Background: an optimization exercise with open tools, aiming at small area. Do not read the settings as production practice. RTL that was checked went through simulation tests only; none was proved equivalent to the original. Some runs may be left out. An edit can pass the tests and still lose a function that they never use. Function not checked in run 9: the RTL went through the layout flow alone. No driver is modelled on the clock port, so clocking that relies on it looks cheaper here than on a real chip.

==> design/flow/design.v <==
module phase_accumulator (
	input 			clk,
	input			En,
	input 	[19:0] 	FCW,
	output 			Vld,
	output 	reg [1:0]	Aout,
	output 	reg		ISout
);
	integer i;
    reg     [6:0]   RdyCtl;
	always @(posedge clk) begin
		if(!En) RdyCtl <= 7'b0100000;
		else begin  
			RdyCtl[0] <= RdyCtl[6];
			for (i=0; i<6; i=i+1)
				RdyCtl[i+1] <= RdyCtl[i];
		end	
	end 
	assign Vld = RdyCtl[6];
	reg [19:0] acc_reg;
	reg [11:0] Atmp;
	always @(posedge clk) begin
		if (!En) begin
			acc_reg <= 20'd0;
			Atmp <= 12'd0;
		end
		else begin
			if (RdyCtl[6]) begin
				acc_reg <= acc_reg + FCW; 
				if 		(acc_reg[19:18] == 2'b01) 
					Atmp <= {2'b11, acc_reg[17:8]};  
				else if (acc_reg[19:18] == 2'b10) 
					Atmp <= {2'b00, acc_reg[17:8]};  
				else 
					Atmp <= acc_reg[19:8];
			end
		end
	end
	always @(posedge clk) begin
		if (En && RdyCtl[6]) begin
			if (acc_reg[19]^acc_reg[18]) ISout <= 1;
			else ISout <= 0;
		end
	end
	always @* begin
		if		(RdyCtl[0])		Aout = Atmp[1:0];
		else if (RdyCtl[1]) 	Aout = Atmp[3:2];
		else if (RdyCtl[2]) 	Aout = Atmp[5:4];
		else if (RdyCtl[3]) 	Aout = Atmp[7:6];
		else if (RdyCtl[4]) 	Aout = Atmp[9:8];
		else if (RdyCtl[5]) 	Aout = Atmp[11:10];
		else 					Aout = 2'b00;
	end
endmodule
module cordic_element ( 
	input 			clk,
	input 	[1:0] 	Xin,
	output 	[1:0] 	Xout,
	input 	[1:0] 	Yin,
	output 	[1:0] 	Yout,
	input 	[1:0]	Ain,
	output 	[1:0]	Aout,  
	input 			ISin, 
	output	reg		ISout,  
/*verilator coverage_off*/ 
	input	[2:0]	Stg,  
/*verilator coverage_on*/ 
	input 			Rdy, 
	output 			Vld  
);
/*verilator coverage_off*/ 
	localparam signed [11:0] oneOverK = 12'd1242;
	localparam signed [11:0] atan0 = 12'd511; 
	localparam signed [11:0] atan1 = 12'd301; 
	localparam signed [11:0] atan2 = 12'd159; 
	localparam signed [11:0] atan3 = 12'd80;  
	localparam signed [11:0] atan4 = 12'd40;  
	localparam signed [11:0] atan5 = 12'd19;  
	localparam signed [11:0] atan6 = 12'd9;   
	localparam signed [11:0] atan7 = 12'd4;   
/*verilator coverage_on*/ 
	integer i;
    reg     [6:0]   LoadCtl;
    always @(posedge clk)
    begin
        LoadCtl[0] <= Rdy;
        for (i=0; i<6; i=i+1)
            LoadCtl[i+1] <= LoadCtl[i];
    end
	assign Vld = LoadCtl[6];
	always @(posedge clk) if(LoadCtl[6]) ISout <= ISin;    
	reg [1:0] Xin5, Xin4, Xin3, Xin2, Xin1, Xin0;
	reg [1:0] Yin5, Yin4, Yin3, Yin2, Yin1, Yin0;
	reg [1:0] Ain5, Ain4, Ain3, Ain2, Ain1, Ain0;
	always @(posedge clk) begin
        if 		(LoadCtl[0]) begin Xin0 <= Xin; Yin0 <= Yin; Ain0 <= Ain; end
        else if (LoadCtl[1]) begin Xin1 <= Xin; Yin1 <= Yin; Ain1 <= Ain; end
		else if (LoadCtl[2]) begin Xin2 <= Xin; Yin2 <= Yin; Ain2 <= Ain; end
        else if (LoadCtl[3]) begin Xin3 <= Xin; Yin3 <= Yin; Ain3 <= Ain; end
		else if (LoadCtl[4]) begin Xin4 <= Xin; Yin4 <= Yin; Ain4 <= Ain; end
        else if (LoadCtl[5]) begin Xin5 <= Xin; Yin5 <= Yin; Ain5 <= Ain; end
    end
/*verilator coverage_off*/ 
	reg signed [11:0] atan;
	always@* begin
		case(Stg)
			3'd0:atan = atan0;
			3'd1:atan = atan1;
			3'd2:atan = atan2;
			3'd3:atan = atan3;
			3'd4:atan = atan4;
			3'd5:atan = atan5;
			3'd6:atan = atan6;
			3'd7:atan = atan7;
		endcase
	end
/*verilator coverage_on*/ 
	wire signed [11:0] Xin12b = {Xin5, Xin4, Xin3, Xin2, Xin1, Xin0}; 
	wire signed [11:0] Yin12b = {Yin5, Yin4, Yin3, Yin2, Yin1, Yin0};
	wire signed [11:0] Ain12b = {Ain5, Ain4, Ain3, Ain2, Ain1, Ain0};
	reg signed [11:0] Xcalc, Ycalc, Acalc;
	always@(posedge clk) begin
		if (LoadCtl[6]) begin
			if(Stg != 3'd0) begin
				if(Ain12b[11] == 0) begin  
					Xcalc <= Xin12b - ( Yin12b >>> Stg );
					Ycalc <= Yin12b + ( Xin12b >>> Stg );
					Acalc <= Ain12b - atan;
				end
				else begin
					Xcalc <= Xin12b + ( Yin12b >>> Stg );
					Ycalc <= Yin12b - ( Xin12b >>> Stg );
					Acalc <= Ain12b + atan;
				end
			end
			else begin  
				if(Ain12b[11] == 0) begin  
					Xcalc <= oneOverK;
					Ycalc <= oneOverK;
					Acalc <= Ain12b - atan;
				end
				else begin
					Xcalc <= oneOverK;
					Ycalc <= -oneOverK;
					Acalc <= Ain12b + atan;
				end
			end
		end
	end
	reg [1:0] X_, Y_, A_;
	always@* begin
		if 		(LoadCtl[0]) begin X_ = Xcalc[1:0]  ; Y_ = Ycalc[1:0]  ; A_ = Acalc[1:0]  ; end
		else if (LoadCtl[1]) begin X_ = Xcalc[3:2]  ; Y_ = Ycalc[3:2]  ; A_ = Acalc[3:2]  ; end
		else if (LoadCtl[2]) begin X_ = Xcalc[5:4]  ; Y_ = Ycalc[5:4]  ; A_ = Acalc[5:4]  ; end
		else if (LoadCtl[3]) begin X_ = Xcalc[7:6]  ; Y_ = Ycalc[7:6]  ; A_ = Acalc[7:6]  ; end
		else if (LoadCtl[4]) begin X_ = Xcalc[9:8]  ; Y_ = Ycalc[9:8]  ; A_ = Acalc[9:8]  ; end
		else if (LoadCtl[5]) begin X_ = Xcalc[11:10]; Y_ = Ycalc[11:10]; A_ = Acalc[11:10]; end
		else 				 begin X_ = 2'b00		; Y_ = 2'b00	   ; A_ = 2'b00		  ; end			 
	end
	assign Xout = X_;
	assign Yout = Y_;
	assign Aout = A_;
endmodule
module output_terminal(
	input 			clk,
/*verilator coverage_off*/
	input			selXY, 	 
	input			selSign, 
/*verilator coverage_on*/ 
	input 	[1:0] 	Xin,
	input 	[1:0] 	Yin,
	output 	[11:0] 	Dout,
	input			Rdy,
	output			Vld,
	input			ISin
);
	integer i;
    reg     [6:0]   LoadCtl;
    always @(posedge clk)
    begin
        LoadCtl[0] <= Rdy;
        for (i=0; i<6; i=i+1)
            LoadCtl[i+1] <= LoadCtl[i];
    end
	assign Vld = LoadCtl[6];	
	reg [1:0] Xin5, Xin4, Xin3, Xin2, Xin1, Xin0;
	reg [1:0] Yin5, Yin4, Yin3, Yin2, Yin1, Yin0;
	always @(posedge clk) begin
        if 		(LoadCtl[0]) begin Xin0 <= Xin; Yin0 <= Yin; end
        else if (LoadCtl[1]) begin Xin1 <= Xin; Yin1 <= Yin; end
		else if (LoadCtl[2]) begin Xin2 <= Xin; Yin2 <= Yin; end
        else if (LoadCtl[3]) begin Xin3 <= Xin; Yin3 <= Yin; end
		else if (LoadCtl[4]) begin Xin4 <= Xin; Yin4 <= Yin; end
        else if (LoadCtl[5]) begin Xin5 <= Xin; Yin5 <= Yin; end
    end
/*verilator coverage_off*/ 
	reg [11:0] bias;
/*verilator coverage_on*/ 
	always@* begin
		if(selSign) bias = 12'h800;
		else bias = 12'h000;
	end
	wire [11:0] Xin12b = {Xin5, Xin4, Xin3, Xin2, Xin1, Xin0}; 
	wire [11:0] Yin12b = {Yin5, Yin4, Yin3, Yin2, Yin1, Yin0};
	reg  [11:0] Xcalc, Ycalc;
	always@(posedge clk) begin
		if(LoadCtl[6]) begin
			if(ISin) begin
				Xcalc <= ~Xin12b + 1 + bias;
				Ycalc <= ~Yin12b + 1 + bias;
			end
			else begin
				Xcalc <= Xin12b + bias;
				Ycalc <= Yin12b + bias;
			end
		end
	end
	assign Dout = (selXY) ? Xcalc : Ycalc;
endmodule
module nco(
	input clk,
/*verilator coverage_off*/
	input En,
/*verilator coverage_on*/ 
	input [19:0] FCW,
/*verilator coverage_off*/
	input selXY,
	input selSign,
/*verilator coverage_on*/ 
	output Vld,
	output [11:0] Dout
);
/*verilator coverage_off*/
	wire [1:0] x [8:0];
	wire [1:0] y [8:0];
	wire [1:0] a [8:0];
	wire [8:0] is, rdy;
	wire [2:0] stg [8:0];
/*verilator coverage_on*/ 
	assign stg[0] = 3'd0;
	assign stg[1] = 3'd1;
	assign stg[2] = 3'd2;
	assign stg[3] = 3'd3;
	assign stg[4] = 3'd4;
	assign stg[5] = 3'd5;
	assign stg[6] = 3'd6;
	assign stg[7] = 3'd7;
	assign stg[8] = 3'd0;
	assign x[0] = 2'b00;
	assign y[0] = 2'b00;
	phase_accumulator u_pa(
		.clk(clk),
		.En(En),
		.FCW(FCW),
		.Vld(rdy[0]),
		.Aout(a[0]),
		.ISout(is[0])
	);
	genvar i;
	generate
		for(i=0; i<8; i=i+1) begin
			cordic_element u_ce(
				.clk	(clk),
				.Xin	(x[i]),
				.Xout	(x[i+1]),
				.Yin	(y[i]),
				.Yout	(y[i+1]),
				.Ain	(a[i]),
				.Aout	(a[i+1]),
				.ISin	(is[i]),
				.ISout	(is[i+1]),
				.Stg	(stg[i]),
				.Rdy	(rdy[i]),
				.Vld	(rdy[i+1])
			);
		end
	endgenerate
	output_terminal u_ot(
		.clk(clk),
		.selXY(selXY),
		.selSign(selSign),
		.Xin(x[8]),
		.Yin(y[8]),
		.Dout(Dout),
		.Rdy(rdy[8]),
		.Vld(Vld),
		.ISin(is[8])
	);
endmodule
==> design/flow/run.sh <==
#!/bin/bash
# synth_recipe.tcl (not shown) runs the flow's synth.tcl, then flattens the netlist and writes it again
# the make line also repeats each setting of config.mk as NAME=value (left out here)
make -C /OpenROAD-flow-scripts/flow DESIGN_CONFIG=/design/flow/config.mk WORK_HOME=/design/flow/orfs CLKGATE_MAP_FILE= SYNTH_SCRIPT=/design/flow/synth_recipe.tcl finish
==> design/flow/config.mk <==
export PLATFORM = sky130hd
export DESIGN_NAME = nco
export DESIGN_NICKNAME = nco
export VERILOG_FILES = /design/flow/design.v
export SDC_FILE = /design/flow/constraint.sdc
export NUM_CORES = 4
export LEC_CHECK = 0
export CAP_MARGIN = 20
export CORE_MARGIN = 2
export CORE_UTILIZATION = 40
export SLEW_MARGIN = 20
==> design/flow/constraint.sdc <==
create_clock -name core_clock -period 6.0 [get_ports {clk}]
set_input_delay 1.2000 -clock core_clock [delete_from_list [all_inputs] [get_ports {clk}]]
set_output_delay 1.2000 -clock core_clock [all_outputs]
set_load 0.01 [all_outputs]
==> notes.md, run 1 <==
----------------------------------------------------
[Outcome]
  Result of the run ... complete, no violations

[Logic synthesis]
  Simple-gate area share of the yosys netlist ... 9.57%
  Number of instances in the synthesized netlist ... 2874
  Most used standard cell by instance count after synthesis ... sky130_fd_sc_hd__edfxtp_1
  Ys async rst share ... 0%
  Mean post-synth cell area ... 12.0 sq um
  EDFF count, synth ... 558
  Primary FF master, synth ... sky130_fd_sc_hd__edfxtp_1
  Post-synthesis sequential area ratio ... 54.5%
  Top cells by area in the synthesized netlist ... sky130_fd_sc_hd__edfxtp_1, sky130_fd_sc_hd__ha_1, sky130_fd_sc_hd__dfxtp_1
  Adder-Cell Fraction of Synth Area ... 11.1%
  Multiplexer fraction of the synthesized cell area ... 1.99%

[Critical path]
  Slowest cell on crit path ... sky130_fd_sc_hd__clkdlybuf4s50_1
  Number of cells traversed by the worst register-to-register path ... 9
  CP dominant cell by count ... sky130_fd_sc_hd__clkdlybuf4s50_1
  Critical Path Stages ... 3
  Startpoint of the worst-slack reg-to-reg timing path ... genblk1[4].u_ce.Ain5[1]$_DFFE_PP_
  Startpoint type of the worst setup path ... input pin
  Crit-path max FO ... 12
  Type of destination of the critical path ... primary output
  Largest delay contributor family on the critical path ... buffers and inverters
  Data required time at the worst endpoint ... 4800 ps
  Register-to-Register Setup Slack ... 2150 ps
  Buffers & Inverters on Critical Path ... 2
  Crit path kind ... input pin to primary output

[Global routing]
  Wire length of the first global-routing pass ... 112000 microns
  Most used routing layer in global routing ... met2
  Leftover overflow at the end of global routing ... 0
  Pin count of the biggest net entering global routing ... 43
  Initial antenna violation count ... 0
  Grt met3 use ... 2.02%
  Via count of the first global-routing pass ... 21.9k

[Clock tree]
  Number of buffers created by CTS ... 74
  Library cell used as clock root buffer ... sky130_fd_sc_hd__clkbuf_16
  Max Root-Sink Buffers ... 3
  Post_cts resized ... 0
  # clock sinks ... 659
  Postcts setup bufs ... 0
  CTS H-tree lvls ... 3

[STA]
  Tightest hold margin ... 353 ps
  Post-layout minimum cycle time ... 4070 ps
  Transition time at the pin with the least slew margin ... 1170 ps
  Final setup fails ... 0
  Total count of max-transition violations in the final report ... 0

[Floorplanning]
  Vertical die dimension ... 297 microns
  I/O pin total ... 37

[Place]
  Worst setup slack before clock tree synthesis ... 1880 ps
  Number of placed instances, taps included ... 4002

[Final layout]
  Number of flip-flops under the largest register name ... 86
  Top library cells by usage in the layout, fill and taps aside ... sky130_fd_sc_hd__edfxtp_1, sky130_fd_sc_hd__ha_1, sky130_fd_sc_hd__xnor2_1
  Multi-input combinational area share ... 38.7%
  Filler instances ... 7643
  Antenna Diode Count ... 0
  Count of plain and timing-repair buffers ... 53
  Multi-input gate count ... 2006
  Most frequent standard cell in the layout excluding fill and tap cells ... sky130_fd_sc_hd__edfxtp_1
  Total Nets Final ... 3250
  Register area ... 18800 sq um
  Non-Clock Inverter Count ... 140
  Proportion of layout cells with a drive suffix above 1 ... 5.91%

[Min path]
  Startpoint of the tightest hold check path ... u_ot.LoadCtl[5]$_DFF_P_
  Hold depth ... 0

[Routing]
  Wire length on met2 ... 34900 microns
  Remaining routing DRC violations ... 0
  Top sig layer ... met4
  DRT Pass-1 Iters ... 5

----------------------------------------------------
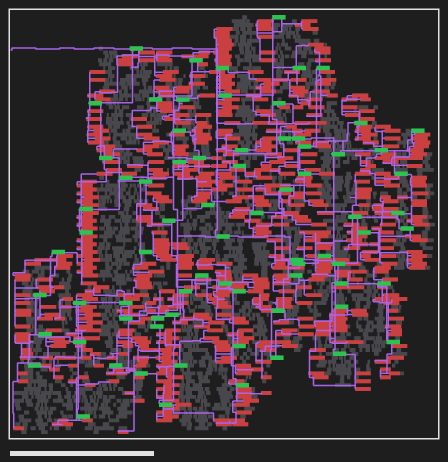
run_1/clock_wires.png
Scale bar: 100 microns.
[purple] clock wires | length: 8230 microns
[red] flip-flops | count: 659
[green] clock-net drivers | count: 74
routed clock nets	75
flops lie	spread over the die
final setup skew: 33.5 ps
source-to-sink clock delay at the later pin of the worst-skew pair: 620 ps

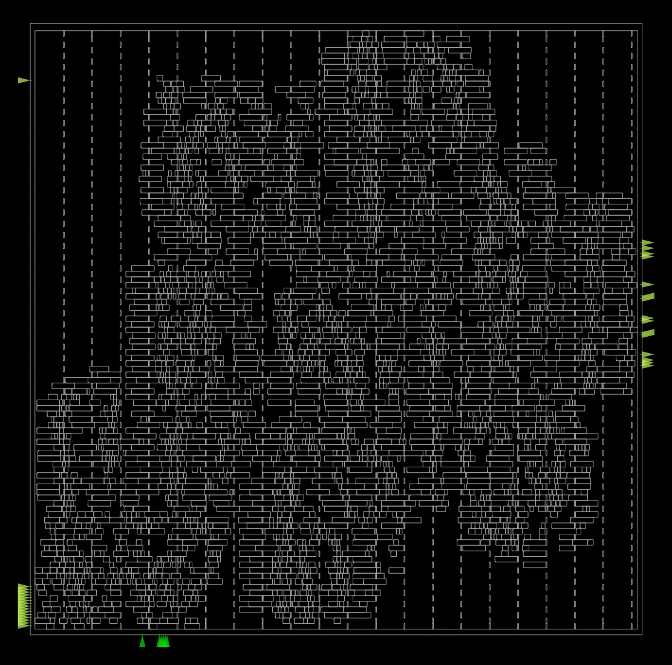
run_1/placed.png
Taps Inserted: 1144
floorplan core area: 85300 sq um
num sequential: 659
non-filler cells in the finished layout: 4137
final core area utilization: 45.2%

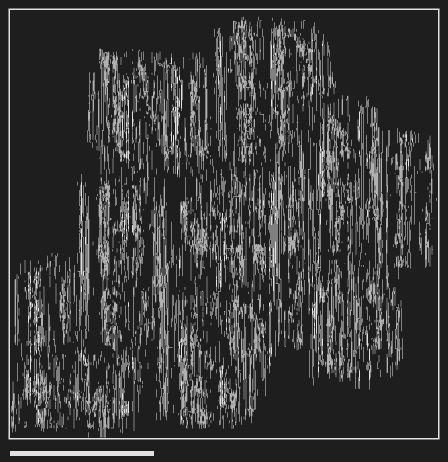
run_1/m2.png
Scale bar: 100 microns.
main direction	vertical
longest straight run	91.4 microns
Vias: 21.7k
met2 demand-to-capacity share in global routing: 28.0%
routed wire length: 69400 microns

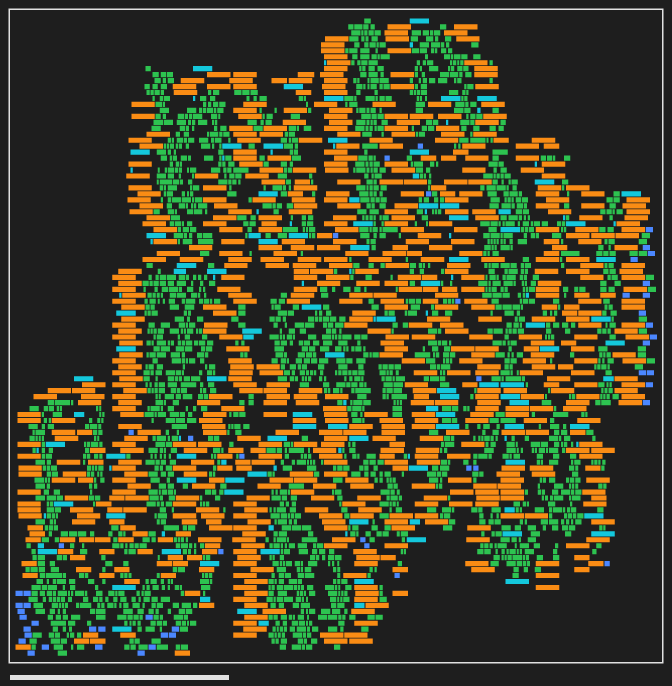
run_1/class_map.png
Scale bar: 100 microns.
color	class	cells	share of their area
cyan	clock drivers and dummy loads	135	6.5%
green	remaining logic cells	2146	42%
blue	remaining buffers and delay cells	53	1.3%
orange	registers	659	51%
cell area after layout: 38600 sq um
proportion of cell area occupied by registers: 48.7%
row count: 107

==> run 2, diff against run 1 <==
==> design/flow/design.v (replaced) <==
module rca #(parameter W = 12) (
	input  [W-1:0] a,
	input  [W-1:0] b,
	input          ci,
	output [W-1:0] s
);
	wire [W:0] c;
	assign c[0] = ci;
	genvar i;
	generate
		for (i = 0; i < W; i = i + 1) begin : g
			assign s[i] = a[i] ^ b[i] ^ c[i];
			assign c[i+1] = (a[i] & b[i]) | (c[i] & (a[i] ^ b[i]));
		end
	endgenerate
endmodule
module nco(
	input clk,
	input En,
	input [19:0] FCW,
	input selXY,
	input selSign,
	output Vld,
	output [11:0] Dout
);
	reg [2:0] p;
	reg [3:0] f;
	wire p1 = (p == 3'd1);
	always @(posedge clk) begin
		if (!En) begin
			p <= 3'd0;
			f <= 4'd0;
		end else begin
			p <= (p == 3'd6) ? 3'd0 : p + 3'd1;
			if (p == 3'd6 && !(f[3] & f[0])) f <= f + 4'd1;
		end
	end
	assign Vld = p1 & f[3] & f[0];
	reg [19:0] acc;
	wire [19:0] acc_n;
	rca #(20) u_acc (.a(acc), .b(FCW), .ci(1'b0), .s(acc_n));
	always @(posedge clk) begin
		if (!En) acc <= 20'd0;
		else if (p1) acc <= acc_n;
	end
	reg signed [10:0] A;
	reg [8:0] at;
	always @* begin
		case (p)
			3'd2: at = 9'd301;
			3'd3: at = 9'd159;
			3'd4: at = 9'd80;
			3'd5: at = 9'd40;
			3'd6: at = 9'd19;
			default: at = 9'd9;
		endcase
	end
	wire signed [10:0] A0 = {acc[18], acc[17:8]};
	wire signed [10:0] Ab = p1 ? A0 : A;
	wire signed [10:0] Ac = p1 ? 11'sd511 : {2'b00, at};
	wire [10:0] An;
	rca #(11) u_a (.a(Ab), .b(Ac ^ {11{~Ab[10]}}), .ci(~Ab[10]), .s(An));
	always @(posedge clk) A <= An;
	reg [56:0] L;
	always @(posedge clk) L <= {L[55:0], A[10]};
	reg [1:0] Q [0:8];
	integer j;
	always @(posedge clk) if (p1) begin
		Q[0] <= acc[19:18];
		for (j = 1; j < 9; j = j + 1) Q[j] <= Q[j-1];
	end
	wire d0 = Q[8][0];
	wire IS = Q[8][1] ^ Q[8][0];
	reg signed [11:0] X, Y;
	wire dk = L[55];
	wire d1 = L[56];
	reg [2:0] k;
	always @* begin
		case (p)
			3'd4: k = 3'd3;
			3'd5: k = 3'd4;
			3'd6: k = 3'd5;
			3'd0: k = 3'd6;
			default: k = 3'd7;
		endcase
	end
	wire signed [11:0] Ys = Y >>> k;
	wire signed [11:0] Xs = X >>> k;
	wire signed [11:0] Xn, Yn;
	rca #(12) u_x (.a(X), .b(Ys ^ {12{~dk}}), .ci(~dk), .s(Xn));
	rca #(12) u_y (.a(Y), .b(Xs ^ {12{dk}}), .ci(dk), .s(Yn));
	reg signed [11:0] X3, Y3;
	always @* begin
		case ({d0, d1, dk})
			3'b000: begin X3 = 12'sd156;  Y3 = 12'sd2018;  end
			3'b001: begin X3 = 12'sd1086; Y3 = 12'sd1708;  end
			3'b010: begin X3 = 12'sd1708; Y3 = 12'sd1086;  end
			3'b011: begin X3 = 12'sd2018; Y3 = 12'sd156;   end
			3'b100: begin X3 = 12'sd2019; Y3 = -12'sd156;  end
			3'b101: begin X3 = 12'sd1707; Y3 = -12'sd1086; end
			3'b110: begin X3 = 12'sd1087; Y3 = -12'sd1708; end
			default: begin X3 = 12'sd155; Y3 = -12'sd2018; end
		endcase
	end
	always @(posedge clk) begin
		if (p == 3'd3) begin X <= X3; Y <= Y3; end
		else begin X <= Xn; Y <= Yn; end
	end
	reg [11:0] Xo, Yo;
	reg ISo, SSo;
	always @(posedge clk) if (p1) begin
		Xo <= Xn;
		Yo <= Yn;
		ISo <= IS;
		SSo <= selSign;
	end
	wire [11:0] M = (selXY ? Xo : Yo) ^ {12{ISo}};
	wire [12:0] ic;
	wire [11:0] R;
	assign ic[0] = ISo;
	genvar gi;
	generate
		for (gi = 0; gi < 12; gi = gi + 1) begin : ginc
			assign R[gi] = M[gi] ^ ic[gi];
			assign ic[gi+1] = M[gi] & ic[gi];
		end
	endgenerate
	assign Dout = R ^ {SSo, 11'd0};
endmodule
--- a/design/flow/config.mk
+++ b/design/flow/config.mk
@@ -6,4 +6,5 @@
 export NUM_CORES = 4
 export LEC_CHECK = 0
+export ABC_AREA = 1
 export CAP_MARGIN = 20
 export CORE_MARGIN = 2
==> run 2 against run 1 <==
Global-route usage decreased by 0.20 points. Core utilization increased by 4.9 points. The layout now fails its checks (negative setup slack). Wire length decreased by 80%. Cell count decreased by 76%. Critical path type is now input pin to flip-flop. Critical endpoint is now acc[19]$_SDFFE_PN0P_.
==> notes.md, run 2 <==
----------------------------------------------------
[Global routing]
  Grt met3 use ... 3.82% (+1.8 points)
  Pin count of the biggest net entering global routing ... 61 (+42%)
  Via count of the first global-routing pass ... 4985 (-77%)
  Wire length of the first global-routing pass ... 23500 microns (-79%)
  Met2 demand-to-capacity share in global routing ... 26.3% (-1.6 points)
  Most used routing layer in global routing ... met2
  Initial antenna violation count ... 0 (unchanged)
  Leftover overflow at the end of global routing ... 0 (unchanged)

[Final layout]
  Total Nets Final ... 865 (-73%)
  Filler instances ... 1584 (-79%)
  Non-filler cells in the finished layout ... 1013 (-76%)
  Multi-input combinational area share ... 37.4% (-1.3 points)
  Register area ... 3710 sq um (-80%)
  Proportion of layout cells with a drive suffix above 1 ... 20.8% (+15 points)
  Antenna Diode Count ... 0 (unchanged)
  Top library cells by usage in the layout, fill and taps aside ... sky130_fd_sc_hd__dfxtp_1, sky130_fd_sc_hd__nand2_1, sky130_fd_sc_hd__inv_1
  Number of flip-flops under the largest register name ... 57 (-34%)
  Number of clock buffers in the layout ... 17
  Cell area after layout ... 9010 sq um (-77%)
  Count of plain and timing-repair buffers ... 87 (+64%)
  Multi-input gate area in the final layout ... 3370 sq um
  Proportion of cell area occupied by registers ... 41.2% (-7.6 points)
  Most frequent standard cell in the layout excluding fill and tap cells ... sky130_fd_sc_hd__dfxtp_1
  Num sequential ... 163 (-75%)
  Multi-input gate count ... 420 (-79%)
  Non-Clock Inverter Count ... 82 (-41%)

[Critical path]
  Largest delay contributor family on the critical path ... adder cells
  Buffers & Inverters on Critical Path ... 1 (-1)
  Crit path kind ... input pin to flip-flop
  Crit-path max FO ... 2 (-10)
  Number of cells traversed by the worst register-to-register path ... 23 (+14)
  Data required time at the worst endpoint ... 6310 ps (+1510 ps)
  Slowest cell on crit path ... sky130_fd_sc_hd__fa_2
  Type of destination of the critical path ... flip-flop
  CP dominant cell by count ... sky130_fd_sc_hd__fa_2
  Critical Path Stages ... 24 (+21)
  Register-to-Register Setup Slack ... -1280 ps (-3430 ps)
  Startpoint of the worst-slack reg-to-reg timing path ... acc[0]$_SDFFE_PN0P_
  Startpoint type of the worst setup path ... input pin

[Place]
  Worst setup slack before clock tree synthesis ... -2590 ps (-4470 ps)
  Global placer's final weighted congestion ... 0.840
  Number of placed instances, taps included ... 977 (-76%)

[Clock tree]
  Postcts setup bufs ... 4 (+4)
  CTS H-tree lvls ... 4 (+1)
  Max Root-Sink Buffers ... 2 (-1)
  Hold-fix buffers, CTS ... 0
  Library cell used as clock root buffer ... sky130_fd_sc_hd__clkbuf_16
  Source-to-sink clock delay at the later pin of the worst-skew pair ... 430 ps (-190 ps)
  Post_cts resized ... 29 (+29)
  Number of buffers created by CTS ... 17 (-77%)
  # clock sinks ... 163 (-75%)

[Logic synthesis]
  EDFF count, synth ... 44 (-92%)
  Mean post-synth cell area ... 10.6 sq um (-12%)
  Leading cell types by count after synthesis ... sky130_fd_sc_hd__dfxtp_1, sky130_fd_sc_hd__nand2_1, sky130_fd_sc_hd__inv_1, sky130_fd_sc_hd__o21ai_0
  Synthesized-area fraction occupied by ao, oa, aoi and oai cells ... 7.69%
  Number of instances in the synthesized netlist ... 692 (-76%)
  Simple-gate area share of the yosys netlist ... 10.5% (+0.94 points)
  Adder-Cell Fraction of Synth Area ... 16.8% (+5.7 points)
  Ys async rst share ... 0% (unchanged)
  Multiplexer fraction of the synthesized cell area ... 2.90% (+0.92 points)
  Most used standard cell by instance count after synthesis ... sky130_fd_sc_hd__dfxtp_1
  Top cells by area in the synthesized netlist ... sky130_fd_sc_hd__dfxtp_1, sky130_fd_sc_hd__edfxtp_1, sky130_fd_sc_hd__fa_1
  Post-synthesis sequential area ratio ... 50.6% (-4.0 points)
  Primary FF master, synth ... sky130_fd_sc_hd__dfxtp_1

[Floorplanning]
  Row count ... 49 (-54%)
  I/O pin total ... 37 (unchanged)
  Vertical die dimension ... 139 microns (-53%)

[Routing]
  Remaining antenna violation count after routing ... 0
  Wire length on met1 ... 6110 microns
  Top sig layer ... met4
  Drt initial violations ... 293
  Wire length on met2 ... 6930 microns (-80%)
  Remaining routing DRC violations ... 0 (unchanged)
  DRT Pass-1 Iters ... 5 (unchanged)

[STA]
  Total count of max-transition violations in the final report ... 0 (unchanged)
  Post-layout minimum cycle time ... 7790 ps (+3720 ps)
  Worst Slack Setup Final ... -1790 ps
  Fin crit share ... 130%
  Final setup fails ... 6 (+6)
  Final setup skew ... 13.7 ps (-19.8 ps)
  Tightest hold margin ... 321 ps (-31.3 ps)
  Transition time at the pin with the least slew margin ... 703 ps (-462 ps)

[Min path]
  Hold depth ... 0 (unchanged)
  Kind of path behind the tightest hold check ... flip-flop to flip-flop
  Startpoint of the tightest hold check path ... L[49]$_DFF_P_

[Outcome]
  Result of the run ... complete, but fails checks
  Reasons for failing layout checks ... negative setup slack

[Flow run]
  Max-Cap Viols ... 0

----------------------------------------------------
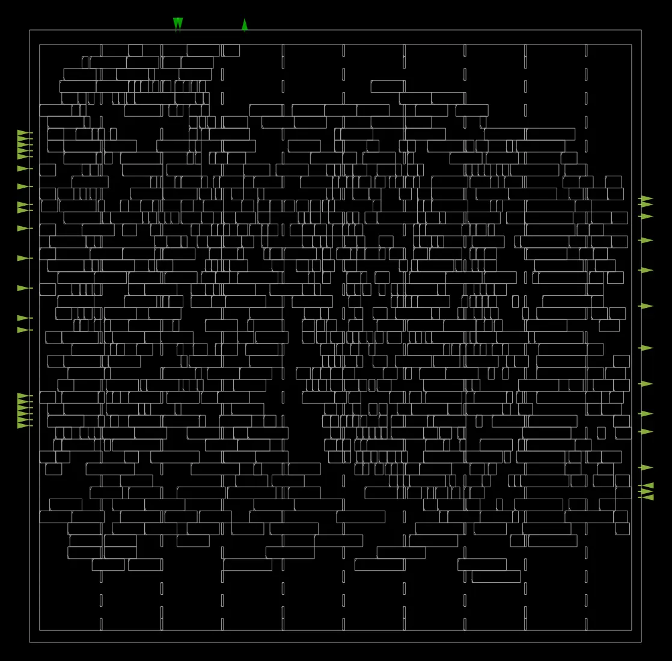
run_2/placed.png
Taps Inserted: 229
final core area utilization: 50.1%
floorplan core area: 18000 sq um

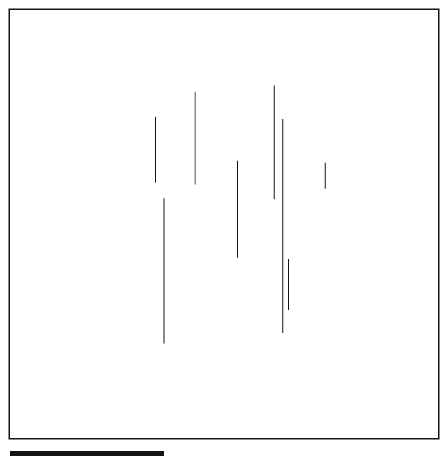
run_2/m4.png
Scale bar: 50 microns.
wire length on this layer	260 microns
nets with wire on the layer	5
Vias: 4841
routed wire length: 14000 microns

run_2/m2.png
Scale bar: 50 microns.
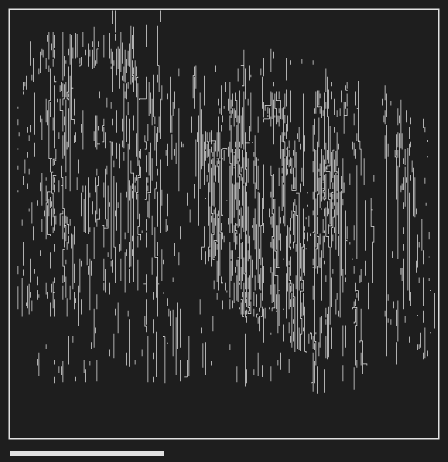

==> run 3: a larger rewrite; changed files in full <==
==> design/flow/design.v <==
module rca #(parameter W = 12) (
	input  [W-1:0] a,
	input  [W-1:0] b,
	input          ci,
	output [W-1:0] s
);
	wire [W:0] c;
	assign c[0] = ci;
	genvar i;
	generate
		for (i = 0; i < W; i = i + 1) begin : g
			assign s[i] = a[i] ^ b[i] ^ c[i];
			assign c[i+1] = (a[i] & b[i]) | (c[i] & (a[i] ^ b[i]));
		end
	endgenerate
endmodule
module b_ctrl(input clk, input En, output reg [2:0] s, output Vld);
	reg [3:0] f;
	wire s7 = &s;
	always @(posedge clk) begin
		if (!En) begin
			s <= 3'd6;
			f <= 4'd0;
		end else begin
			s <= s7 ? 3'd1 : s + 3'd1;
			if (s7 && !(f[3] & f[0])) f <= f + 4'd1;
		end
	end
	assign Vld = s7 & f[3] & f[0];
endmodule
module b_acc(input clk, input En, input p1, input [19:0] FCW, output reg [19:0] acc);
	reg c10;
	wire [19:0] b = FCW & {20{p1}};
	wire [9:0] lo;
	wire [9:0] hi;
	wire [10:0] cl;
	wire [10:0] ch;
	assign cl[0] = 1'b0;
	assign ch[0] = c10;
	genvar i;
	generate
		for (i = 0; i < 10; i = i + 1) begin : g
			assign lo[i] = acc[i] ^ b[i] ^ cl[i];
			assign cl[i+1] = (acc[i] & b[i]) | (cl[i] & (acc[i] ^ b[i]));
			assign hi[i] = acc[i+10] ^ b[i+10] ^ ch[i];
			assign ch[i+1] = (acc[i+10] & b[i+10]) | (ch[i] & (acc[i+10] ^ b[i+10]));
		end
	endgenerate
	always @(posedge clk) begin
		acc <= {hi, lo} & {20{En}};
		c10 <= cl[10];
	end
endmodule
module b_ang(input clk, input [2:0] s, input [10:0] A0, output sgn);
	reg signed [10:0] A;
	reg [8:0] at;
	wire p1 = &s;
	always @* begin
		case (s)
			3'd1: at = 9'd301;
			3'd2: at = 9'd159;
			3'd3: at = 9'd80;
			3'd4: at = 9'd40;
			3'd5: at = 9'd19;
			default: at = 9'd9;
		endcase
	end
	wire signed [10:0] Ab = p1 ? A0 : A;
	wire signed [10:0] Ac = p1 ? 11'sd511 : {2'b00, at};
	wire [10:0] An;
	rca #(11) u_a (.a(Ab), .b(Ac ^ {11{~Ab[10]}}), .ci(~Ab[10]), .s(An));
	always @(posedge clk) A <= An;
	assign sgn = A[10];
endmodule
module b_lane(input clk, input p1, input sgn, input [1:0] q, output dk, output [1:0] q7, output [1:0] q8);
	reg [55:0] L;
	always @(posedge clk) L <= {L[54:0], sgn};
	reg [1:0] Q [0:8];
	integer j;
	always @(posedge clk) if (p1) begin
		Q[0] <= q;
		for (j = 1; j < 9; j = j + 1) Q[j] <= Q[j-1];
	end
	assign dk = L[55];
	assign q7 = Q[7];
	assign q8 = Q[8];
endmodule
module b_shr(input [11:0] v, input [2:0] s, output [11:0] o, output st);
	wire [11:0] a = s[0] ? {v[11], v[11:1]} : v;
	wire [11:0] b = s[1] ? {{2{a[11]}}, a[11:2]} : a;
	assign o = s[2] ? {{4{b[11]}}, b[11:4]} : b;
	assign st = (s[0] & v[0]) | (s[1] & (a[1] | a[0])) | (s[2] & (|b[3:0]));
endmodule
module b_xy(input clk, input [2:0] s, input dk, input [1:0] q7, input IS, output [11:0] Xn, output [11:0] Yn);
	reg [11:0] X, Y;
	wire [11:0] Xs, Ys;
	wire stX, stY;
	b_shr u_sx(.v(X), .s(s), .o(Xs), .st(stX));
	b_shr u_sy(.v(Y), .s(s), .o(Ys), .st(stY));
	rca #(12) u_x (.a(X), .b(Ys ^ {12{~dk}}), .ci(~dk ^ (IS & stY)), .s(Xn));
	rca #(12) u_y (.a(Y), .b(Xs ^ {12{dk}}), .ci(dk ^ (IS & stX)), .s(Yn));
	wire nx = q7[0] ^ q7[1];
	wire ny = q7[1];
	wire [11:0] X1 = nx ? 12'hB26 : 12'h4DA;
	wire [11:0] Y1 = ny ? 12'hB26 : 12'h4DA;
	always @(posedge clk) begin
		if (&s) begin X <= X1; Y <= Y1; end
		else begin X <= Xn; Y <= Yn; end
	end
endmodule
module b_out(input clk, input p1, input [11:0] Xn, input [11:0] Yn, input selSign, input selXY, output [11:0] Dout);
	reg [11:0] Xo, Yo;
	always @(posedge clk) if (p1) begin
		Xo <= Xn ^ {selSign, 11'd0};
		Yo <= Yn ^ {selSign, 11'd0};
	end
	assign Dout = selXY ? Xo : Yo;
endmodule
module nco(
	input clk,
	input En,
	input [19:0] FCW,
	input selXY,
	input selSign,
	output Vld,
	output [11:0] Dout
);
	wire [2:0] s;
	wire p1 = &s;
	wire [19:0] acc;
	wire sgn, dk;
	wire [1:0] q7, q8;
	wire [11:0] Xn, Yn;
	b_ctrl u_ctrl(.clk(clk), .En(En), .s(s), .Vld(Vld));
	b_acc u_acc(.clk(clk), .En(En), .p1(p1), .FCW(FCW), .acc(acc));
	b_ang u_ang(.clk(clk), .s(s), .A0({acc[18], acc[17:8]}), .sgn(sgn));
	b_lane u_lane(.clk(clk), .p1(p1), .sgn(sgn), .q(acc[19:18]), .dk(dk), .q7(q7), .q8(q8));
	b_xy u_xy(.clk(clk), .s(s), .dk(dk), .q7(q7), .IS(q8[1] ^ q8[0]), .Xn(Xn), .Yn(Yn));
	b_out u_out(.clk(clk), .p1(p1), .Xn(Xn), .Yn(Yn), .selSign(selSign), .selXY(selXY), .Dout(Dout));
endmodule
==> design/flow/config.mk <==
export PLATFORM = sky130hd
export DESIGN_NAME = nco
export DESIGN_NICKNAME = nco
export VERILOG_FILES = /design/flow/design.v
export SDC_FILE = /design/flow/constraint.sdc
export NUM_CORES = 4
export LEC_CHECK = 0
export ABC_AREA = 1
export CAP_MARGIN = 20
export CORE_MARGIN = 2
export CORE_UTILIZATION = 65
export CTS_BUF_LIST = sky130_fd_sc_hd__clkbuf_4 sky130_fd_sc_hd__clkbuf_8
export CTS_CLUSTER_DIAMETER = 100
export CTS_CLUSTER_SIZE = 30
export SLEW_MARGIN = 20
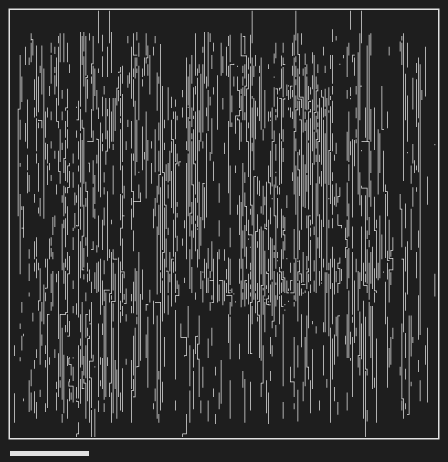
run_3/m2.png
Scale bar: 20 microns.
nets with wire on the layer	713
longest straight run	68.0 microns
met2 demand-to-capacity share in global routing: 45.1%
routed wire length: 14200 microns
Vias: 4712

==> run 3 against run 2 <==
Now clean on timing, DRC and antenna. Worst hold slack gained 3.1 ps. Synthesized cell count shrank 0.87%. Clock-buffer cell count grew 1. Core utilization grew 29 points. Wire length grew 1.5%. Highest routed layer unchanged.
==> notes.md, run 3 <==
----------------------------------------------------
[Logic synthesis]
  Leading cell types by count after synthesis ... sky130_fd_sc_hd__nand2_1, sky130_fd_sc_hd__dfxtp_1, sky130_fd_sc_hd__inv_1, sky130_fd_sc_hd__o21ai_0, sky130_fd_sc_hd__fa_1
  Multiplexer fraction of the synthesized cell area ... 2.65% (-0.26 points)
  Post-synthesis sequential area ratio ... 52.1% (+1.5 points)
  Top cells by area in the synthesized netlist ... sky130_fd_sc_hd__dfxtp_1, sky130_fd_sc_hd__edfxtp_1, sky130_fd_sc_hd__fa_1
  Most used standard cell by instance count after synthesis ... sky130_fd_sc_hd__nand2_1
  Adder-Cell Fraction of Synth Area ... 15.6% (-1.2 points)
  Primary FF master, synth ... sky130_fd_sc_hd__dfxtp_1

[Final layout]
  Cell area after layout ... 8220 sq um (-8.7%)
  Multi-input combinational area share ... 35.9% (-1.5 points)
  Multi-input gate area in the final layout ... 2950 sq um (-12%)
  Non-Clock Inverter Count ... 103 (+26%)
  Number of clock buffers in the layout ... 18 (+1)
  Filler instances ... 680 (-57%)
  Count of plain and timing-repair buffers ... 73 (-16%)

[Floorplanning]
  I/O pin total ... 37 (unchanged)
  Floorplan core area ... 10400 sq um (-42%)
  Row count ... 37 (-24%)
  Vertical die dimension ... 108 microns (-23%)
  Taps Inserted ... 136 (-41%)

[Clock tree]
  Post_cts resized ... 18 (-38%)
  CTS H-tree lvls ... 4 (unchanged)
  Postcts setup bufs ... 0 (-4)
  Max Root-Sink Buffers ... 2 (unchanged)

[Global routing]
  Via count of the first global-routing pass ... 4809 (-3.5%)
  Grt met3 use ... 6.60% (+2.8 points)

[Critical path]
  Buffers & Inverters on Critical Path ... 4 (+3)
  Number of cells traversed by the worst register-to-register path ... 26 (+13%)
  Largest delay contributor family on the critical path ... adder cells
  Critical Path Stages ... 26 (+8.3%)
  Crit path kind ... flip-flop to flip-flop
  Startpoint type of the worst setup path ... flip-flop
  Startpoint of the worst-slack reg-to-reg timing path ... u_ctrl.s[0]$_SDFF_PN0_
  Data required time at the worst endpoint ... 6230 ps (-80 ps)
  Type of destination of the critical path ... flip-flop

[Min path]
  Hold depth ... 0 (unchanged)
  Startpoint of the tightest hold check path ... u_lane.L[7]$_DFF_P_

[Routing]
  Wire length on met1 ... 5860 microns (-4.1%)
  Remaining routing DRC violations ... 0 (unchanged)
  DRT Pass-1 Iters ... 5 (unchanged)

[Outcome]
  Result of the run ... complete, no violations

[Place]
  Global placer's final weighted congestion ... 0.898 (+6.8%)
  Number of placed instances, taps included ... 867 (-11%)

[STA]
  Total count of max-transition violations in the final report ... 0 (unchanged)
  Tightest hold margin ... 325 ps (+3.07 ps)
  Final setup skew ... 11.6 ps (-2.03 ps)

[Flow run]
  Max-Cap Viols ... 0 (unchanged)

----------------------------------------------------
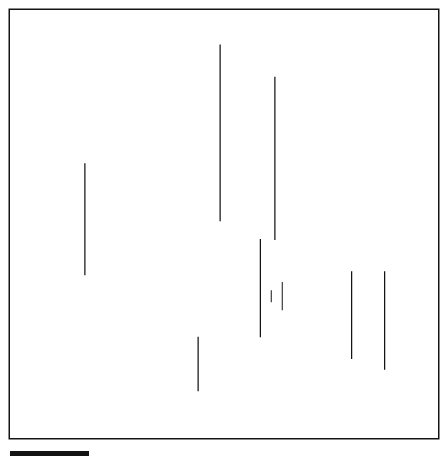
run_3/m4.png
Scale bar: 20 microns.
longest straight run	44.2 microns
share of all routed wire	1.5%
main direction	vertical

==> run 4, diff against run 3 <==
--- a/design/flow/config.mk
+++ b/design/flow/config.mk
@@ -9,5 +9,5 @@
 export CAP_MARGIN = 20
 export CORE_MARGIN = 2
-export CORE_UTILIZATION = 65
+export CORE_UTILIZATION = 40
 export CTS_BUF_LIST = sky130_fd_sc_hd__clkbuf_4 sky130_fd_sc_hd__clkbuf_8
 export CTS_CLUSTER_DIAMETER = 100
==> run 4 against run 3 <==
Clock-buffer cell count grew 1. Critical path depth is the same. Critical path type unchanged.
==> notes.md, run 4 <==
----------------------------------------------------
[Critical path]
  Source of the critical timing path ... u_ctrl.s[0]$_SDFF_PN0_
  Type of destination of the critical path ... flip-flop
  Critical Path Stages ... 26 (unchanged)
  Startpoint type of the worst setup path ... flip-flop
  Data required time at the worst endpoint ... 6210 ps (-20 ps)
  Register-to-Register Setup Slack ... 170 ps
  Buffers & Inverters on Critical Path ... 4 (unchanged)
  Startpoint of the worst-slack reg-to-reg timing path ... u_ctrl.s[0]$_SDFF_PN0_
  Slowest cell on crit path ... sky130_fd_sc_hd__dfxtp_4
  Worst r2r dst ... u_out.Xo[11]$_DFFE_PP_
  Largest delay contributor family on the critical path ... adder cells
  Number of cells traversed by the worst register-to-register path ... 26 (unchanged)
  Crit path kind ... flip-flop to flip-flop

[Outcome]
  Result of the run ... complete, no violations

[Final layout]
  Final core area utilization ... 48.9%
  Clock tree cell share of total cell area ... 4.82%
  Multi-input combinational area share ... 35.3% (-0.60 points)
  Num sequential ... 161
  Register area ... 3650 sq um
  Multi-input gate area in the final layout ... 2960 sq um (+0.51%)
  Most frequent standard cell in the layout excluding fill and tap cells ... sky130_fd_sc_hd__nand2_1
  Multi-input gate count ... 396
  Non-filler cells in the finished layout ... 994
  Proportion of layout cells with a drive suffix above 1 ... 16.0%
  Filler instances ... 1617 (+140%)
  Non-Clock Inverter Count ... 103 (unchanged)
  Dominant class by area ... flip-flops and latches
  Antenna Diode Count ... 0
  Count of plain and timing-repair buffers ... 77 (+5.5%)
  Number of clock buffers in the layout ... 19 (+1)

[Routing]
  Routed wire length ... 13600 microns (-3.8%)
  Wire length on met1 ... 6380 microns (+8.9%)
  Remaining routing DRC violations ... 0 (unchanged)
  DRT Pass-1 Iters ... 6 (+1)
  Wire length on met2 ... 6410 microns
  Detail-routed via count per cell ... 4.56

[Min path]
  Startpoint of the tightest hold check path ... u_lane.L[44]$_DFF_P_
  Hold depth ... 0 (unchanged)

[Flow run]
  Max-Cap Viols ... 0 (unchanged)

[Logic synthesis]
  Primary FF master, synth ... sky130_fd_sc_hd__dfxtp_1
  Most used standard cell by instance count after synthesis ... sky130_fd_sc_hd__nand2_1
  Adder-Cell Fraction of Synth Area ... 15.6% (unchanged)
  Multiplexer fraction of the synthesized cell area ... 2.65% (unchanged)
  Top cells by area in the synthesized netlist ... sky130_fd_sc_hd__dfxtp_1, sky130_fd_sc_hd__edfxtp_1, sky130_fd_sc_hd__fa_1
  Leading cell types by count after synthesis ... sky130_fd_sc_hd__nand2_1, sky130_fd_sc_hd__dfxtp_1, sky130_fd_sc_hd__inv_1, sky130_fd_sc_hd__o21ai_0, sky130_fd_sc_hd__fa_1
  Post-synthesis sequential area ratio ... 52.1% (unchanged)
  Area leader, netlist ... sky130_fd_sc_hd__dfxtp_1

[Global routing]
  Pin count of the biggest net entering global routing ... 41
  Grt met3 use ... 3.91% (-2.7 points)
  Via count of the first global-routing pass ... 4731 (-1.6%)
  Leftover overflow at the end of global routing ... 0

[Floorplanning]
  Row count ... 48 (+30%)
  Taps Inserted ... 225 (+65%)
  I/O pin total ... 37 (unchanged)
  X dimension of the die ... 136 microns
  Vertical die dimension ... 136 microns (+26%)

[Clock tree]
  Source-to-sink clock delay at the later pin of the worst-skew pair ... 460 ps
  CTS H-tree lvls ... 4 (unchanged)
  Post_cts resized ... 21 (+3)
  Postcts setup bufs ... 2 (+2)
  Max Root-Sink Buffers ... 2 (unchanged)
  Hold-fix buffers, CTS ... 0

[STA]
  Tightest hold margin ... 326 ps (+1.88 ps)
  Transition time at the pin with the least slew margin ... 628 ps
  F_max ... 172 MHz
  Total count of max-transition violations in the final report ... 0 (unchanged)
  Final setup skew ... 17.9 ps (+6.26 ps)
  Post-layout minimum cycle time ... 5830 ps

[Place]
  Post-Place Cell Area ... 7840 sq um
  Global placer's final weighted congestion ... 0.857 (-4.5%)
  Number of placed instances, taps included ... 957 (+10%)

----------------------------------------------------
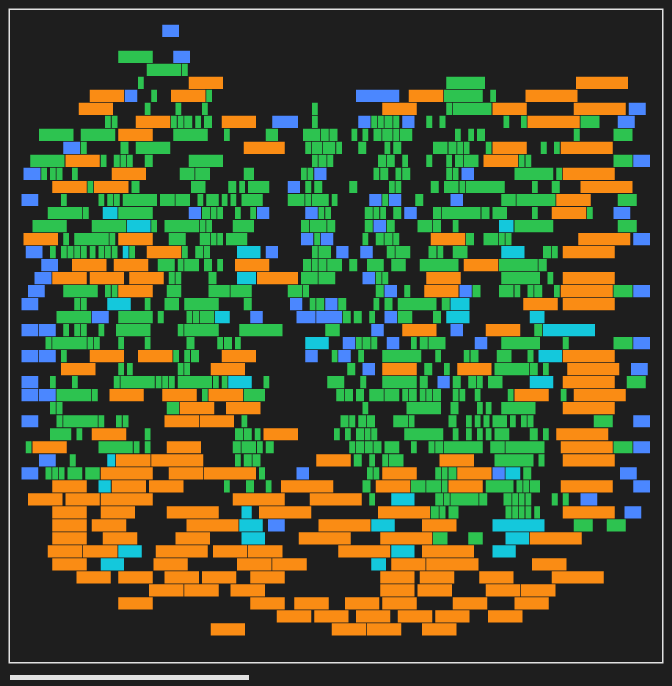
run_4/class_map.png
Scale bar: 50 microns.
color	class	cells	share of their area
cyan	clock drivers and dummy loads	32	5.0%
blue	remaining buffers and delay cells	77	8.7%
green	remaining logic cells	499	41%
orange	registers	161	45%
floorplan core area: 17200 sq um
proportion of cell area occupied by registers: 43.4%
cell area after layout: 8400 sq um

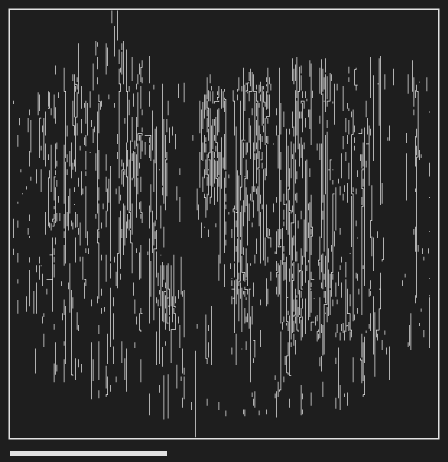
run_4/m2.png
Scale bar: 50 microns.
share of all routed wire	47%
longest straight run	56.4 microns
wire length on this layer	6410 microns
Vias: 4537
met2 demand-to-capacity share in global routing: 26.3%

run_4/m4.png
Scale bar: 50 microns.
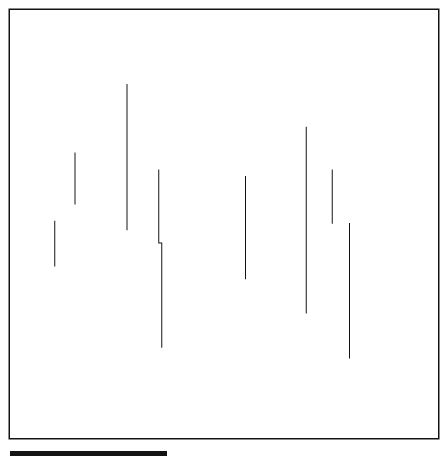

==> run 5, diff against run 4 <==
--- a/design/flow/config.mk
+++ b/design/flow/config.mk
@@ -10,6 +10,3 @@
 export CORE_MARGIN = 2
 export CORE_UTILIZATION = 40
-export CTS_BUF_LIST = sky130_fd_sc_hd__clkbuf_4 sky130_fd_sc_hd__clkbuf_8
-export CTS_CLUSTER_DIAMETER = 100
-export CTS_CLUSTER_SIZE = 30
 export SLEW_MARGIN = 20
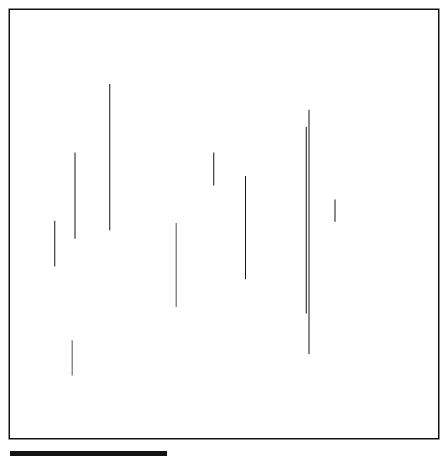
run_5/m4.png
Scale bar: 50 microns.
nets with wire on the layer	7
wire length on this layer	311 microns
main direction	vertical
Vias: 4600
routed wire length: 13700 microns

==> run 5 against run 4 <==
Still clean. Core utilization increased by 1.0 points. Area after synthesis unchanged. First-iteration DRC count decreased by 3.4%. Non-clock buffer count unchanged. Worst hold slack got worse by 4.0 ps. Wire length increased by 0.54%.
==> notes.md, run 5 <==
----------------------------------------------------
[Final layout]
  Non-Clock Inverter Count ... 103 (unchanged)
  Multi-input gate area in the final layout ... 2960 sq um (unchanged)
  Count of plain and timing-repair buffers ... 77 (unchanged)
  Filler instances ... 1584 (-2.0%)
  Multi-input combinational area share ... 34.5% (-0.74 points)

[Logic synthesis]
  Leading cell types by count after synthesis ... sky130_fd_sc_hd__nand2_1, sky130_fd_sc_hd__dfxtp_1, sky130_fd_sc_hd__inv_1, sky130_fd_sc_hd__o21ai_0, sky130_fd_sc_hd__fa_1
  Primary FF master, synth ... sky130_fd_sc_hd__dfxtp_1
  Top cells by area in the synthesized netlist ... sky130_fd_sc_hd__dfxtp_1, sky130_fd_sc_hd__edfxtp_1, sky130_fd_sc_hd__fa_1
  Most used standard cell by instance count after synthesis ... sky130_fd_sc_hd__nand2_1
  Area leader, netlist ... sky130_fd_sc_hd__dfxtp_1

[STA]
  Total count of max-transition violations in the final report ... 0 (unchanged)
  Final setup skew ... 10.6 ps (-7.25 ps)
  Transition time at the pin with the least slew margin ... 629 ps (+0.983 ps)
  Tightest hold margin ... 322 ps (-4.02 ps)
  Post-layout minimum cycle time ... 5800 ps (-22.6 ps)

[Clock tree]
  Max Root-Sink Buffers ... 2 (unchanged)
  Source-to-sink clock delay at the later pin of the worst-skew pair ... 420 ps (-40 ps)
  CTS H-tree lvls ... 4 (unchanged)

[Global routing]
  Via count of the first global-routing pass ... 4739 (+0.17%)
  Leftover overflow at the end of global routing ... 0 (unchanged)
  Pin count of the biggest net entering global routing ... 41 (unchanged)

[Routing]
  Wire length on met2 ... 6420 microns (+0.25%)
  Remaining routing DRC violations ... 0 (unchanged)
  Wire length on met1 ... 6330 microns (-0.78%)
  Detail-routed via count per cell ... 4.63 (+1.4%)

[Critical path]
  Crit path kind ... flip-flop to flip-flop
  Largest delay contributor family on the critical path ... adder cells
  Number of cells traversed by the worst register-to-register path ... 26 (unchanged)
  Data required time at the worst endpoint ... 6170 ps (-40 ps)
  Buffers & Inverters on Critical Path ... 4 (unchanged)
  Register-to-Register Setup Slack ... 200 ps (+20 ps)

[Floorplanning]
  I/O pin total ... 37 (unchanged)
  Row count ... 48 (unchanged)
  X dimension of the die ... 136 microns (unchanged)
  Floorplan core area ... 17200 sq um (unchanged)

[Min path]
  Startpoint of the tightest hold check path ... u_lane.L[24]$_DFF_P_

[Outcome]
  Result of the run ... complete, no violations

----------------------------------------------------
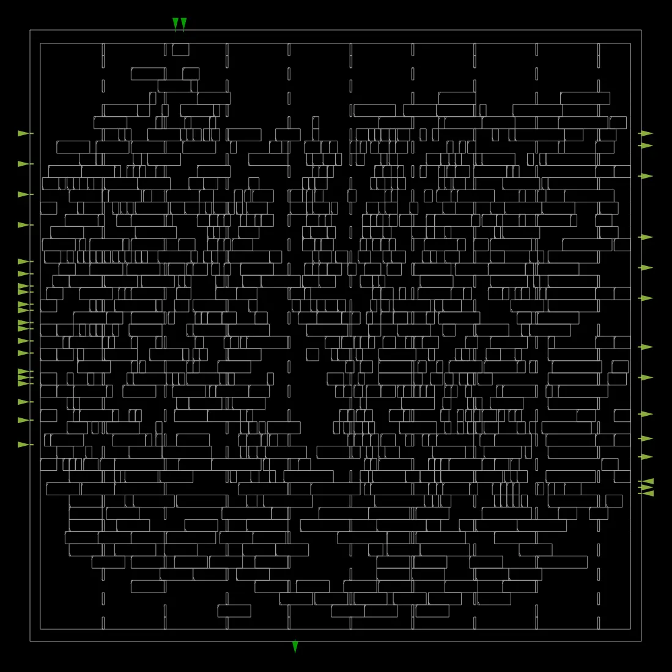
run_5/placed.png
num sequential: 161
final core area utilization: 50.0%

==> run 6, diff against run 5 <==
==> design/flow/flow/run.sh (new file) <==
#!/bin/bash
# Standard ORFS layout with smaller port buffers and a clock tree without dummy loads.
set -euo pipefail
bash standard.sh \
  BUFFER_PORTS_ARGS="-buffer_cell sky130_fd_sc_hd__buf_1" \
  CTS_ARGS="-sink_clustering_enable -repair_clock_nets -dont_use_dummy_load -buf_list sky130_fd_sc_hd__clkbuf_8 -sink_clustering_size 25 -sink_clustering_max_diameter 60" \
  finish > make.log 2>&1
==> design/flow/standard.sh (new file) <==
#!/bin/bash
# synth_recipe.tcl (not shown) runs the flow's synth.tcl, then flattens the netlist and writes it again
# the make line also repeats each setting of config.mk as NAME=value (left out here)
make -C /OpenROAD-flow-scripts/flow DESIGN_CONFIG=/design/flow/config.mk WORK_HOME=/design/flow/orfs CLKGATE_MAP_FILE= SYNTH_SCRIPT=/design/flow/synth_recipe.tcl "${@:-finish}"
--- a/design/flow/config.mk
+++ b/design/flow/config.mk
@@ -9,4 +9,5 @@
 export CAP_MARGIN = 20
 export CORE_MARGIN = 2
-export CORE_UTILIZATION = 40
+export CORE_UTILIZATION = 65
+export GPL_TIMING_DRIVEN = 0
 export SLEW_MARGIN = 20
removed: design/flow/run.sh
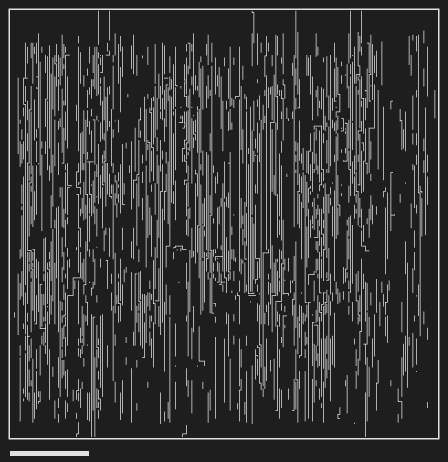
run_6/m2.png
Scale bar: 20 microns.
main direction	vertical
longest straight run	51.3 microns
share of all routed wire	51%
met2 demand-to-capacity share in global routing: 49.5%
routed wire length: 15500 microns
Vias: 4731

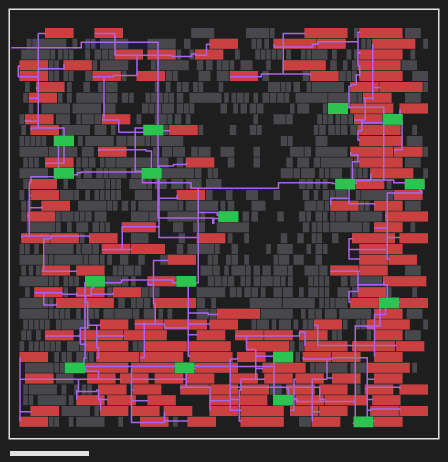
run_6/clock_wires.png
Scale bar: 20 microns.
[red] flip-flops | count: 161
[green] clock-net drivers | count: 17
[purple] clock wires | length: 1600 microns
flops lie	spread over the die
routed clock nets	18
final setup skew: 26.7 ps

==> run 6 against run 5 <==
Wire length is 13% higher. Die area down 37%. Highest routed layer unchanged.
==> notes.md, run 6 <==
----------------------------------------------------
[Logic synthesis]
  Seq cells post-synth ... 161
  Area leader, netlist ... sky130_fd_sc_hd__dfxtp_1
  Top cells by area in the synthesized netlist ... sky130_fd_sc_hd__dfxtp_1, sky130_fd_sc_hd__edfxtp_1, sky130_fd_sc_hd__fa_1
  Combinational family with the most area after synthesis ... adder cells
  Top cell type's share of synthesized area ... 34.0%
  Primary FF master, synth ... sky130_fd_sc_hd__dfxtp_1
  Most used standard cell by instance count after synthesis ... sky130_fd_sc_hd__nand2_1
  Post-synth cell types ... 28
  EDFF count, synth ... 42
  Leading cell types by count after synthesis ... sky130_fd_sc_hd__nand2_1, sky130_fd_sc_hd__dfxtp_1, sky130_fd_sc_hd__inv_1, sky130_fd_sc_hd__o21ai_0, sky130_fd_sc_hd__fa_1
  Ys async rst share ... 0%
  Multiplexer fraction of the synthesized cell area ... 2.65%

[STA]
  Total negative slack for setup checks ... 0 ps
  F_max ... 169 MHz
  Worst Slack Setup Final ... 98.2 ps
  Transition time at the pin with the least slew margin ... 697 ps (+67.4 ps)
  Fin crit share ... 98.4%
  Post-layout minimum cycle time ... 5900 ps (+98.9 ps)
  Tightest hold margin ... 315 ps (-6.98 ps)
  Total count of max-transition violations in the final report ... 0 (unchanged)

[Final layout]
  Number of flip-flops under the largest register name ... 56
  Final core area utilization ... 75.2% (+25 points)
  Multi-input combinational area share ... 38.0% (+3.5 points)
  Count of plain and timing-repair buffers ... 68 (-12%)
  Clock tree cell share of total cell area ... 3.00%
  Non-Clock Inverter Count ... 102 (-0.97%)
  Proportion of cell area occupied by registers ... 46.8%
  Num sequential ... 161 (unchanged)
  Area share of buffers outside the clock network ... 4.98%
  Top library cells by usage in the layout, fill and taps aside ... sky130_fd_sc_hd__nand2_1, sky130_fd_sc_hd__dfxtp_1, sky130_fd_sc_hd__inv_1
  Multi-input gate area in the final layout ... 2970 sq um (about the same)
  Dominant class by area ... flip-flops and latches
  Non-filler cells in the finished layout ... 880
  Multi-input gate count ... 396
  Filler instances ... 720 (-55%)

[Place]
  Post-Place Cell Area ... 7330 sq um

[Clock tree]
  # clock sinks ... 161
  Max Root-Sink Buffers ... 2 (unchanged)
  CTS H-tree lvls ... 4 (unchanged)
  Library cell used as clock root buffer ... sky130_fd_sc_hd__clkbuf_8
  Post_cts resized ... 43
  Source-to-sink clock delay at the later pin of the worst-skew pair ... 450 ps (+30 ps)
  Postcts setup bufs ... 3
  Hold-fix buffers, CTS ... 0
  Number of buffers created by CTS ... 17
  Clock transition at the registers of the reported paths ... 80 ps

[Global routing]
  Leftover overflow at the end of global routing ... 0 (unchanged)
  Met1 usage in global routing ... 35.5%
  Wire length of the first global-routing pass ... 24700 microns
  Total GRT Usage ... 29.3%
  Grt met3 use ... 7.93%
  Via count of the first global-routing pass ... 5008 (+5.7%)
  Pin count of the biggest net entering global routing ... 22 (-46%)
  Initial antenna violation count ... 0

[Critical path]
  Slowest cell on crit path ... sky130_fd_sc_hd__dfxtp_4
  Source of the critical timing path ... u_ctrl.s[0]$_SDFF_PN0_
  Endpoint of the worst setup timing path ... u_out.Xo[11]$_DFFE_PP_
  Largest delay contributor family on the critical path ... adder cells
  Number of cells traversed by the worst register-to-register path ... 27 (+3.8%)
  Crit-path max FO ... 11
  Crit path kind ... flip-flop to flip-flop
  Data required time at the worst endpoint ... 6220 ps (+50 ps)
  Buffers & Inverters on Critical Path ... 5 (+1)
  Worst r2r dst ... u_out.Xo[11]$_DFFE_PP_
  Register-to-Register Setup Slack ... 100 ps (-100 ps)
  Largest stage delay on the critical path ... 410 ps

[Routing]
  Top sig layer ... met4
  Remaining antenna violation count after routing ... 0
  Wire length on met1 ... 6390 microns (+0.95%)
  Detail-routed via count per cell ... 5.38 (+16%)
  DRT Pass-1 Iters ... 8
  Remaining routing DRC violations ... 0 (unchanged)
  Wire length on met2 ... 7820 microns (+22%)
  Drt initial violations ... 316

[Min path]
  Hold depth ... 0
  Startpoint of the tightest hold check path ... u_lane.L[51]$_DFF_P_
  Kind of path behind the tightest hold check ... flip-flop to flip-flop

[Floorplanning]
  I/O pin total ... 37 (unchanged)
  X dimension of the die ... 108 microns (-21%)
  Taps Inserted ... 136
  Row count ... 37 (-23%)
  Initial standard-cell utilization of the core ... 67.5%
  Floorplan core area ... 10400 sq um (-40%)

[Outcome]
  Result of the run ... complete, no violations

----------------------------------------------------
==> run 7, diff against run 6 <==
==> design/flow/flow/run.sh (replaced) <==
#!/bin/bash
# Standard ORFS layout with smaller port buffers and a clock tree without dummy loads.
set -euo pipefail
bash standard.sh \
  BUFFER_PORTS_ARGS="-buffer_cell sky130_fd_sc_hd__buf_1" \
  CTS_ARGS="-sink_clustering_enable -repair_clock_nets -dont_use_dummy_load -buf_list sky130_fd_sc_hd__clkbuf_8" \
  finish > make.log 2>&1
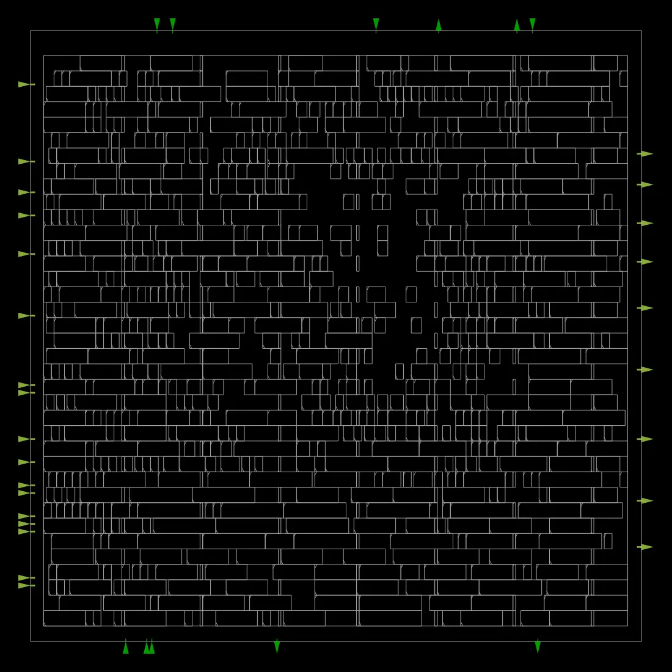
run_7/placed.png
proportion of cell area occupied by registers: 46.8%
filler instances: 720
non-filler cells in the finished layout: 880

==> run 7 against run 6 <==
Largest cell class unchanged. Non-clock buffer count is the same. Core utilization unchanged. Final area unchanged. First-iteration DRC count unchanged. Via count unchanged. Clock-buffer cell count did not move. Cell count is the same. Register-to-register slack barely moved. Die area unchanged. Worst setup slack stayed put. Still clean.
==> notes.md, run 7 <==
----------------------------------------------------
[Outcome]
  Result of the run ... complete, no violations

[Floorplanning]
  I/O pin total ... 37 (unchanged)
  Taps Inserted ... 136 (unchanged)

[Logic synthesis]
  Leading cell types by count after synthesis ... sky130_fd_sc_hd__nand2_1, sky130_fd_sc_hd__dfxtp_1, sky130_fd_sc_hd__inv_1, sky130_fd_sc_hd__o21ai_0, sky130_fd_sc_hd__fa_1
  Top cell type's share of synthesized area ... 34.0% (unchanged)
  Post-synth cell types ... 28 (unchanged)
  Most used standard cell by instance count after synthesis ... sky130_fd_sc_hd__nand2_1
  Top cells by area in the synthesized netlist ... sky130_fd_sc_hd__dfxtp_1, sky130_fd_sc_hd__edfxtp_1, sky130_fd_sc_hd__fa_1

[STA]
  Fin crit share ... 98.4% (unchanged)
  Total negative slack for setup checks ... 0 ps (unchanged)
  Transition time at the pin with the least slew margin ... 697 ps (unchanged)
  Tightest hold margin ... 315 ps (unchanged)
  Post-layout minimum cycle time ... 5900 ps (unchanged)

[Routing]
  Remaining antenna violation count after routing ... 0 (unchanged)
  Remaining routing DRC violations ... 0 (unchanged)
  Detail-routed via count per cell ... 5.38 (unchanged)
  Top sig layer ... met4
  Wire length on met1 ... 6390 microns (unchanged)
  Wire length on met2 ... 7820 microns (unchanged)

[Critical path]
  Buffers & Inverters on Critical Path ... 5 (unchanged)
  Worst r2r dst ... u_out.Xo[11]$_DFFE_PP_
  Number of cells traversed by the worst register-to-register path ... 27 (unchanged)
  Slowest cell on crit path ... sky130_fd_sc_hd__dfxtp_4
  Crit path kind ... flip-flop to flip-flop
  Crit-path max FO ... 11 (unchanged)
  Endpoint of the worst setup timing path ... u_out.Xo[11]$_DFFE_PP_
  Source of the critical timing path ... u_ctrl.s[0]$_SDFF_PN0_
  Data required time at the worst endpoint ... 6220 ps (about the same)

[Clock tree]
  Hold-fix buffers, CTS ... 0 (unchanged)
  Postcts setup bufs ... 3 (unchanged)
  Source-to-sink clock delay at the later pin of the worst-skew pair ... 450 ps (about the same)
  # clock sinks ... 161 (unchanged)
  Clock transition at the registers of the reported paths ... 80 ps (about the same)
  Max Root-Sink Buffers ... 2 (unchanged)
  CTS H-tree lvls ... 4 (unchanged)
  Post_cts resized ... 43 (unchanged)

[Final layout]
  Number of flip-flops under the largest register name ... 56 (unchanged)
  Multi-input combinational area share ... 38.0% (unchanged)
  Multi-input gate area in the final layout ... 2970 sq um (unchanged)
  Count of plain and timing-repair buffers ... 68 (unchanged)
  Num sequential ... 161 (unchanged)
  Multi-input gate count ... 396 (unchanged)
  Area share of buffers outside the clock network ... 4.98% (unchanged)
  Dominant class by area ... flip-flops and latches

[Global routing]
  Met1 usage in global routing ... 35.5% (unchanged)
  Leftover overflow at the end of global routing ... 0 (unchanged)
  Grt met3 use ... 7.93% (unchanged)
  Met2 demand-to-capacity share in global routing ... 49.5% (unchanged)

[Min path]
  Hold depth ... 0 (unchanged)

[Place]
  Post-Place Cell Area ... 7330 sq um (unchanged)

----------------------------------------------------
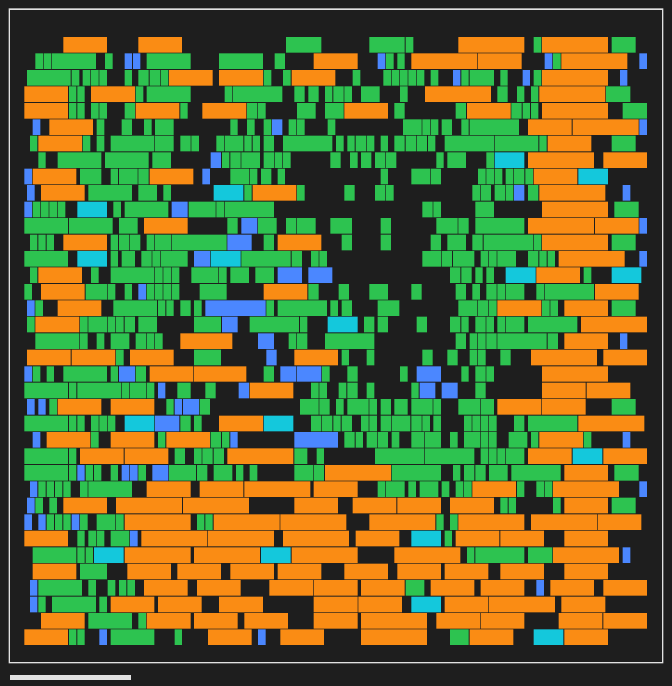
run_7/class_map.png
Scale bar: 20 microns.
color	class	cells	share of their area
blue	remaining buffers and delay cells	68	5.1%
green	remaining logic cells	498	44%
cyan	clock-net drivers	17	3.1%
orange	registers	161	48%
cell area after layout: 7800 sq um
floorplan core area: 10400 sq um
final core area utilization: 75.2%
row count: 37

run_7/m4.png
Scale bar: 20 microns.
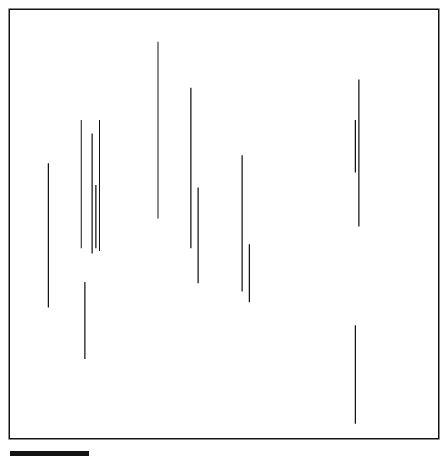

==> run 8, diff against run 7 <==
--- a/design/flow/design.v
+++ b/design/flow/design.v
@@ -29,6 +29,8 @@
 	assign Vld = s7 & f[3] & f[0];
 endmodule
-module b_acc(input clk, input En, input p1, input [19:0] FCW, output reg [19:0] acc);
+module b_acc(input clk, input En, input p1, input [19:0] FCW, output [19:0] acc);
+	reg [19:0] nacc;
 	reg c10;
+	assign acc = ~nacc;
 	wire [19:0] b = FCW & {20{p1}};
 	wire [9:0] lo;
@@ -48,5 +50,5 @@
 	endgenerate
 	always @(posedge clk) begin
-		acc <= {hi, lo} & {20{En}};
+		nacc <= ~({hi, lo} & {20{En}});
 		c10 <= cl[10];
 	end
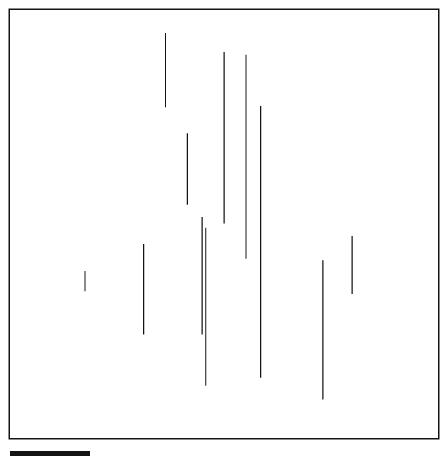
run_8/m4.png
Scale bar: 20 microns.
longest straight run	68.0 microns
main direction	vertical
Vias: 4626
routed wire length: 14500 microns

==> run 8 against run 7 <==
Wire length shrank 6.4%. Area after synthesis shrank 0.27%. Register-to-register slack gained 70 ps. Critical path type unchanged. Critical endpoint is now u_out.Yo[11]$_DFFE_PP_. Largest cell class unchanged.
==> notes.md, run 8 <==
----------------------------------------------------
[Final layout]
  Proportion of layout cells with a drive suffix above 1 ... 13.3%
  Dominant class by area ... flip-flops and latches
  Most frequent standard cell in the layout excluding fill and tap cells ... sky130_fd_sc_hd__nand2_1
  Multi-input combinational area share ... 37.8% (-0.19 points)
  Proportion of cell area occupied by registers ... 46.8% (about the same)
  Count of plain and timing-repair buffers ... 70 (+2.9%)
  Num sequential ... 161 (unchanged)
  Filler instances ... 709 (-1.5%)
  Final core area utilization ... 75.2% (about the same)
  Number of flip-flops under the largest register name ... 56 (unchanged)
  Multi-input gate count ... 395 (-0.25%)
  Cell area after layout ... 7800 sq um (about the same)
  Register area ... 3650 sq um
  Largest registers ... u_lane.L (56), u_acc.nacc (20), u_lane.Q (18)
  Area share of buffers outside the clock network ... 5.23% (+0.25 points)

[STA]
  Fin crit share ... 97.2% (-1.1 points)
  Total negative slack for setup checks ... 0 ps (unchanged)
  Tightest hold margin ... 327 ps (+11.3 ps)
  Transition time at the pin with the least slew margin ... 683 ps (-13.9 ps)

[Critical path]
  Number of cells traversed by the worst register-to-register path ... 24 (-11%)
  Crit-path max FO ... 10 (-1)
  Buffers & Inverters on Critical Path ... 4 (-1)
  Source of the critical timing path ... u_ctrl.s[0]$_SDFF_PN0_
  Worst r2r dst ... u_out.Yo[11]$_DFFE_PP_
  Data required time at the worst endpoint ... 6200 ps (-20 ps)
  Crit path kind ... flip-flop to flip-flop
  Endpoint of the worst setup timing path ... u_out.Yo[11]$_DFFE_PP_
  Slowest cell on crit path ... sky130_fd_sc_hd__fa_2

[Routing]
  Detail-routed via count per cell ... 5.26 (-2.1%)
  Detailed route wirelength on metal3 ... 721 microns
  Remaining antenna violation count after routing ... 0 (unchanged)
  Top sig layer ... met4
  Remaining routing DRC violations ... 0 (unchanged)
  Wire length on met1 ... 6130 microns (-4.1%)

[Clock tree]
  Postcts setup bufs ... 7 (+4)
  Post_cts resized ... 48 (+12%)
  Hold-fix buffers, CTS ... 0 (unchanged)
  Max Root-Sink Buffers ... 2 (unchanged)
  Clock transition at the registers of the reported paths ... 70 ps (about the same)

[Floorplanning]
  Floorplan core area ... 10400 sq um (unchanged)
  Row count ... 37 (unchanged)
  X dimension of the die ... 108 microns
  Taps Inserted ... 136 (unchanged)
  I/O pin total ... 37 (unchanged)

[Global routing]
  Leftover overflow at the end of global routing ... 0 (unchanged)
  Met1 usage in global routing ... 33.0% (-2.4 points)
  Met2 demand-to-capacity share in global routing ... 47.3% (-2.2 points)

[Outcome]
  Result of the run ... complete, no violations

[Min path]
  Hold depth ... 0 (unchanged)
  Endpoint of the worst hold-timing path ... u_lane.L[32]$_DFF_P_
  Startpoint of the tightest hold check path ... u_lane.L[31]$_DFF_P_

[Logic synthesis]
  Top cell type's share of synthesized area ... 34.1% (+0.092 points)
  Leading cell types by count after synthesis ... sky130_fd_sc_hd__nand2_1, sky130_fd_sc_hd__dfxtp_1, sky130_fd_sc_hd__inv_1, sky130_fd_sc_hd__o21ai_0, sky130_fd_sc_hd__fa_1
  Post-synth cell types ... 28 (unchanged)
  Top cells by area in the synthesized netlist ... sky130_fd_sc_hd__dfxtp_1, sky130_fd_sc_hd__edfxtp_1, sky130_fd_sc_hd__fa_1
  Most used standard cell by instance count after synthesis ... sky130_fd_sc_hd__nand2_1

[Place]
  Post-Place Cell Area ... 7300 sq um (-0.38%)

----------------------------------------------------
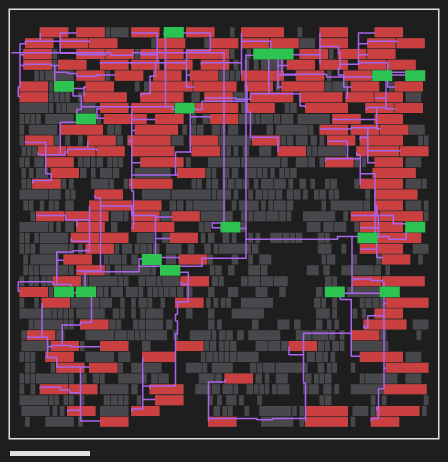
run_8/clock_wires.png
Scale bar: 20 microns.
[red] flip-flops | count: 161
[green] clock-net drivers | count: 17
[purple] clock wires | length: 1600 microns
routed clock nets	18
source-to-sink clock delay at the later pin of the worst-skew pair: 450 ps

==> run 9, diff against run 8 <==
--- a/design/flow/design.v
+++ b/design/flow/design.v
@@ -113,9 +113,11 @@
 module b_out(input clk, input p1, input [11:0] Xn, input [11:0] Yn, input selSign, input selXY, output [11:0] Dout);
 	reg [11:0] Xo, Yo;
+	reg SSo;
 	always @(posedge clk) if (p1) begin
-		Xo <= Xn ^ {selSign, 11'd0};
-		Yo <= Yn ^ {selSign, 11'd0};
+		Xo <= Xn;
+		Yo <= Yn;
+		SSo <= selSign;
 	end
-	assign Dout = selXY ? Xo : Yo;
+	assign Dout = (selXY ? Xo : Yo) ^ {SSo, 11'd0};
 endmodule
 module nco(
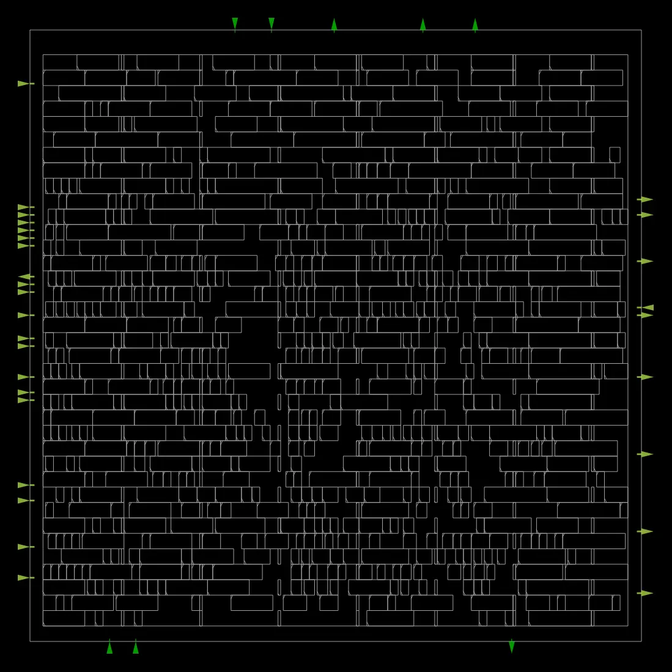
run_9/placed.png
final core area utilization: 74.6%
Taps Inserted: 136
proportion of cell area occupied by registers: 47.6%
filler instances: 736

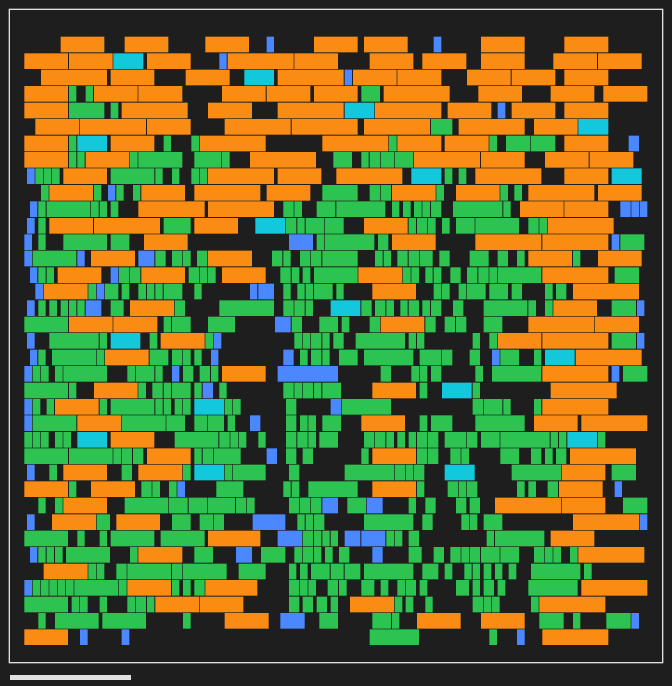
run_9/class_map.png
Scale bar: 20 microns.
color	class	cells	share of their area
orange	registers	162	49%
blue	remaining buffers and delay cells	66	4.7%
cyan	clock-net drivers	17	3.1%
green	remaining logic cells	488	44%
cell area after layout: 7740 sq um

==> run 9 against run 8 <==
Still clean. Maximum frequency down 0.12%. Worst setup slack worse by 7.0 ps. Wire length down 1.6%.
==> notes.md, run 9 <==
----------------------------------------------------
[Final layout]
  Register area ... 3680 sq um (+0.82%)
  Most frequent standard cell in the layout excluding fill and tap cells ... sky130_fd_sc_hd__nand2_1
  Top library cells by usage in the layout, fill and taps aside ... sky130_fd_sc_hd__nand2_1, sky130_fd_sc_hd__dfxtp_1, sky130_fd_sc_hd__inv_1
  Relative area change from synthesis to final layout ... 10.6%
  Multi-input combinational area share ... 37.7% (-0.11 points)
  Count of plain and timing-repair buffers ... 66 (-5.7%)
  Multi-input gate count ... 389 (-1.5%)
  Number of flip-flops under the largest register name ... 56 (unchanged)
  Proportion of layout cells with a drive suffix above 1 ... 12.1% (-1.2 points)
  Multi-input gate area in the final layout ... 2920 sq um
  Num sequential ... 162 (+0.62%)
  Largest registers ... u_lane.L (56), u_acc.nacc (20), u_lane.Q (18)
  Area share of buffers outside the clock network ... 4.56% (-0.67 points)
  Total Nets Final ... 817
  Dominant class by area ... flip-flops and latches

[Floorplanning]
  Floorplan core area ... 10400 sq um (unchanged)
  Vertical die dimension ... 108 microns
  X dimension of the die ... 108 microns (about the same)
  Die footprint ... 11600 sq um
  I/O pin total ... 37 (unchanged)
  Row count ... 37 (unchanged)

[Routing]
  DRT Pass-1 Iters ... 8
  Routed wire length ... 14200 microns (-1.6%)
  Detail-routed via count per cell ... 5.36 (+1.9%)
  Remaining routing DRC violations ... 0 (unchanged)
  Wire length on met1 ... 5670 microns (-7.6%)
  Top sig layer ... met4
  Vias ... 4658 (+0.69%)
  Wire length per cell after detailed routing ... 16.4 microns
  Drt initial violations ... 353
  Remaining antenna violation count after routing ... 0 (unchanged)
  Detailed route wirelength on metal3 ... 1100 microns (+53%)

[Global routing]
  Pin count of the biggest net entering global routing ... 23
  Met2 demand-to-capacity share in global routing ... 47.2% (-0.13 points)
  Initial antenna violation count ... 0
  Most used routing layer in global routing ... met2
  Met1 usage in global routing ... 33.3% (+0.29 points)
  Wire length of the first global-routing pass ... 23100 microns
  Leftover overflow at the end of global routing ... 0 (unchanged)

[Critical path]
  Slowest cell on crit path ... sky130_fd_sc_hd__fa_2
  Critical Path Stages ... 20
  Worst r2r dst ... u_out.Xo[11]$_DFFE_PP_
  Number of cells traversed by the worst register-to-register path ... 20 (-17%)
  Source of the critical timing path ... u_ctrl.s[0]$_SDFF_PN0_
  Buffers & Inverters on Critical Path ... 4 (unchanged)
  Crit-path max FO ... 10 (unchanged)
  Startpoint type of the worst setup path ... flip-flop
  Endpoint of the worst setup timing path ... u_out.Xo[11]$_DFFE_PP_
  CP dominant cell by count ... sky130_fd_sc_hd__fa_2
  Type of destination of the critical path ... flip-flop
  Data required time at the worst endpoint ... 6220 ps (+20 ps)
  Crit path kind ... flip-flop to flip-flop
  Data arrival, critical path ... 6060 ps
  Largest stage delay on the critical path ... 430 ps

[Clock tree]
  Clock transition at the registers of the reported paths ... 80 ps (about the same)
  Post_cts resized ... 39 (-19%)
  Source-to-sink clock delay at the later pin of the worst-skew pair ... 460 ps (about the same)
  Library cell used as clock root buffer ... sky130_fd_sc_hd__clkbuf_8
  Hold-fix buffers, CTS ... 0 (unchanged)
  # clock sinks ... 162
  Postcts setup bufs ... 3 (-4)
  Max Root-Sink Buffers ... 2 (unchanged)

[Logic synthesis]
  Syn. warnings ... 7
  Combinational family with the most area after synthesis ... adder cells
  Top cells by area in the synthesized netlist ... sky130_fd_sc_hd__dfxtp_1, sky130_fd_sc_hd__edfxtp_1, sky130_fd_sc_hd__fa_1
  Post-synth cell types ... 28 (unchanged)
  Mean post-synth cell area ... 10.3 sq um
  Adder-Cell Fraction of Synth Area ... 15.6%
  Leading cell types by count after synthesis ... sky130_fd_sc_hd__nand2_1, sky130_fd_sc_hd__dfxtp_1, sky130_fd_sc_hd__inv_1, sky130_fd_sc_hd__fa_1, sky130_fd_sc_hd__o21ai_0
  Top cell type's share of synthesized area ... 34.1% (-0.061 points)
  Post-synthesis sequential area ratio ... 52.5%
  Synthesized-area fraction occupied by ao, oa, aoi and oai cells ... 6.26%
  Most used standard cell by instance count after synthesis ... sky130_fd_sc_hd__nand2_1
  Number of instances in the synthesized netlist ... 677
  Seq cells post-synth ... 162

[STA]
  Total negative slack for setup checks ... 0 ps (unchanged)
  Final setup fails ... 0
  Total count of max-transition violations in the final report ... 0
  Transition time at the pin with the least slew margin ... 719 ps (+36.3 ps)
  Fin crit share ... 97.4% (+0.12 points)
  Final Hold Fails ... 0
  Tightest hold margin ... 322 ps (-4.64 ps)

[Place]
  Port Buffers ... 36
  Post-Place Cell Area ... 7310 sq um (about the same)
  Worst setup slack before clock tree synthesis ... -624 ps

[Min path]
  Hold depth ... 0 (unchanged)
  Startpoint of the tightest hold check path ... u_lane.L[2]$_DFF_P_
  Endpoint of the worst hold-timing path ... u_lane.L[3]$_DFF_P_

[Outcome]
  Result of the run ... complete, no violations

----------------------------------------------------
==> run 10, diff against run 9 <==
--- a/design/flow/design.v
+++ b/design/flow/design.v
@@ -112,12 +112,10 @@
 endmodule
 module b_out(input clk, input p1, input [11:0] Xn, input [11:0] Yn, input selSign, input selXY, output [11:0] Dout);
-	reg [11:0] Xo, Yo;
-	reg SSo;
+	reg [11:0] NXo, NYo;
 	always @(posedge clk) if (p1) begin
-		Xo <= Xn;
-		Yo <= Yn;
-		SSo <= selSign;
+		NXo <= ~(Xn ^ {selSign, 11'd0});
+		NYo <= ~(Yn ^ {selSign, 11'd0});
 	end
-	assign Dout = (selXY ? Xo : Yo) ^ {SSo, 11'd0};
+	assign Dout = ~(selXY ? NXo : NYo);
 endmodule
 module nco(
--- a/design/flow/flow/run.sh
+++ b/design/flow/flow/run.sh
@@ -5,3 +5,4 @@
   BUFFER_PORTS_ARGS="-buffer_cell sky130_fd_sc_hd__buf_1" \
   CTS_ARGS="-sink_clustering_enable -repair_clock_nets -dont_use_dummy_load -buf_list sky130_fd_sc_hd__clkbuf_8" \
+  REMOVE_ABC_BUFFERS=1 \
   finish > make.log 2>&1
==> run 10 against run 9 <==
Register-to-register slack gained 40 ps. Critical path type unchanged. Final area shrank 0.71%. Cell count shrank 2.8%. Still clean. Worst hold slack lost 7.7 ps. Sequential cell count shrank 1. Area after synthesis grew 0.47%. Largest cell class unchanged.
==> notes.md, run 10 <==
----------------------------------------------------
[Clock tree]
  Clock transition at the registers of the reported paths ... 80 ps (about the same)
  # clock sinks ... 161 (-0.62%)
  Max Root-Sink Buffers ... 2 (unchanged)
  Post_cts resized ... 31 (-21%)
  Source-to-sink clock delay at the later pin of the worst-skew pair ... 460 ps (about the same)
  Hold-fix buffers, CTS ... 0 (unchanged)
  Postcts setup bufs ... 7 (+4)

[Final layout]
  Total Nets Final ... 793 (-2.9%)
  Largest registers ... u_lane.L (56), u_acc.nacc (20), u_lane.Q (18)
  Num sequential ... 161 (-0.62%)
  Area share of buffers outside the clock network ... 3.78% (-0.78 points)
  Most frequent standard cell in the layout excluding fill and tap cells ... sky130_fd_sc_hd__nand2_1
  Proportion of layout cells with a drive suffix above 1 ... 13.3% (+1.1 points)
  Count of plain and timing-repair buffers ... 53 (-20%)
  Dominant class by area ... flip-flops and latches
  Top library cells by usage in the layout, fill and taps aside ... sky130_fd_sc_hd__nand2_1, sky130_fd_sc_hd__dfxtp_1, sky130_fd_sc_hd__inv_1
  Multi-input gate area in the final layout ... 2990 sq um (+2.4%)
  Number of flip-flops under the largest register name ... 56 (unchanged)
  Relative area change from synthesis to final layout ... 9.35%
  Register area ... 3660 sq um (-0.68%)
  Multi-input combinational area share ... 38.9% (+1.2 points)

[STA]
  Total count of max-transition violations in the final report ... 0 (unchanged)
  Final Hold Fails ... 0 (unchanged)
  Total negative slack for setup checks ... 0 ps (unchanged)
  Fin crit share ... 96.8% (-0.60 points)
  Final setup fails ... 0 (unchanged)
  Transition time at the pin with the least slew margin ... 1030 ps (+315 ps)

[Logic synthesis]
  Seq cells post-synth ... 161 (-0.62%)
  Post-synth cell types ... 35 (+25%)
  Mean post-synth cell area ... 10.6 sq um (+2.3%)
  Adder-Cell Fraction of Synth Area ... 15.6% (-0.072 points)
  Syn. warnings ... 7 (unchanged)
  Synthesized-area fraction occupied by ao, oa, aoi and oai cells ... 6.72% (+0.45 points)
  Top cells by area in the synthesized netlist ... sky130_fd_sc_hd__dfxtp_1, sky130_fd_sc_hd__edfxtp_1, sky130_fd_sc_hd__fa_1
  Post-synthesis sequential area ratio ... 51.9% (-0.67 points)
  Most used standard cell by instance count after synthesis ... sky130_fd_sc_hd__nand2_1
  Number of instances in the synthesized netlist ... 665 (-1.8%)

[Place]
  Worst setup slack before clock tree synthesis ... -1570 ps (-947 ps)
  Port Buffers ... 36 (unchanged)

[Global routing]
  Initial antenna violation count ... 0 (unchanged)
  Most used routing layer in global routing ... met2
  Wire length of the first global-routing pass ... 20500 microns (-11%)
  Met1 usage in global routing ... 28.9% (-4.4 points)
  Leftover overflow at the end of global routing ... 0 (unchanged)
  Pin count of the biggest net entering global routing ... 63 (+170%)

[Floorplanning]
  Die footprint ... 11700 sq um (+0.45%)
  Row count ... 37 (unchanged)
  X dimension of the die ... 108 microns (+0.22%)
  Vertical die dimension ... 108 microns (+0.22%)
  I/O pin total ... 37 (unchanged)
  Taps Inserted ... 136 (unchanged)

[Critical path]
  Critical Path Stages ... 22 (+10%)
  Type of destination of the critical path ... flip-flop
  Endpoint of the worst setup timing path ... u_out.NXo[11]$_DFFE_PP_
  CP dominant cell by count ... sky130_fd_sc_hd__fa_2
  Source of the critical timing path ... u_ctrl.s[0]$_SDFF_PN0_
  Data required time at the worst endpoint ... 6190 ps (-30 ps)
  Slowest cell on crit path ... sky130_fd_sc_hd__fa_2
  Largest stage delay on the critical path ... 400 ps (-30 ps)
  Data arrival, critical path ... 6000 ps (-60 ps)
  Crit path kind ... flip-flop to flip-flop
  Buffers & Inverters on Critical Path ... 1 (-3)
  Startpoint type of the worst setup path ... flip-flop
  Number of cells traversed by the worst register-to-register path ... 22 (+10%)

[Min path]
  Startpoint of the tightest hold check path ... u_lane.L[15]$_DFF_P_
  Endpoint of the worst hold-timing path ... u_lane.L[16]$_DFF_P_

[Routing]
  DRT Pass-1 Iters ... 5 (-3)
  Remaining routing DRC violations ... 0 (unchanged)
  Detail-routed via count per cell ... 5.25 (-2.0%)
  Top sig layer ... met4
  Remaining antenna violation count after routing ... 0 (unchanged)

[Outcome]
  Result of the run ... complete, no violations

----------------------------------------------------
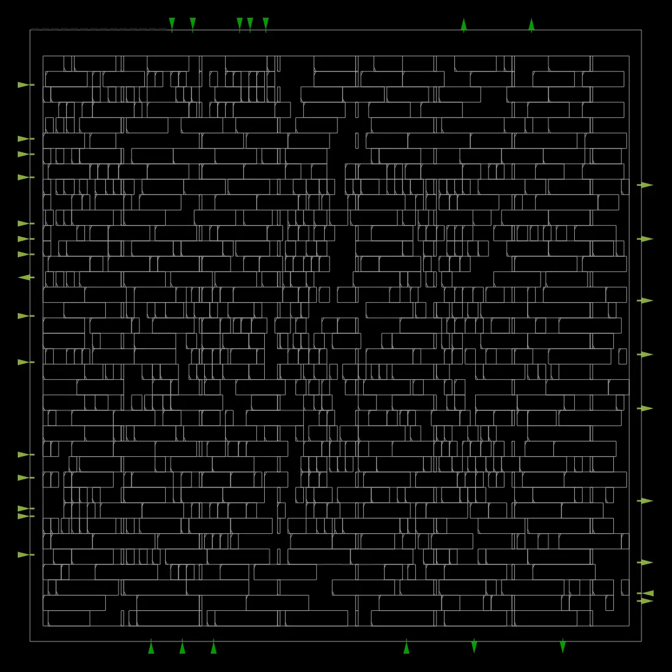
run_10/placed.png
proportion of cell area occupied by registers: 47.6%
non-filler cells in the finished layout: 845
floorplan core area: 10400 sq um
filler instances: 755
final core area utilization: 73.7%

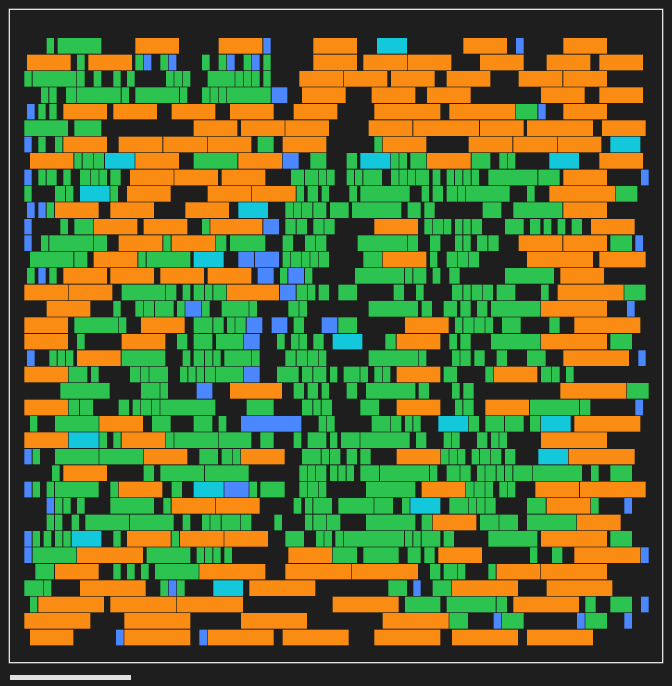
run_10/class_map.png
Scale bar: 20 microns.
color	class	cells	share of their area
blue	remaining buffers and delay cells	53	3.9%
orange	registers	161	49%
green	remaining logic cells	478	44%
cyan	clock-net drivers	17	3.1%
cell area after layout: 7680 sq um

==> run 11, diff against run 10 <==
--- a/design/flow/design.v
+++ b/design/flow/design.v
@@ -75,16 +75,18 @@
 	assign sgn = A[10];
 endmodule
-module b_lane(input clk, input p1, input sgn, input [1:0] q, output dk, output [1:0] q7, output [1:0] q8);
+module b_lane(input clk, input p1, input sgn, input [1:0] q, output dk, output [1:0] q7, output IS);
 	reg [55:0] L;
 	always @(posedge clk) L <= {L[54:0], sgn};
-	reg [1:0] Q [0:8];
+	reg [1:0] Q [0:7];
+	reg ISr;
 	integer j;
 	always @(posedge clk) if (p1) begin
 		Q[0] <= q;
-		for (j = 1; j < 9; j = j + 1) Q[j] <= Q[j-1];
+		for (j = 1; j < 8; j = j + 1) Q[j] <= Q[j-1];
+		ISr <= Q[7][1] ^ Q[7][0];
 	end
 	assign dk = L[55];
 	assign q7 = Q[7];
-	assign q8 = Q[8];
+	assign IS = ISr;
 endmodule
 module b_shr(input [11:0] v, input [2:0] s, output [11:0] o, output st);
@@ -132,11 +134,12 @@
 	wire [19:0] acc;
 	wire sgn, dk;
-	wire [1:0] q7, q8;
+	wire [1:0] q7;
+	wire IS;
 	wire [11:0] Xn, Yn;
 	b_ctrl u_ctrl(.clk(clk), .En(En), .s(s), .Vld(Vld));
 	b_acc u_acc(.clk(clk), .En(En), .p1(p1), .FCW(FCW), .acc(acc));
 	b_ang u_ang(.clk(clk), .s(s), .A0({acc[18], acc[17:8]}), .sgn(sgn));
-	b_lane u_lane(.clk(clk), .p1(p1), .sgn(sgn), .q(acc[19:18]), .dk(dk), .q7(q7), .q8(q8));
-	b_xy u_xy(.clk(clk), .s(s), .dk(dk), .q7(q7), .IS(q8[1] ^ q8[0]), .Xn(Xn), .Yn(Yn));
+	b_lane u_lane(.clk(clk), .p1(p1), .sgn(sgn), .q(acc[19:18]), .dk(dk), .q7(q7), .IS(IS));
+	b_xy u_xy(.clk(clk), .s(s), .dk(dk), .q7(q7), .IS(IS), .Xn(Xn), .Yn(Yn));
 	b_out u_out(.clk(clk), .p1(p1), .Xn(Xn), .Yn(Yn), .selSign(selSign), .selXY(selXY), .Dout(Dout));
 endmodule
--- a/design/flow/flow/run.sh
+++ b/design/flow/flow/run.sh
@@ -5,4 +5,3 @@
   BUFFER_PORTS_ARGS="-buffer_cell sky130_fd_sc_hd__buf_1" \
   CTS_ARGS="-sink_clustering_enable -repair_clock_nets -dont_use_dummy_load -buf_list sky130_fd_sc_hd__clkbuf_8" \
-  REMOVE_ABC_BUFFERS=1 \
   finish > make.log 2>&1
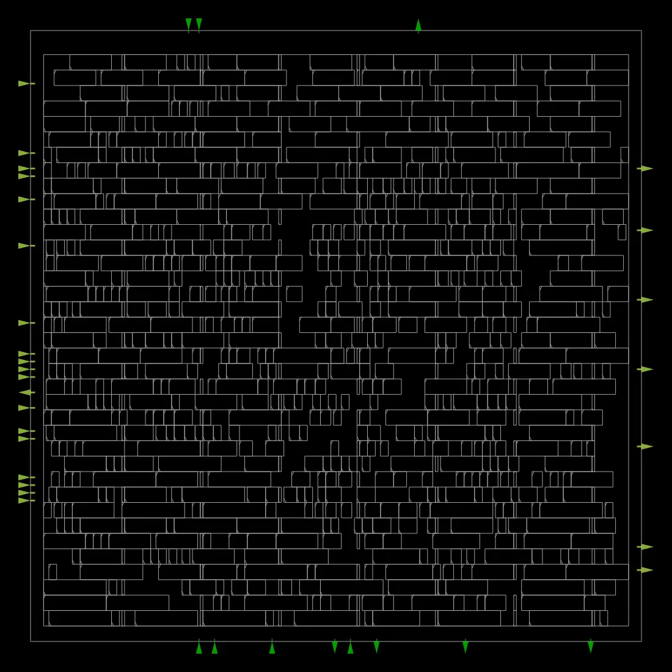
run_11/placed.png
filler instances: 737
floorplan core area: 10400 sq um

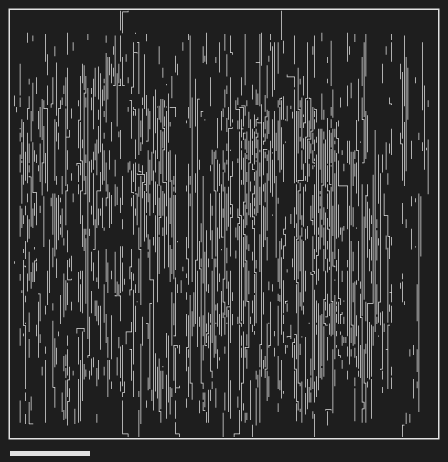
run_11/m2.png
Scale bar: 20 microns.
nets with wire on the layer	684
longest straight run	62.9 microns
main direction	vertical
Vias: 4606
met2 demand-to-capacity share in global routing: 46.3%

==> run 11 against run 10 <==
The layout now fails its checks (negative setup slack). Largest cell class unchanged. Die area down 0.66%. Synthesized cell count up 0.75%. Core utilization up 1.9 points. Global-route usage up 4.0 points.
==> notes.md, run 11 <==
----------------------------------------------------
[Outcome]
  Result of the run ... complete, but fails checks
  Reasons for failing layout checks ... negative setup slack

[Critical path]
  Data required time at the worst endpoint ... 6200 ps (about the same)
  Largest delay contributor family on the critical path ... adder cells
  Critical Path Stages ... 20 (-9.1%)
  CP dominant cell by count ... sky130_fd_sc_hd__fa_2
  Slowest cell on crit path ... sky130_fd_sc_hd__fa_2
  Largest stage delay on the critical path ... 430 ps (+30 ps)
  Source of the critical timing path ... u_ctrl.s[0]$_SDFF_PN0_
  Startpoint type of the worst setup path ... flip-flop
  Buffers & Inverters on Critical Path ... 2 (+1)
  Endpoint of the worst setup timing path ... u_out.NXo[11]$_DFFE_PP_
  Crit path kind ... flip-flop to flip-flop
  Number of cells traversed by the worst register-to-register path ... 20 (-9.1%)
  Data arrival, critical path ... 6230 ps (+230 ps)
  Type of destination of the critical path ... flip-flop

[Logic synthesis]
  Top cells by area in the synthesized netlist ... sky130_fd_sc_hd__dfxtp_1, sky130_fd_sc_hd__edfxtp_1, sky130_fd_sc_hd__fa_1
  Adder-Cell Fraction of Synth Area ... 15.7% (+0.11 points)
  Seq cells post-synth ... 160 (-0.62%)
  Mean post-synth cell area ... 10.4 sq um (-1.4%)
  Most used standard cell by instance count after synthesis ... sky130_fd_sc_hd__nand2_1
  Synthesized-area fraction occupied by ao, oa, aoi and oai cells ... 6.74% (+0.028 points)
  Syn. warnings ... 7 (unchanged)
  Number of instances in the synthesized netlist ... 670 (+0.75%)
  Post-synth cell types ... 32 (-8.6%)

[Routing]
  DRT Pass-1 Iters ... 4 (-1)
  Detail-routed via count per cell ... 5.31 (+0.99%)
  Remaining routing DRC violations ... 0 (unchanged)
  Top sig layer ... met4
  Remaining antenna violation count after routing ... 0 (unchanged)
  Wire length per cell after detailed routing ... 16.8 microns

[STA]
  Worst Slack Setup Final ... -34.0 ps
  Transition time at the pin with the least slew margin ... 654 ps (-380 ps)
  Final setup fails ... 1 (+1)
  Fin crit share ... 101% (+3.8 points)
  Setup repair after global routing missed its margin ... true
  Total negative slack for setup checks ... -34.0 ps (-34.0 ps)

[Final layout]
  Non-Clock Inverter Count ... 83
  Multi-input gate area in the final layout ... 3060 sq um (+2.2%)
  Register area ... 3620 sq um (-0.96%)
  Final core area utilization ... 75.7% (+1.9 points)
  Top library cells by usage in the layout, fill and taps aside ... sky130_fd_sc_hd__nand2_1, sky130_fd_sc_hd__dfxtp_1, sky130_fd_sc_hd__inv_1
  Relative area change from synthesis to final layout ... 12.5%
  Most frequent standard cell in the layout excluding fill and tap cells ... sky130_fd_sc_hd__nand2_1
  Non-filler cells in the finished layout ... 868 (+2.7%)
  Cell area after layout ... 7850 sq um (+2.2%)
  Count of plain and timing-repair buffers ... 72 (+36%)
  Largest registers ... u_lane.L (56), u_acc.nacc (20), u_lane.Q (16)
  Dominant class by area ... flip-flops and latches
  Area share of buffers outside the clock network ... 5.60% (+1.8 points)
  Num sequential ... 160 (-0.62%)
  Proportion of cell area occupied by registers ... 46.1% (-1.4 points)
  Number of flip-flops under the largest register name ... 56 (unchanged)
  Proportion of layout cells with a drive suffix above 1 ... 16.3% (+3.0 points)

[Global routing]
  Leftover overflow at the end of global routing ... 0 (unchanged)
  Most used routing layer in global routing ... met2
  Pin count of the biggest net entering global routing ... 22 (-65%)
  Wire length of the first global-routing pass ... 23200 microns (+14%)
  Initial antenna violation count ... 0 (unchanged)

[Min path]
  Endpoint of the worst hold-timing path ... u_lane.L[29]$_DFF_P_
  Startpoint of the tightest hold check path ... u_lane.L[28]$_DFF_P_

[Place]
  Worst setup slack before clock tree synthesis ... -542 ps (+1030 ps)
  Port Buffers ... 36 (unchanged)

[Floorplanning]
  Vertical die dimension ... 108 microns (-0.33%)
  Taps Inserted ... 136 (unchanged)
  Die footprint ... 11600 sq um (-0.66%)
  Row count ... 37 (unchanged)
  I/O pin total ... 37 (unchanged)

[Clock tree]
  # clock sinks ... 160 (-0.62%)
  Source-to-sink clock delay at the later pin of the worst-skew pair ... 450 ps (about the same)
  Library cell used as clock root buffer ... sky130_fd_sc_hd__clkbuf_8
  Clock transition at the registers of the reported paths ... 80 ps (about the same)
  Hold-fix buffers, CTS ... 0 (unchanged)
  Post_cts resized ... 21 (-32%)
  Postcts setup bufs ... 2 (-5)

----------------------------------------------------
run_11/class_map.png
Scale bar: 20 microns.
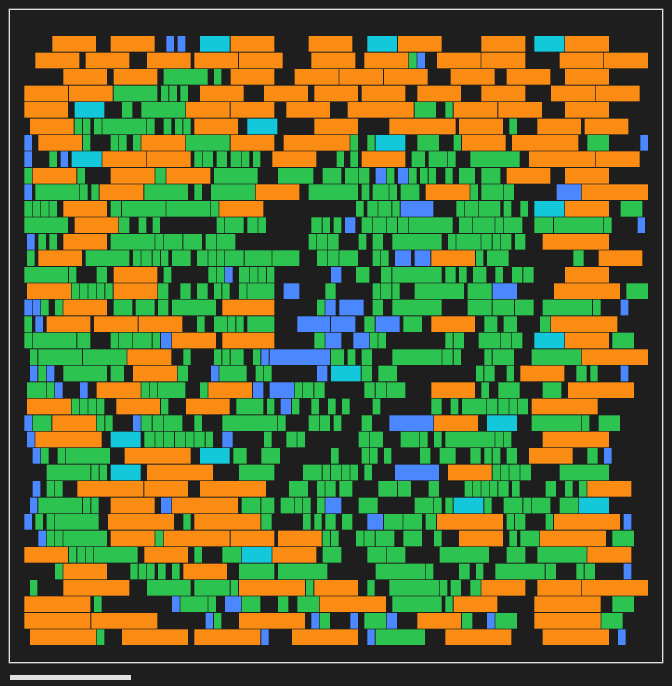

==> run 12, diff against run 11 <==
--- a/design/flow/flow/run.sh
+++ b/design/flow/flow/run.sh
@@ -5,3 +5,4 @@
   BUFFER_PORTS_ARGS="-buffer_cell sky130_fd_sc_hd__buf_1" \
   CTS_ARGS="-sink_clustering_enable -repair_clock_nets -dont_use_dummy_load -buf_list sky130_fd_sc_hd__clkbuf_8" \
+  REMOVE_ABC_BUFFERS=1 \
   finish > make.log 2>&1
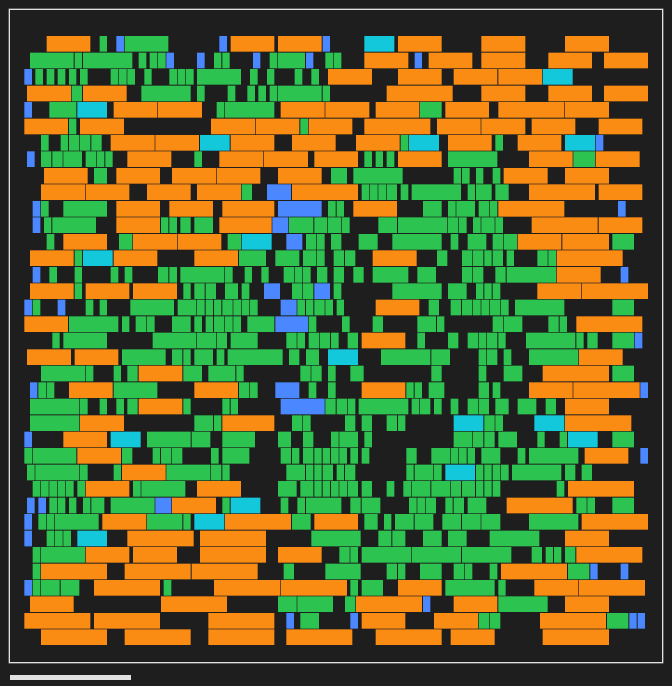
run_12/class_map.png
Scale bar: 20 microns.
color	class	cells	share of their area
cyan	clock-net drivers	17	3.1%
green	remaining logic cells	483	45%
blue	remaining buffers and delay cells	47	3.5%
orange	registers	160	49%
final core area utilization: 73.6%
proportion of cell area occupied by registers: 47.5%
cell area after layout: 7630 sq um

==> run 12 against run 11 <==
The run now finishes clean. Via count down 4.8%. Largest cell class unchanged.
==> notes.md, run 12 <==
----------------------------------------------------
[Routing]
  DRT Pass-1 Iters ... 5 (+1)
  Vias ... 4383 (-4.8%)
  Wire length per cell after detailed routing ... 14.7 microns (-12%)
  Top sig layer ... met4
  Remaining antenna violation count after routing ... 0 (unchanged)
  Detail-routed via count per cell ... 5.20 (-2.0%)
  Remaining routing DRC violations ... 0 (unchanged)

[Clock tree]
  Clock transition at the registers of the reported paths ... 90 ps (about the same)
  # clock sinks ... 160 (unchanged)
  Hold-fix buffers, CTS ... 0 (unchanged)
  Library cell used as clock root buffer ... sky130_fd_sc_hd__clkbuf_8

[Final layout]
  Non-Clock Inverter Count ... 83 (unchanged)
  Filler instances ... 784 (+6.4%)
  Largest registers ... u_lane.L (56), u_acc.nacc (20), u_lane.Q (16)
  Top library cells by usage in the layout, fill and taps aside ... sky130_fd_sc_hd__nand2_1, sky130_fd_sc_hd__dfxtp_1, sky130_fd_sc_hd__inv_1
  Antenna Diode Count ... 0
  Dominant class by area ... flip-flops and latches
  Area share of buffers outside the clock network ... 3.38% (-2.2 points)
  Proportion of layout cells with a drive suffix above 1 ... 13.3% (-3.0 points)
  Multi-input gate area in the final layout ... 3000 sq um (-1.7%)
  Relative area change from synthesis to final layout ... 9.40%
  Number of flip-flops under the largest register name ... 56 (unchanged)
  Most frequent standard cell in the layout excluding fill and tap cells ... sky130_fd_sc_hd__nand2_1

[Critical path]
  Data required time at the worst endpoint ... 6190 ps (about the same)
  Buffers & Inverters on Critical Path ... 3 (+1)
  Slowest cell on crit path ... sky130_fd_sc_hd__fa_2
  Crit path kind ... flip-flop to flip-flop
  Startpoint type of the worst setup path ... flip-flop
  Endpoint of the worst setup timing path ... u_out.NXo[11]$_DFFE_PP_
  Critical Path Stages ... 20 (unchanged)
  CP dominant cell by count ... sky130_fd_sc_hd__fa_2
  Largest stage delay on the critical path ... 400 ps (-30 ps)
  Data arrival, critical path ... 6010 ps (-220 ps)
  Largest delay contributor family on the critical path ... adder cells
  Type of destination of the critical path ... flip-flop
  Number of cells traversed by the worst register-to-register path ... 20 (unchanged)

[Global routing]
  Initial antenna violation count ... 0 (unchanged)
  Met2 demand-to-capacity share in global routing ... 39.4% (-6.9 points)
  Leftover overflow at the end of global routing ... 0 (unchanged)
  Wire length of the first global-routing pass ... 20500 microns (-12%)
  Pin count of the biggest net entering global routing ... 56 (+150%)
  Most used routing layer in global routing ... met2

[Floorplanning]
  Row count ... 37 (unchanged)
  Die footprint ... 11600 sq um (unchanged)
  Floorplan core area ... 10400 sq um (unchanged)
  I/O pin total ... 37 (unchanged)
  Taps Inserted ... 136 (unchanged)
  Vertical die dimension ... 108 microns (unchanged)

[STA]
  Setup repair after global routing missed its margin ... false
  Total negative slack for setup checks ... 0 ps (+34.0 ps)

[Logic synthesis]
  Seq cells post-synth ... 160 (unchanged)
  Most used standard cell by instance count after synthesis ... sky130_fd_sc_hd__nand2_1
  Syn. warnings ... 7 (unchanged)
  Number of instances in the synthesized netlist ... 670 (unchanged)
  Summed instance area of the synthesized netlist ... 6980 sq um
  Adder-Cell Fraction of Synth Area ... 15.7% (unchanged)
  Synthesized-area fraction occupied by ao, oa, aoi and oai cells ... 6.74% (unchanged)
  Top cells by area in the synthesized netlist ... sky130_fd_sc_hd__dfxtp_1, sky130_fd_sc_hd__edfxtp_1, sky130_fd_sc_hd__fa_1
  Post-synth cell types ... 32 (unchanged)

[Min path]
  Endpoint of the worst hold-timing path ... u_lane.L[34]$_DFF_P_
  Startpoint of the tightest hold check path ... u_lane.L[33]$_DFF_P_

[Place]
  Port Buffers ... 36 (unchanged)
  Worst setup slack before clock tree synthesis ... -1540 ps (-997 ps)
  Number of placed instances, taps included ... 816

[Outcome]
  Result of the run ... complete, no violations

----------------------------------------------------
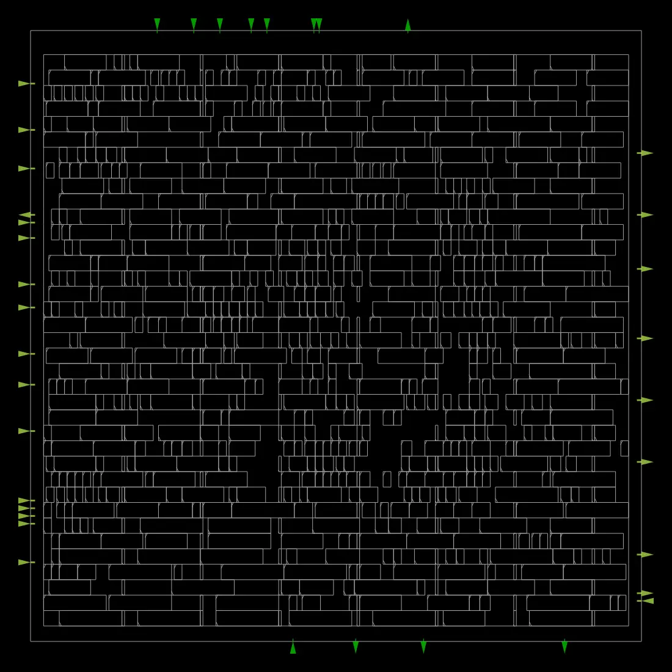
run_12/placed.png
non-filler cells in the finished layout: 843
num sequential: 160

==> run 13, diff against run 12 <==
==> design/flow/flow/run.sh (replaced) <==
#!/bin/bash
# Standard ORFS layout (standard.sh) with: port buffers of buf_1, no buffer removal at
# floorplan beyond yosys/abc's own buffers, a clock tree of clkbuf_4 without dummy loads, and a
# POST_CTS hook (flow/post_cts.tcl) that upsizes any clock buffer whose sinks see too slow a slew.
# make's output goes to make.log; each ORFS step keeps its own log under orfs/logs.
set -euo pipefail
here=$(pwd)
bash standard.sh \
  BUFFER_PORTS_ARGS="-buffer_cell sky130_fd_sc_hd__buf_1" \
  CTS_ARGS="-sink_clustering_enable -repair_clock_nets -dont_use_dummy_load -buf_list sky130_fd_sc_hd__clkbuf_4" \
  POST_CTS_TCL="$here/flow/post_cts.tcl" \
  REMOVE_ABC_BUFFERS=1 \
  finish > make.log 2>&1
==> design/flow/flow/post_cts.tcl (new file) <==
estimate_parasitics -placement
set my_upsized 0
foreach inst [get_cells -filter "ref_name == sky130_fd_sc_hd__clkbuf_4"] {
  set outp [get_pins -of_objects $inst -filter "direction == output"]
  set worst 0
  foreach p [get_pins -of_objects [get_nets -of_objects $outp] -filter "direction == input"] {
    set s [get_property $p slew_max]
    if {$s > $worst} { set worst $s }
  }
  if {$worst > 0.115} {
    puts "post_cts: [get_property $inst name] load slew $worst, upsized to clkbuf_8"
    replace_cell $inst sky130_fd_sc_hd__clkbuf_8
    incr my_upsized
  }
}
if {$my_upsized > 0} {
  detailed_placement
  check_placement -verbose
  estimate_parasitics -placement
}
--- a/design/flow/config.mk
+++ b/design/flow/config.mk
@@ -9,5 +9,5 @@
 export CAP_MARGIN = 20
 export CORE_MARGIN = 2
-export CORE_UTILIZATION = 65
+export CORE_UTILIZATION = 75
 export GPL_TIMING_DRIVEN = 0
 export SLEW_MARGIN = 20
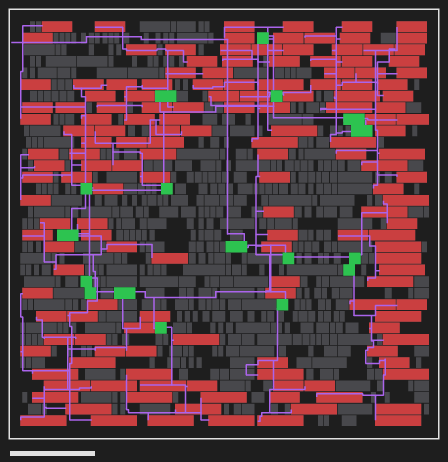
run_13/clock_wires.png
Scale bar: 20 microns.
[green] clock-net drivers | count: 17
[red] flip-flops | count: 160
[purple] clock wires | length: 1540 microns
routed clock nets	18
source-to-sink clock delay at the later pin of the worst-skew pair: 420 ps
final setup skew: 36.1 ps

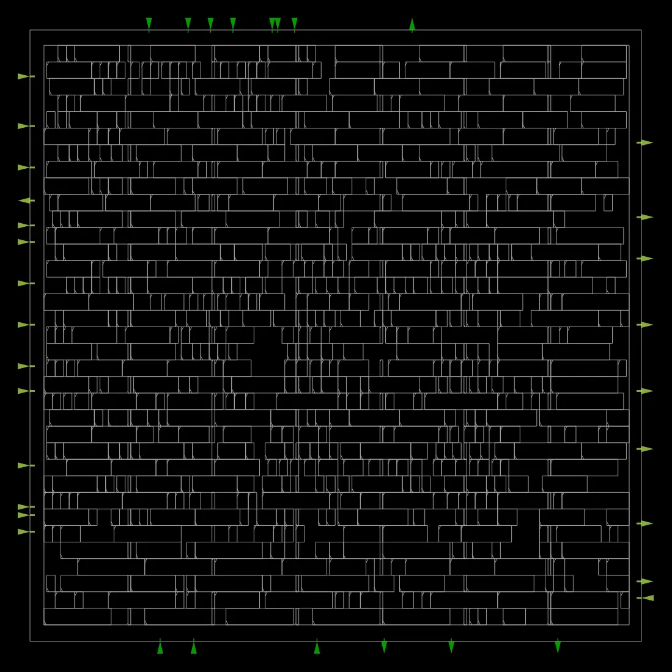
run_13/placed.png
floorplan core area: 9150 sq um
filler instances: 511
non-filler cells in the finished layout: 816
proportion of cell area occupied by registers: 47.9%

==> run 13 against run 12 <==
Now fails the layout checks on negative setup slack. Cell count fell by 3.2%. First-iteration DRC count rose by 4.7%. Final area is 0.72% lower. Clock skew up 12 ps. Global-route usage increased by 5.0 points.
==> notes.md, run 13 <==
----------------------------------------------------
[Global routing]
  Leftover overflow at the end of global routing ... 0 (unchanged)
  Met2 demand-to-capacity share in global routing ... 51.3% (+12 points)
  Wire length of the first global-routing pass ... 21800 microns (+6.1%)
  Pin count of the biggest net entering global routing ... 67 (+20%)
  Most used routing layer in global routing ... met2

[Place]
  Number of placed instances, taps included ... 792 (-2.9%)
  Worst setup slack before clock tree synthesis ... -1540 ps (+1.88 ps)
  Port Buffers ... 36 (unchanged)

[Critical path]
  Startpoint type of the worst setup path ... flip-flop
  CP dominant cell by count ... sky130_fd_sc_hd__fa_2
  Buffers & Inverters on Critical Path ... 1 (-2)
  Data arrival, critical path ... 6150 ps (+140 ps)
  Largest delay contributor family on the critical path ... adder cells
  Critical Path Stages ... 23 (+15%)
  Number of cells traversed by the worst register-to-register path ... 23 (+15%)

[Outcome]
  Result of the run ... complete, but fails checks
  Reasons for failing layout checks ... negative setup slack

[Routing]
  Remaining routing DRC violations ... 0 (unchanged)
  DRT Pass-1 Iters ... 5 (unchanged)
  Remaining antenna violation count after routing ... 0 (unchanged)
  Vias ... 4585 (+4.6%)
  Detail-routed via count per cell ... 5.62 (+8.1%)
  Wire length per cell after detailed routing ... 16.3 microns (+10%)
  Top sig layer ... met4

[Floorplanning]
  Taps Inserted ... 111 (-18%)
  Die footprint ... 10100 sq um (-13%)
  Row count ... 35 (-5.4%)
  I/O pin total ... 37 (unchanged)
  Vertical die dimension ... 100 microns (-6.6%)

[STA]
  Setup repair after global routing missed its margin ... true
  Worst Slack Setup Final ... -2.02 ps
  Final setup fails ... 1
  Total negative slack for setup checks ... -2.02 ps (-2.02 ps)

[Logic synthesis]
  Top cells by area in the synthesized netlist ... sky130_fd_sc_hd__dfxtp_1, sky130_fd_sc_hd__edfxtp_1, sky130_fd_sc_hd__fa_1
  Adder-Cell Fraction of Synth Area ... 15.7% (unchanged)
  Syn. warnings ... 7 (unchanged)
  Synthesized-area fraction occupied by ao, oa, aoi and oai cells ... 6.74% (unchanged)
  Seq cells post-synth ... 160 (unchanged)
  Most used standard cell by instance count after synthesis ... sky130_fd_sc_hd__nand2_1
  Summed instance area of the synthesized netlist ... 6980 sq um (unchanged)

[Final layout]
  Largest registers ... u_lane.L (56), u_acc.nacc (20), u_lane.Q (16)
  Cell area after layout ... 7580 sq um (-0.72%)
  Relative area change from synthesis to final layout ... 8.61%
  Top library cells by usage in the layout, fill and taps aside ... sky130_fd_sc_hd__nand2_1, sky130_fd_sc_hd__dfxtp_1, sky130_fd_sc_hd__inv_1
  Final core area utilization ... 82.8% (+9.2 points)
  Antenna Diode Count ... 0 (unchanged)
  Num sequential ... 160 (unchanged)
  Proportion of layout cells with a drive suffix above 1 ... 13.3% (+0.038 points)
  Area share of buffers outside the clock network ... 3.80% (+0.42 points)
  Dominant class by area ... flip-flops and latches

[Min path]
  Endpoint of the worst hold-timing path ... u_lane.L[24]$_DFF_P_
  Startpoint of the tightest hold check path ... u_lane.L[23]$_DFF_P_

[Clock tree]
  Clock transition at the registers of the reported paths ... 110 ps (+20 ps)
  # clock sinks ... 160 (unchanged)

----------------------------------------------------

## Gallery

Cell placement.
picture 1
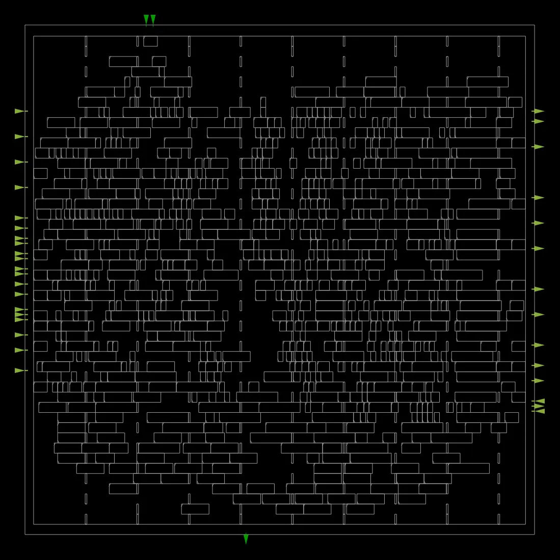
picture 2
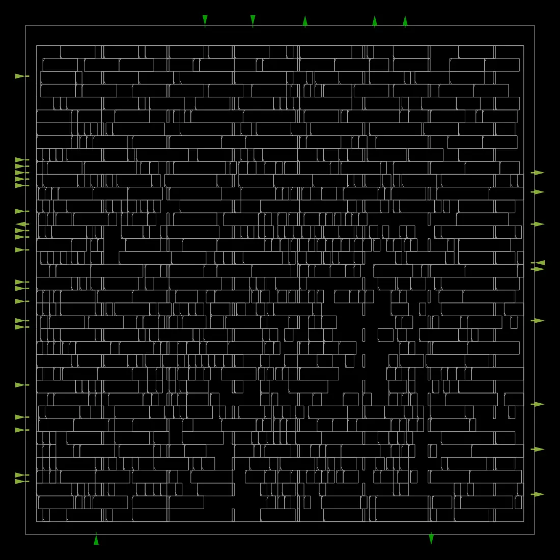
picture 3
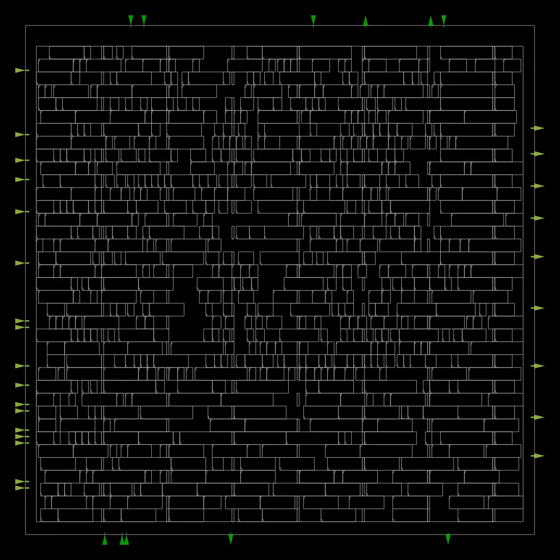
picture 2 -> run 8
picture 3 -> run 3
picture 1 -> run 4
Of these, lowest utilization: picture 1

## separate check: timing with driven ports
How much do the figures lean on ideal ports? The routed layouts below were timed once more, with nothing changed but the port constraints. Step 1 (the two cells are an assumption about what drives the block):
set clk [get_ports {clk}]
set_driving_cell -lib_cell sky130_fd_sc_hd__clkbuf_16 $clk
set_driving_cell -lib_cell sky130_fd_sc_hd__buf_2 [delete_from_list [all_inputs] $clk]
Step 2 moves the port delays by t, midway between the first and last clock arrival at a register: inputs arrive t later, outputs are due t later. That takes back most of the time a late clock gives input paths. Three values: ideal ports, drivers, drivers and shift; two values: the first two.
run | t, ns | setup WS [ns] | worst setup path after step 2 | slew at the worst register clock pin (ns) | worst slew at a driven data input, ns
run 1 | 0.668 | 1.928 / 1.904 / 1.904 | input to output | 0.06 / 0.06 | 0.06
run 2 | 0.463 | -1.788 / -1.782 / -2.245 | input to register | 0.07 / 0.07 | 0.04
run 3 | 0.493 | 0.218 / 0.218 / 0.159 | input to register | 0.09 / 0.09 | 0.03
run 4 | 0.485 | 0.174 / 0.174 / 0.174 | register to register | 0.10 / 0.10 | 0.04
run 5 | 0.458 | 0.197 / 0.197 / 0.197 | register to register | 0.07 / 0.07 | 0.04
run 6 | 0.475 | 0.098 / 0.098 / 0.098 | register to register | 0.08 / 0.08 | 0.04
run 7 | 0.475 | 0.098 / 0.098 / 0.098 | register to register | 0.08 / 0.08 | 0.04
run 8 | 0.471 | 0.165 / 0.165 / 0.165 | register to register | 0.09 / 0.09 | 0.03
run 9 | 0.483 | 0.158 / 0.158 / 0.158 | register to register | 0.09 / 0.09 | 0.04
run 10 | 0.481 | 0.194 / 0.194 / 0.194 | register to register | 0.08 / 0.08 | 0.03
run 11 | 0.469 | -0.034 / -0.034 / -0.034 | register to register | 0.08 / 0.08 | 0.03
run 12 | 0.478 | 0.178 / 0.178 / 0.178 | register to register | 0.09 / 0.09 | 0.03
run 13 | 0.441 | -0.002 / -0.002 / -0.002 | register to register | 0.11 / 0.11 | 0.03
The setup slack of run 2, which loses most, moves by +0.006 ns with the drivers and by -0.457 ns with both steps.
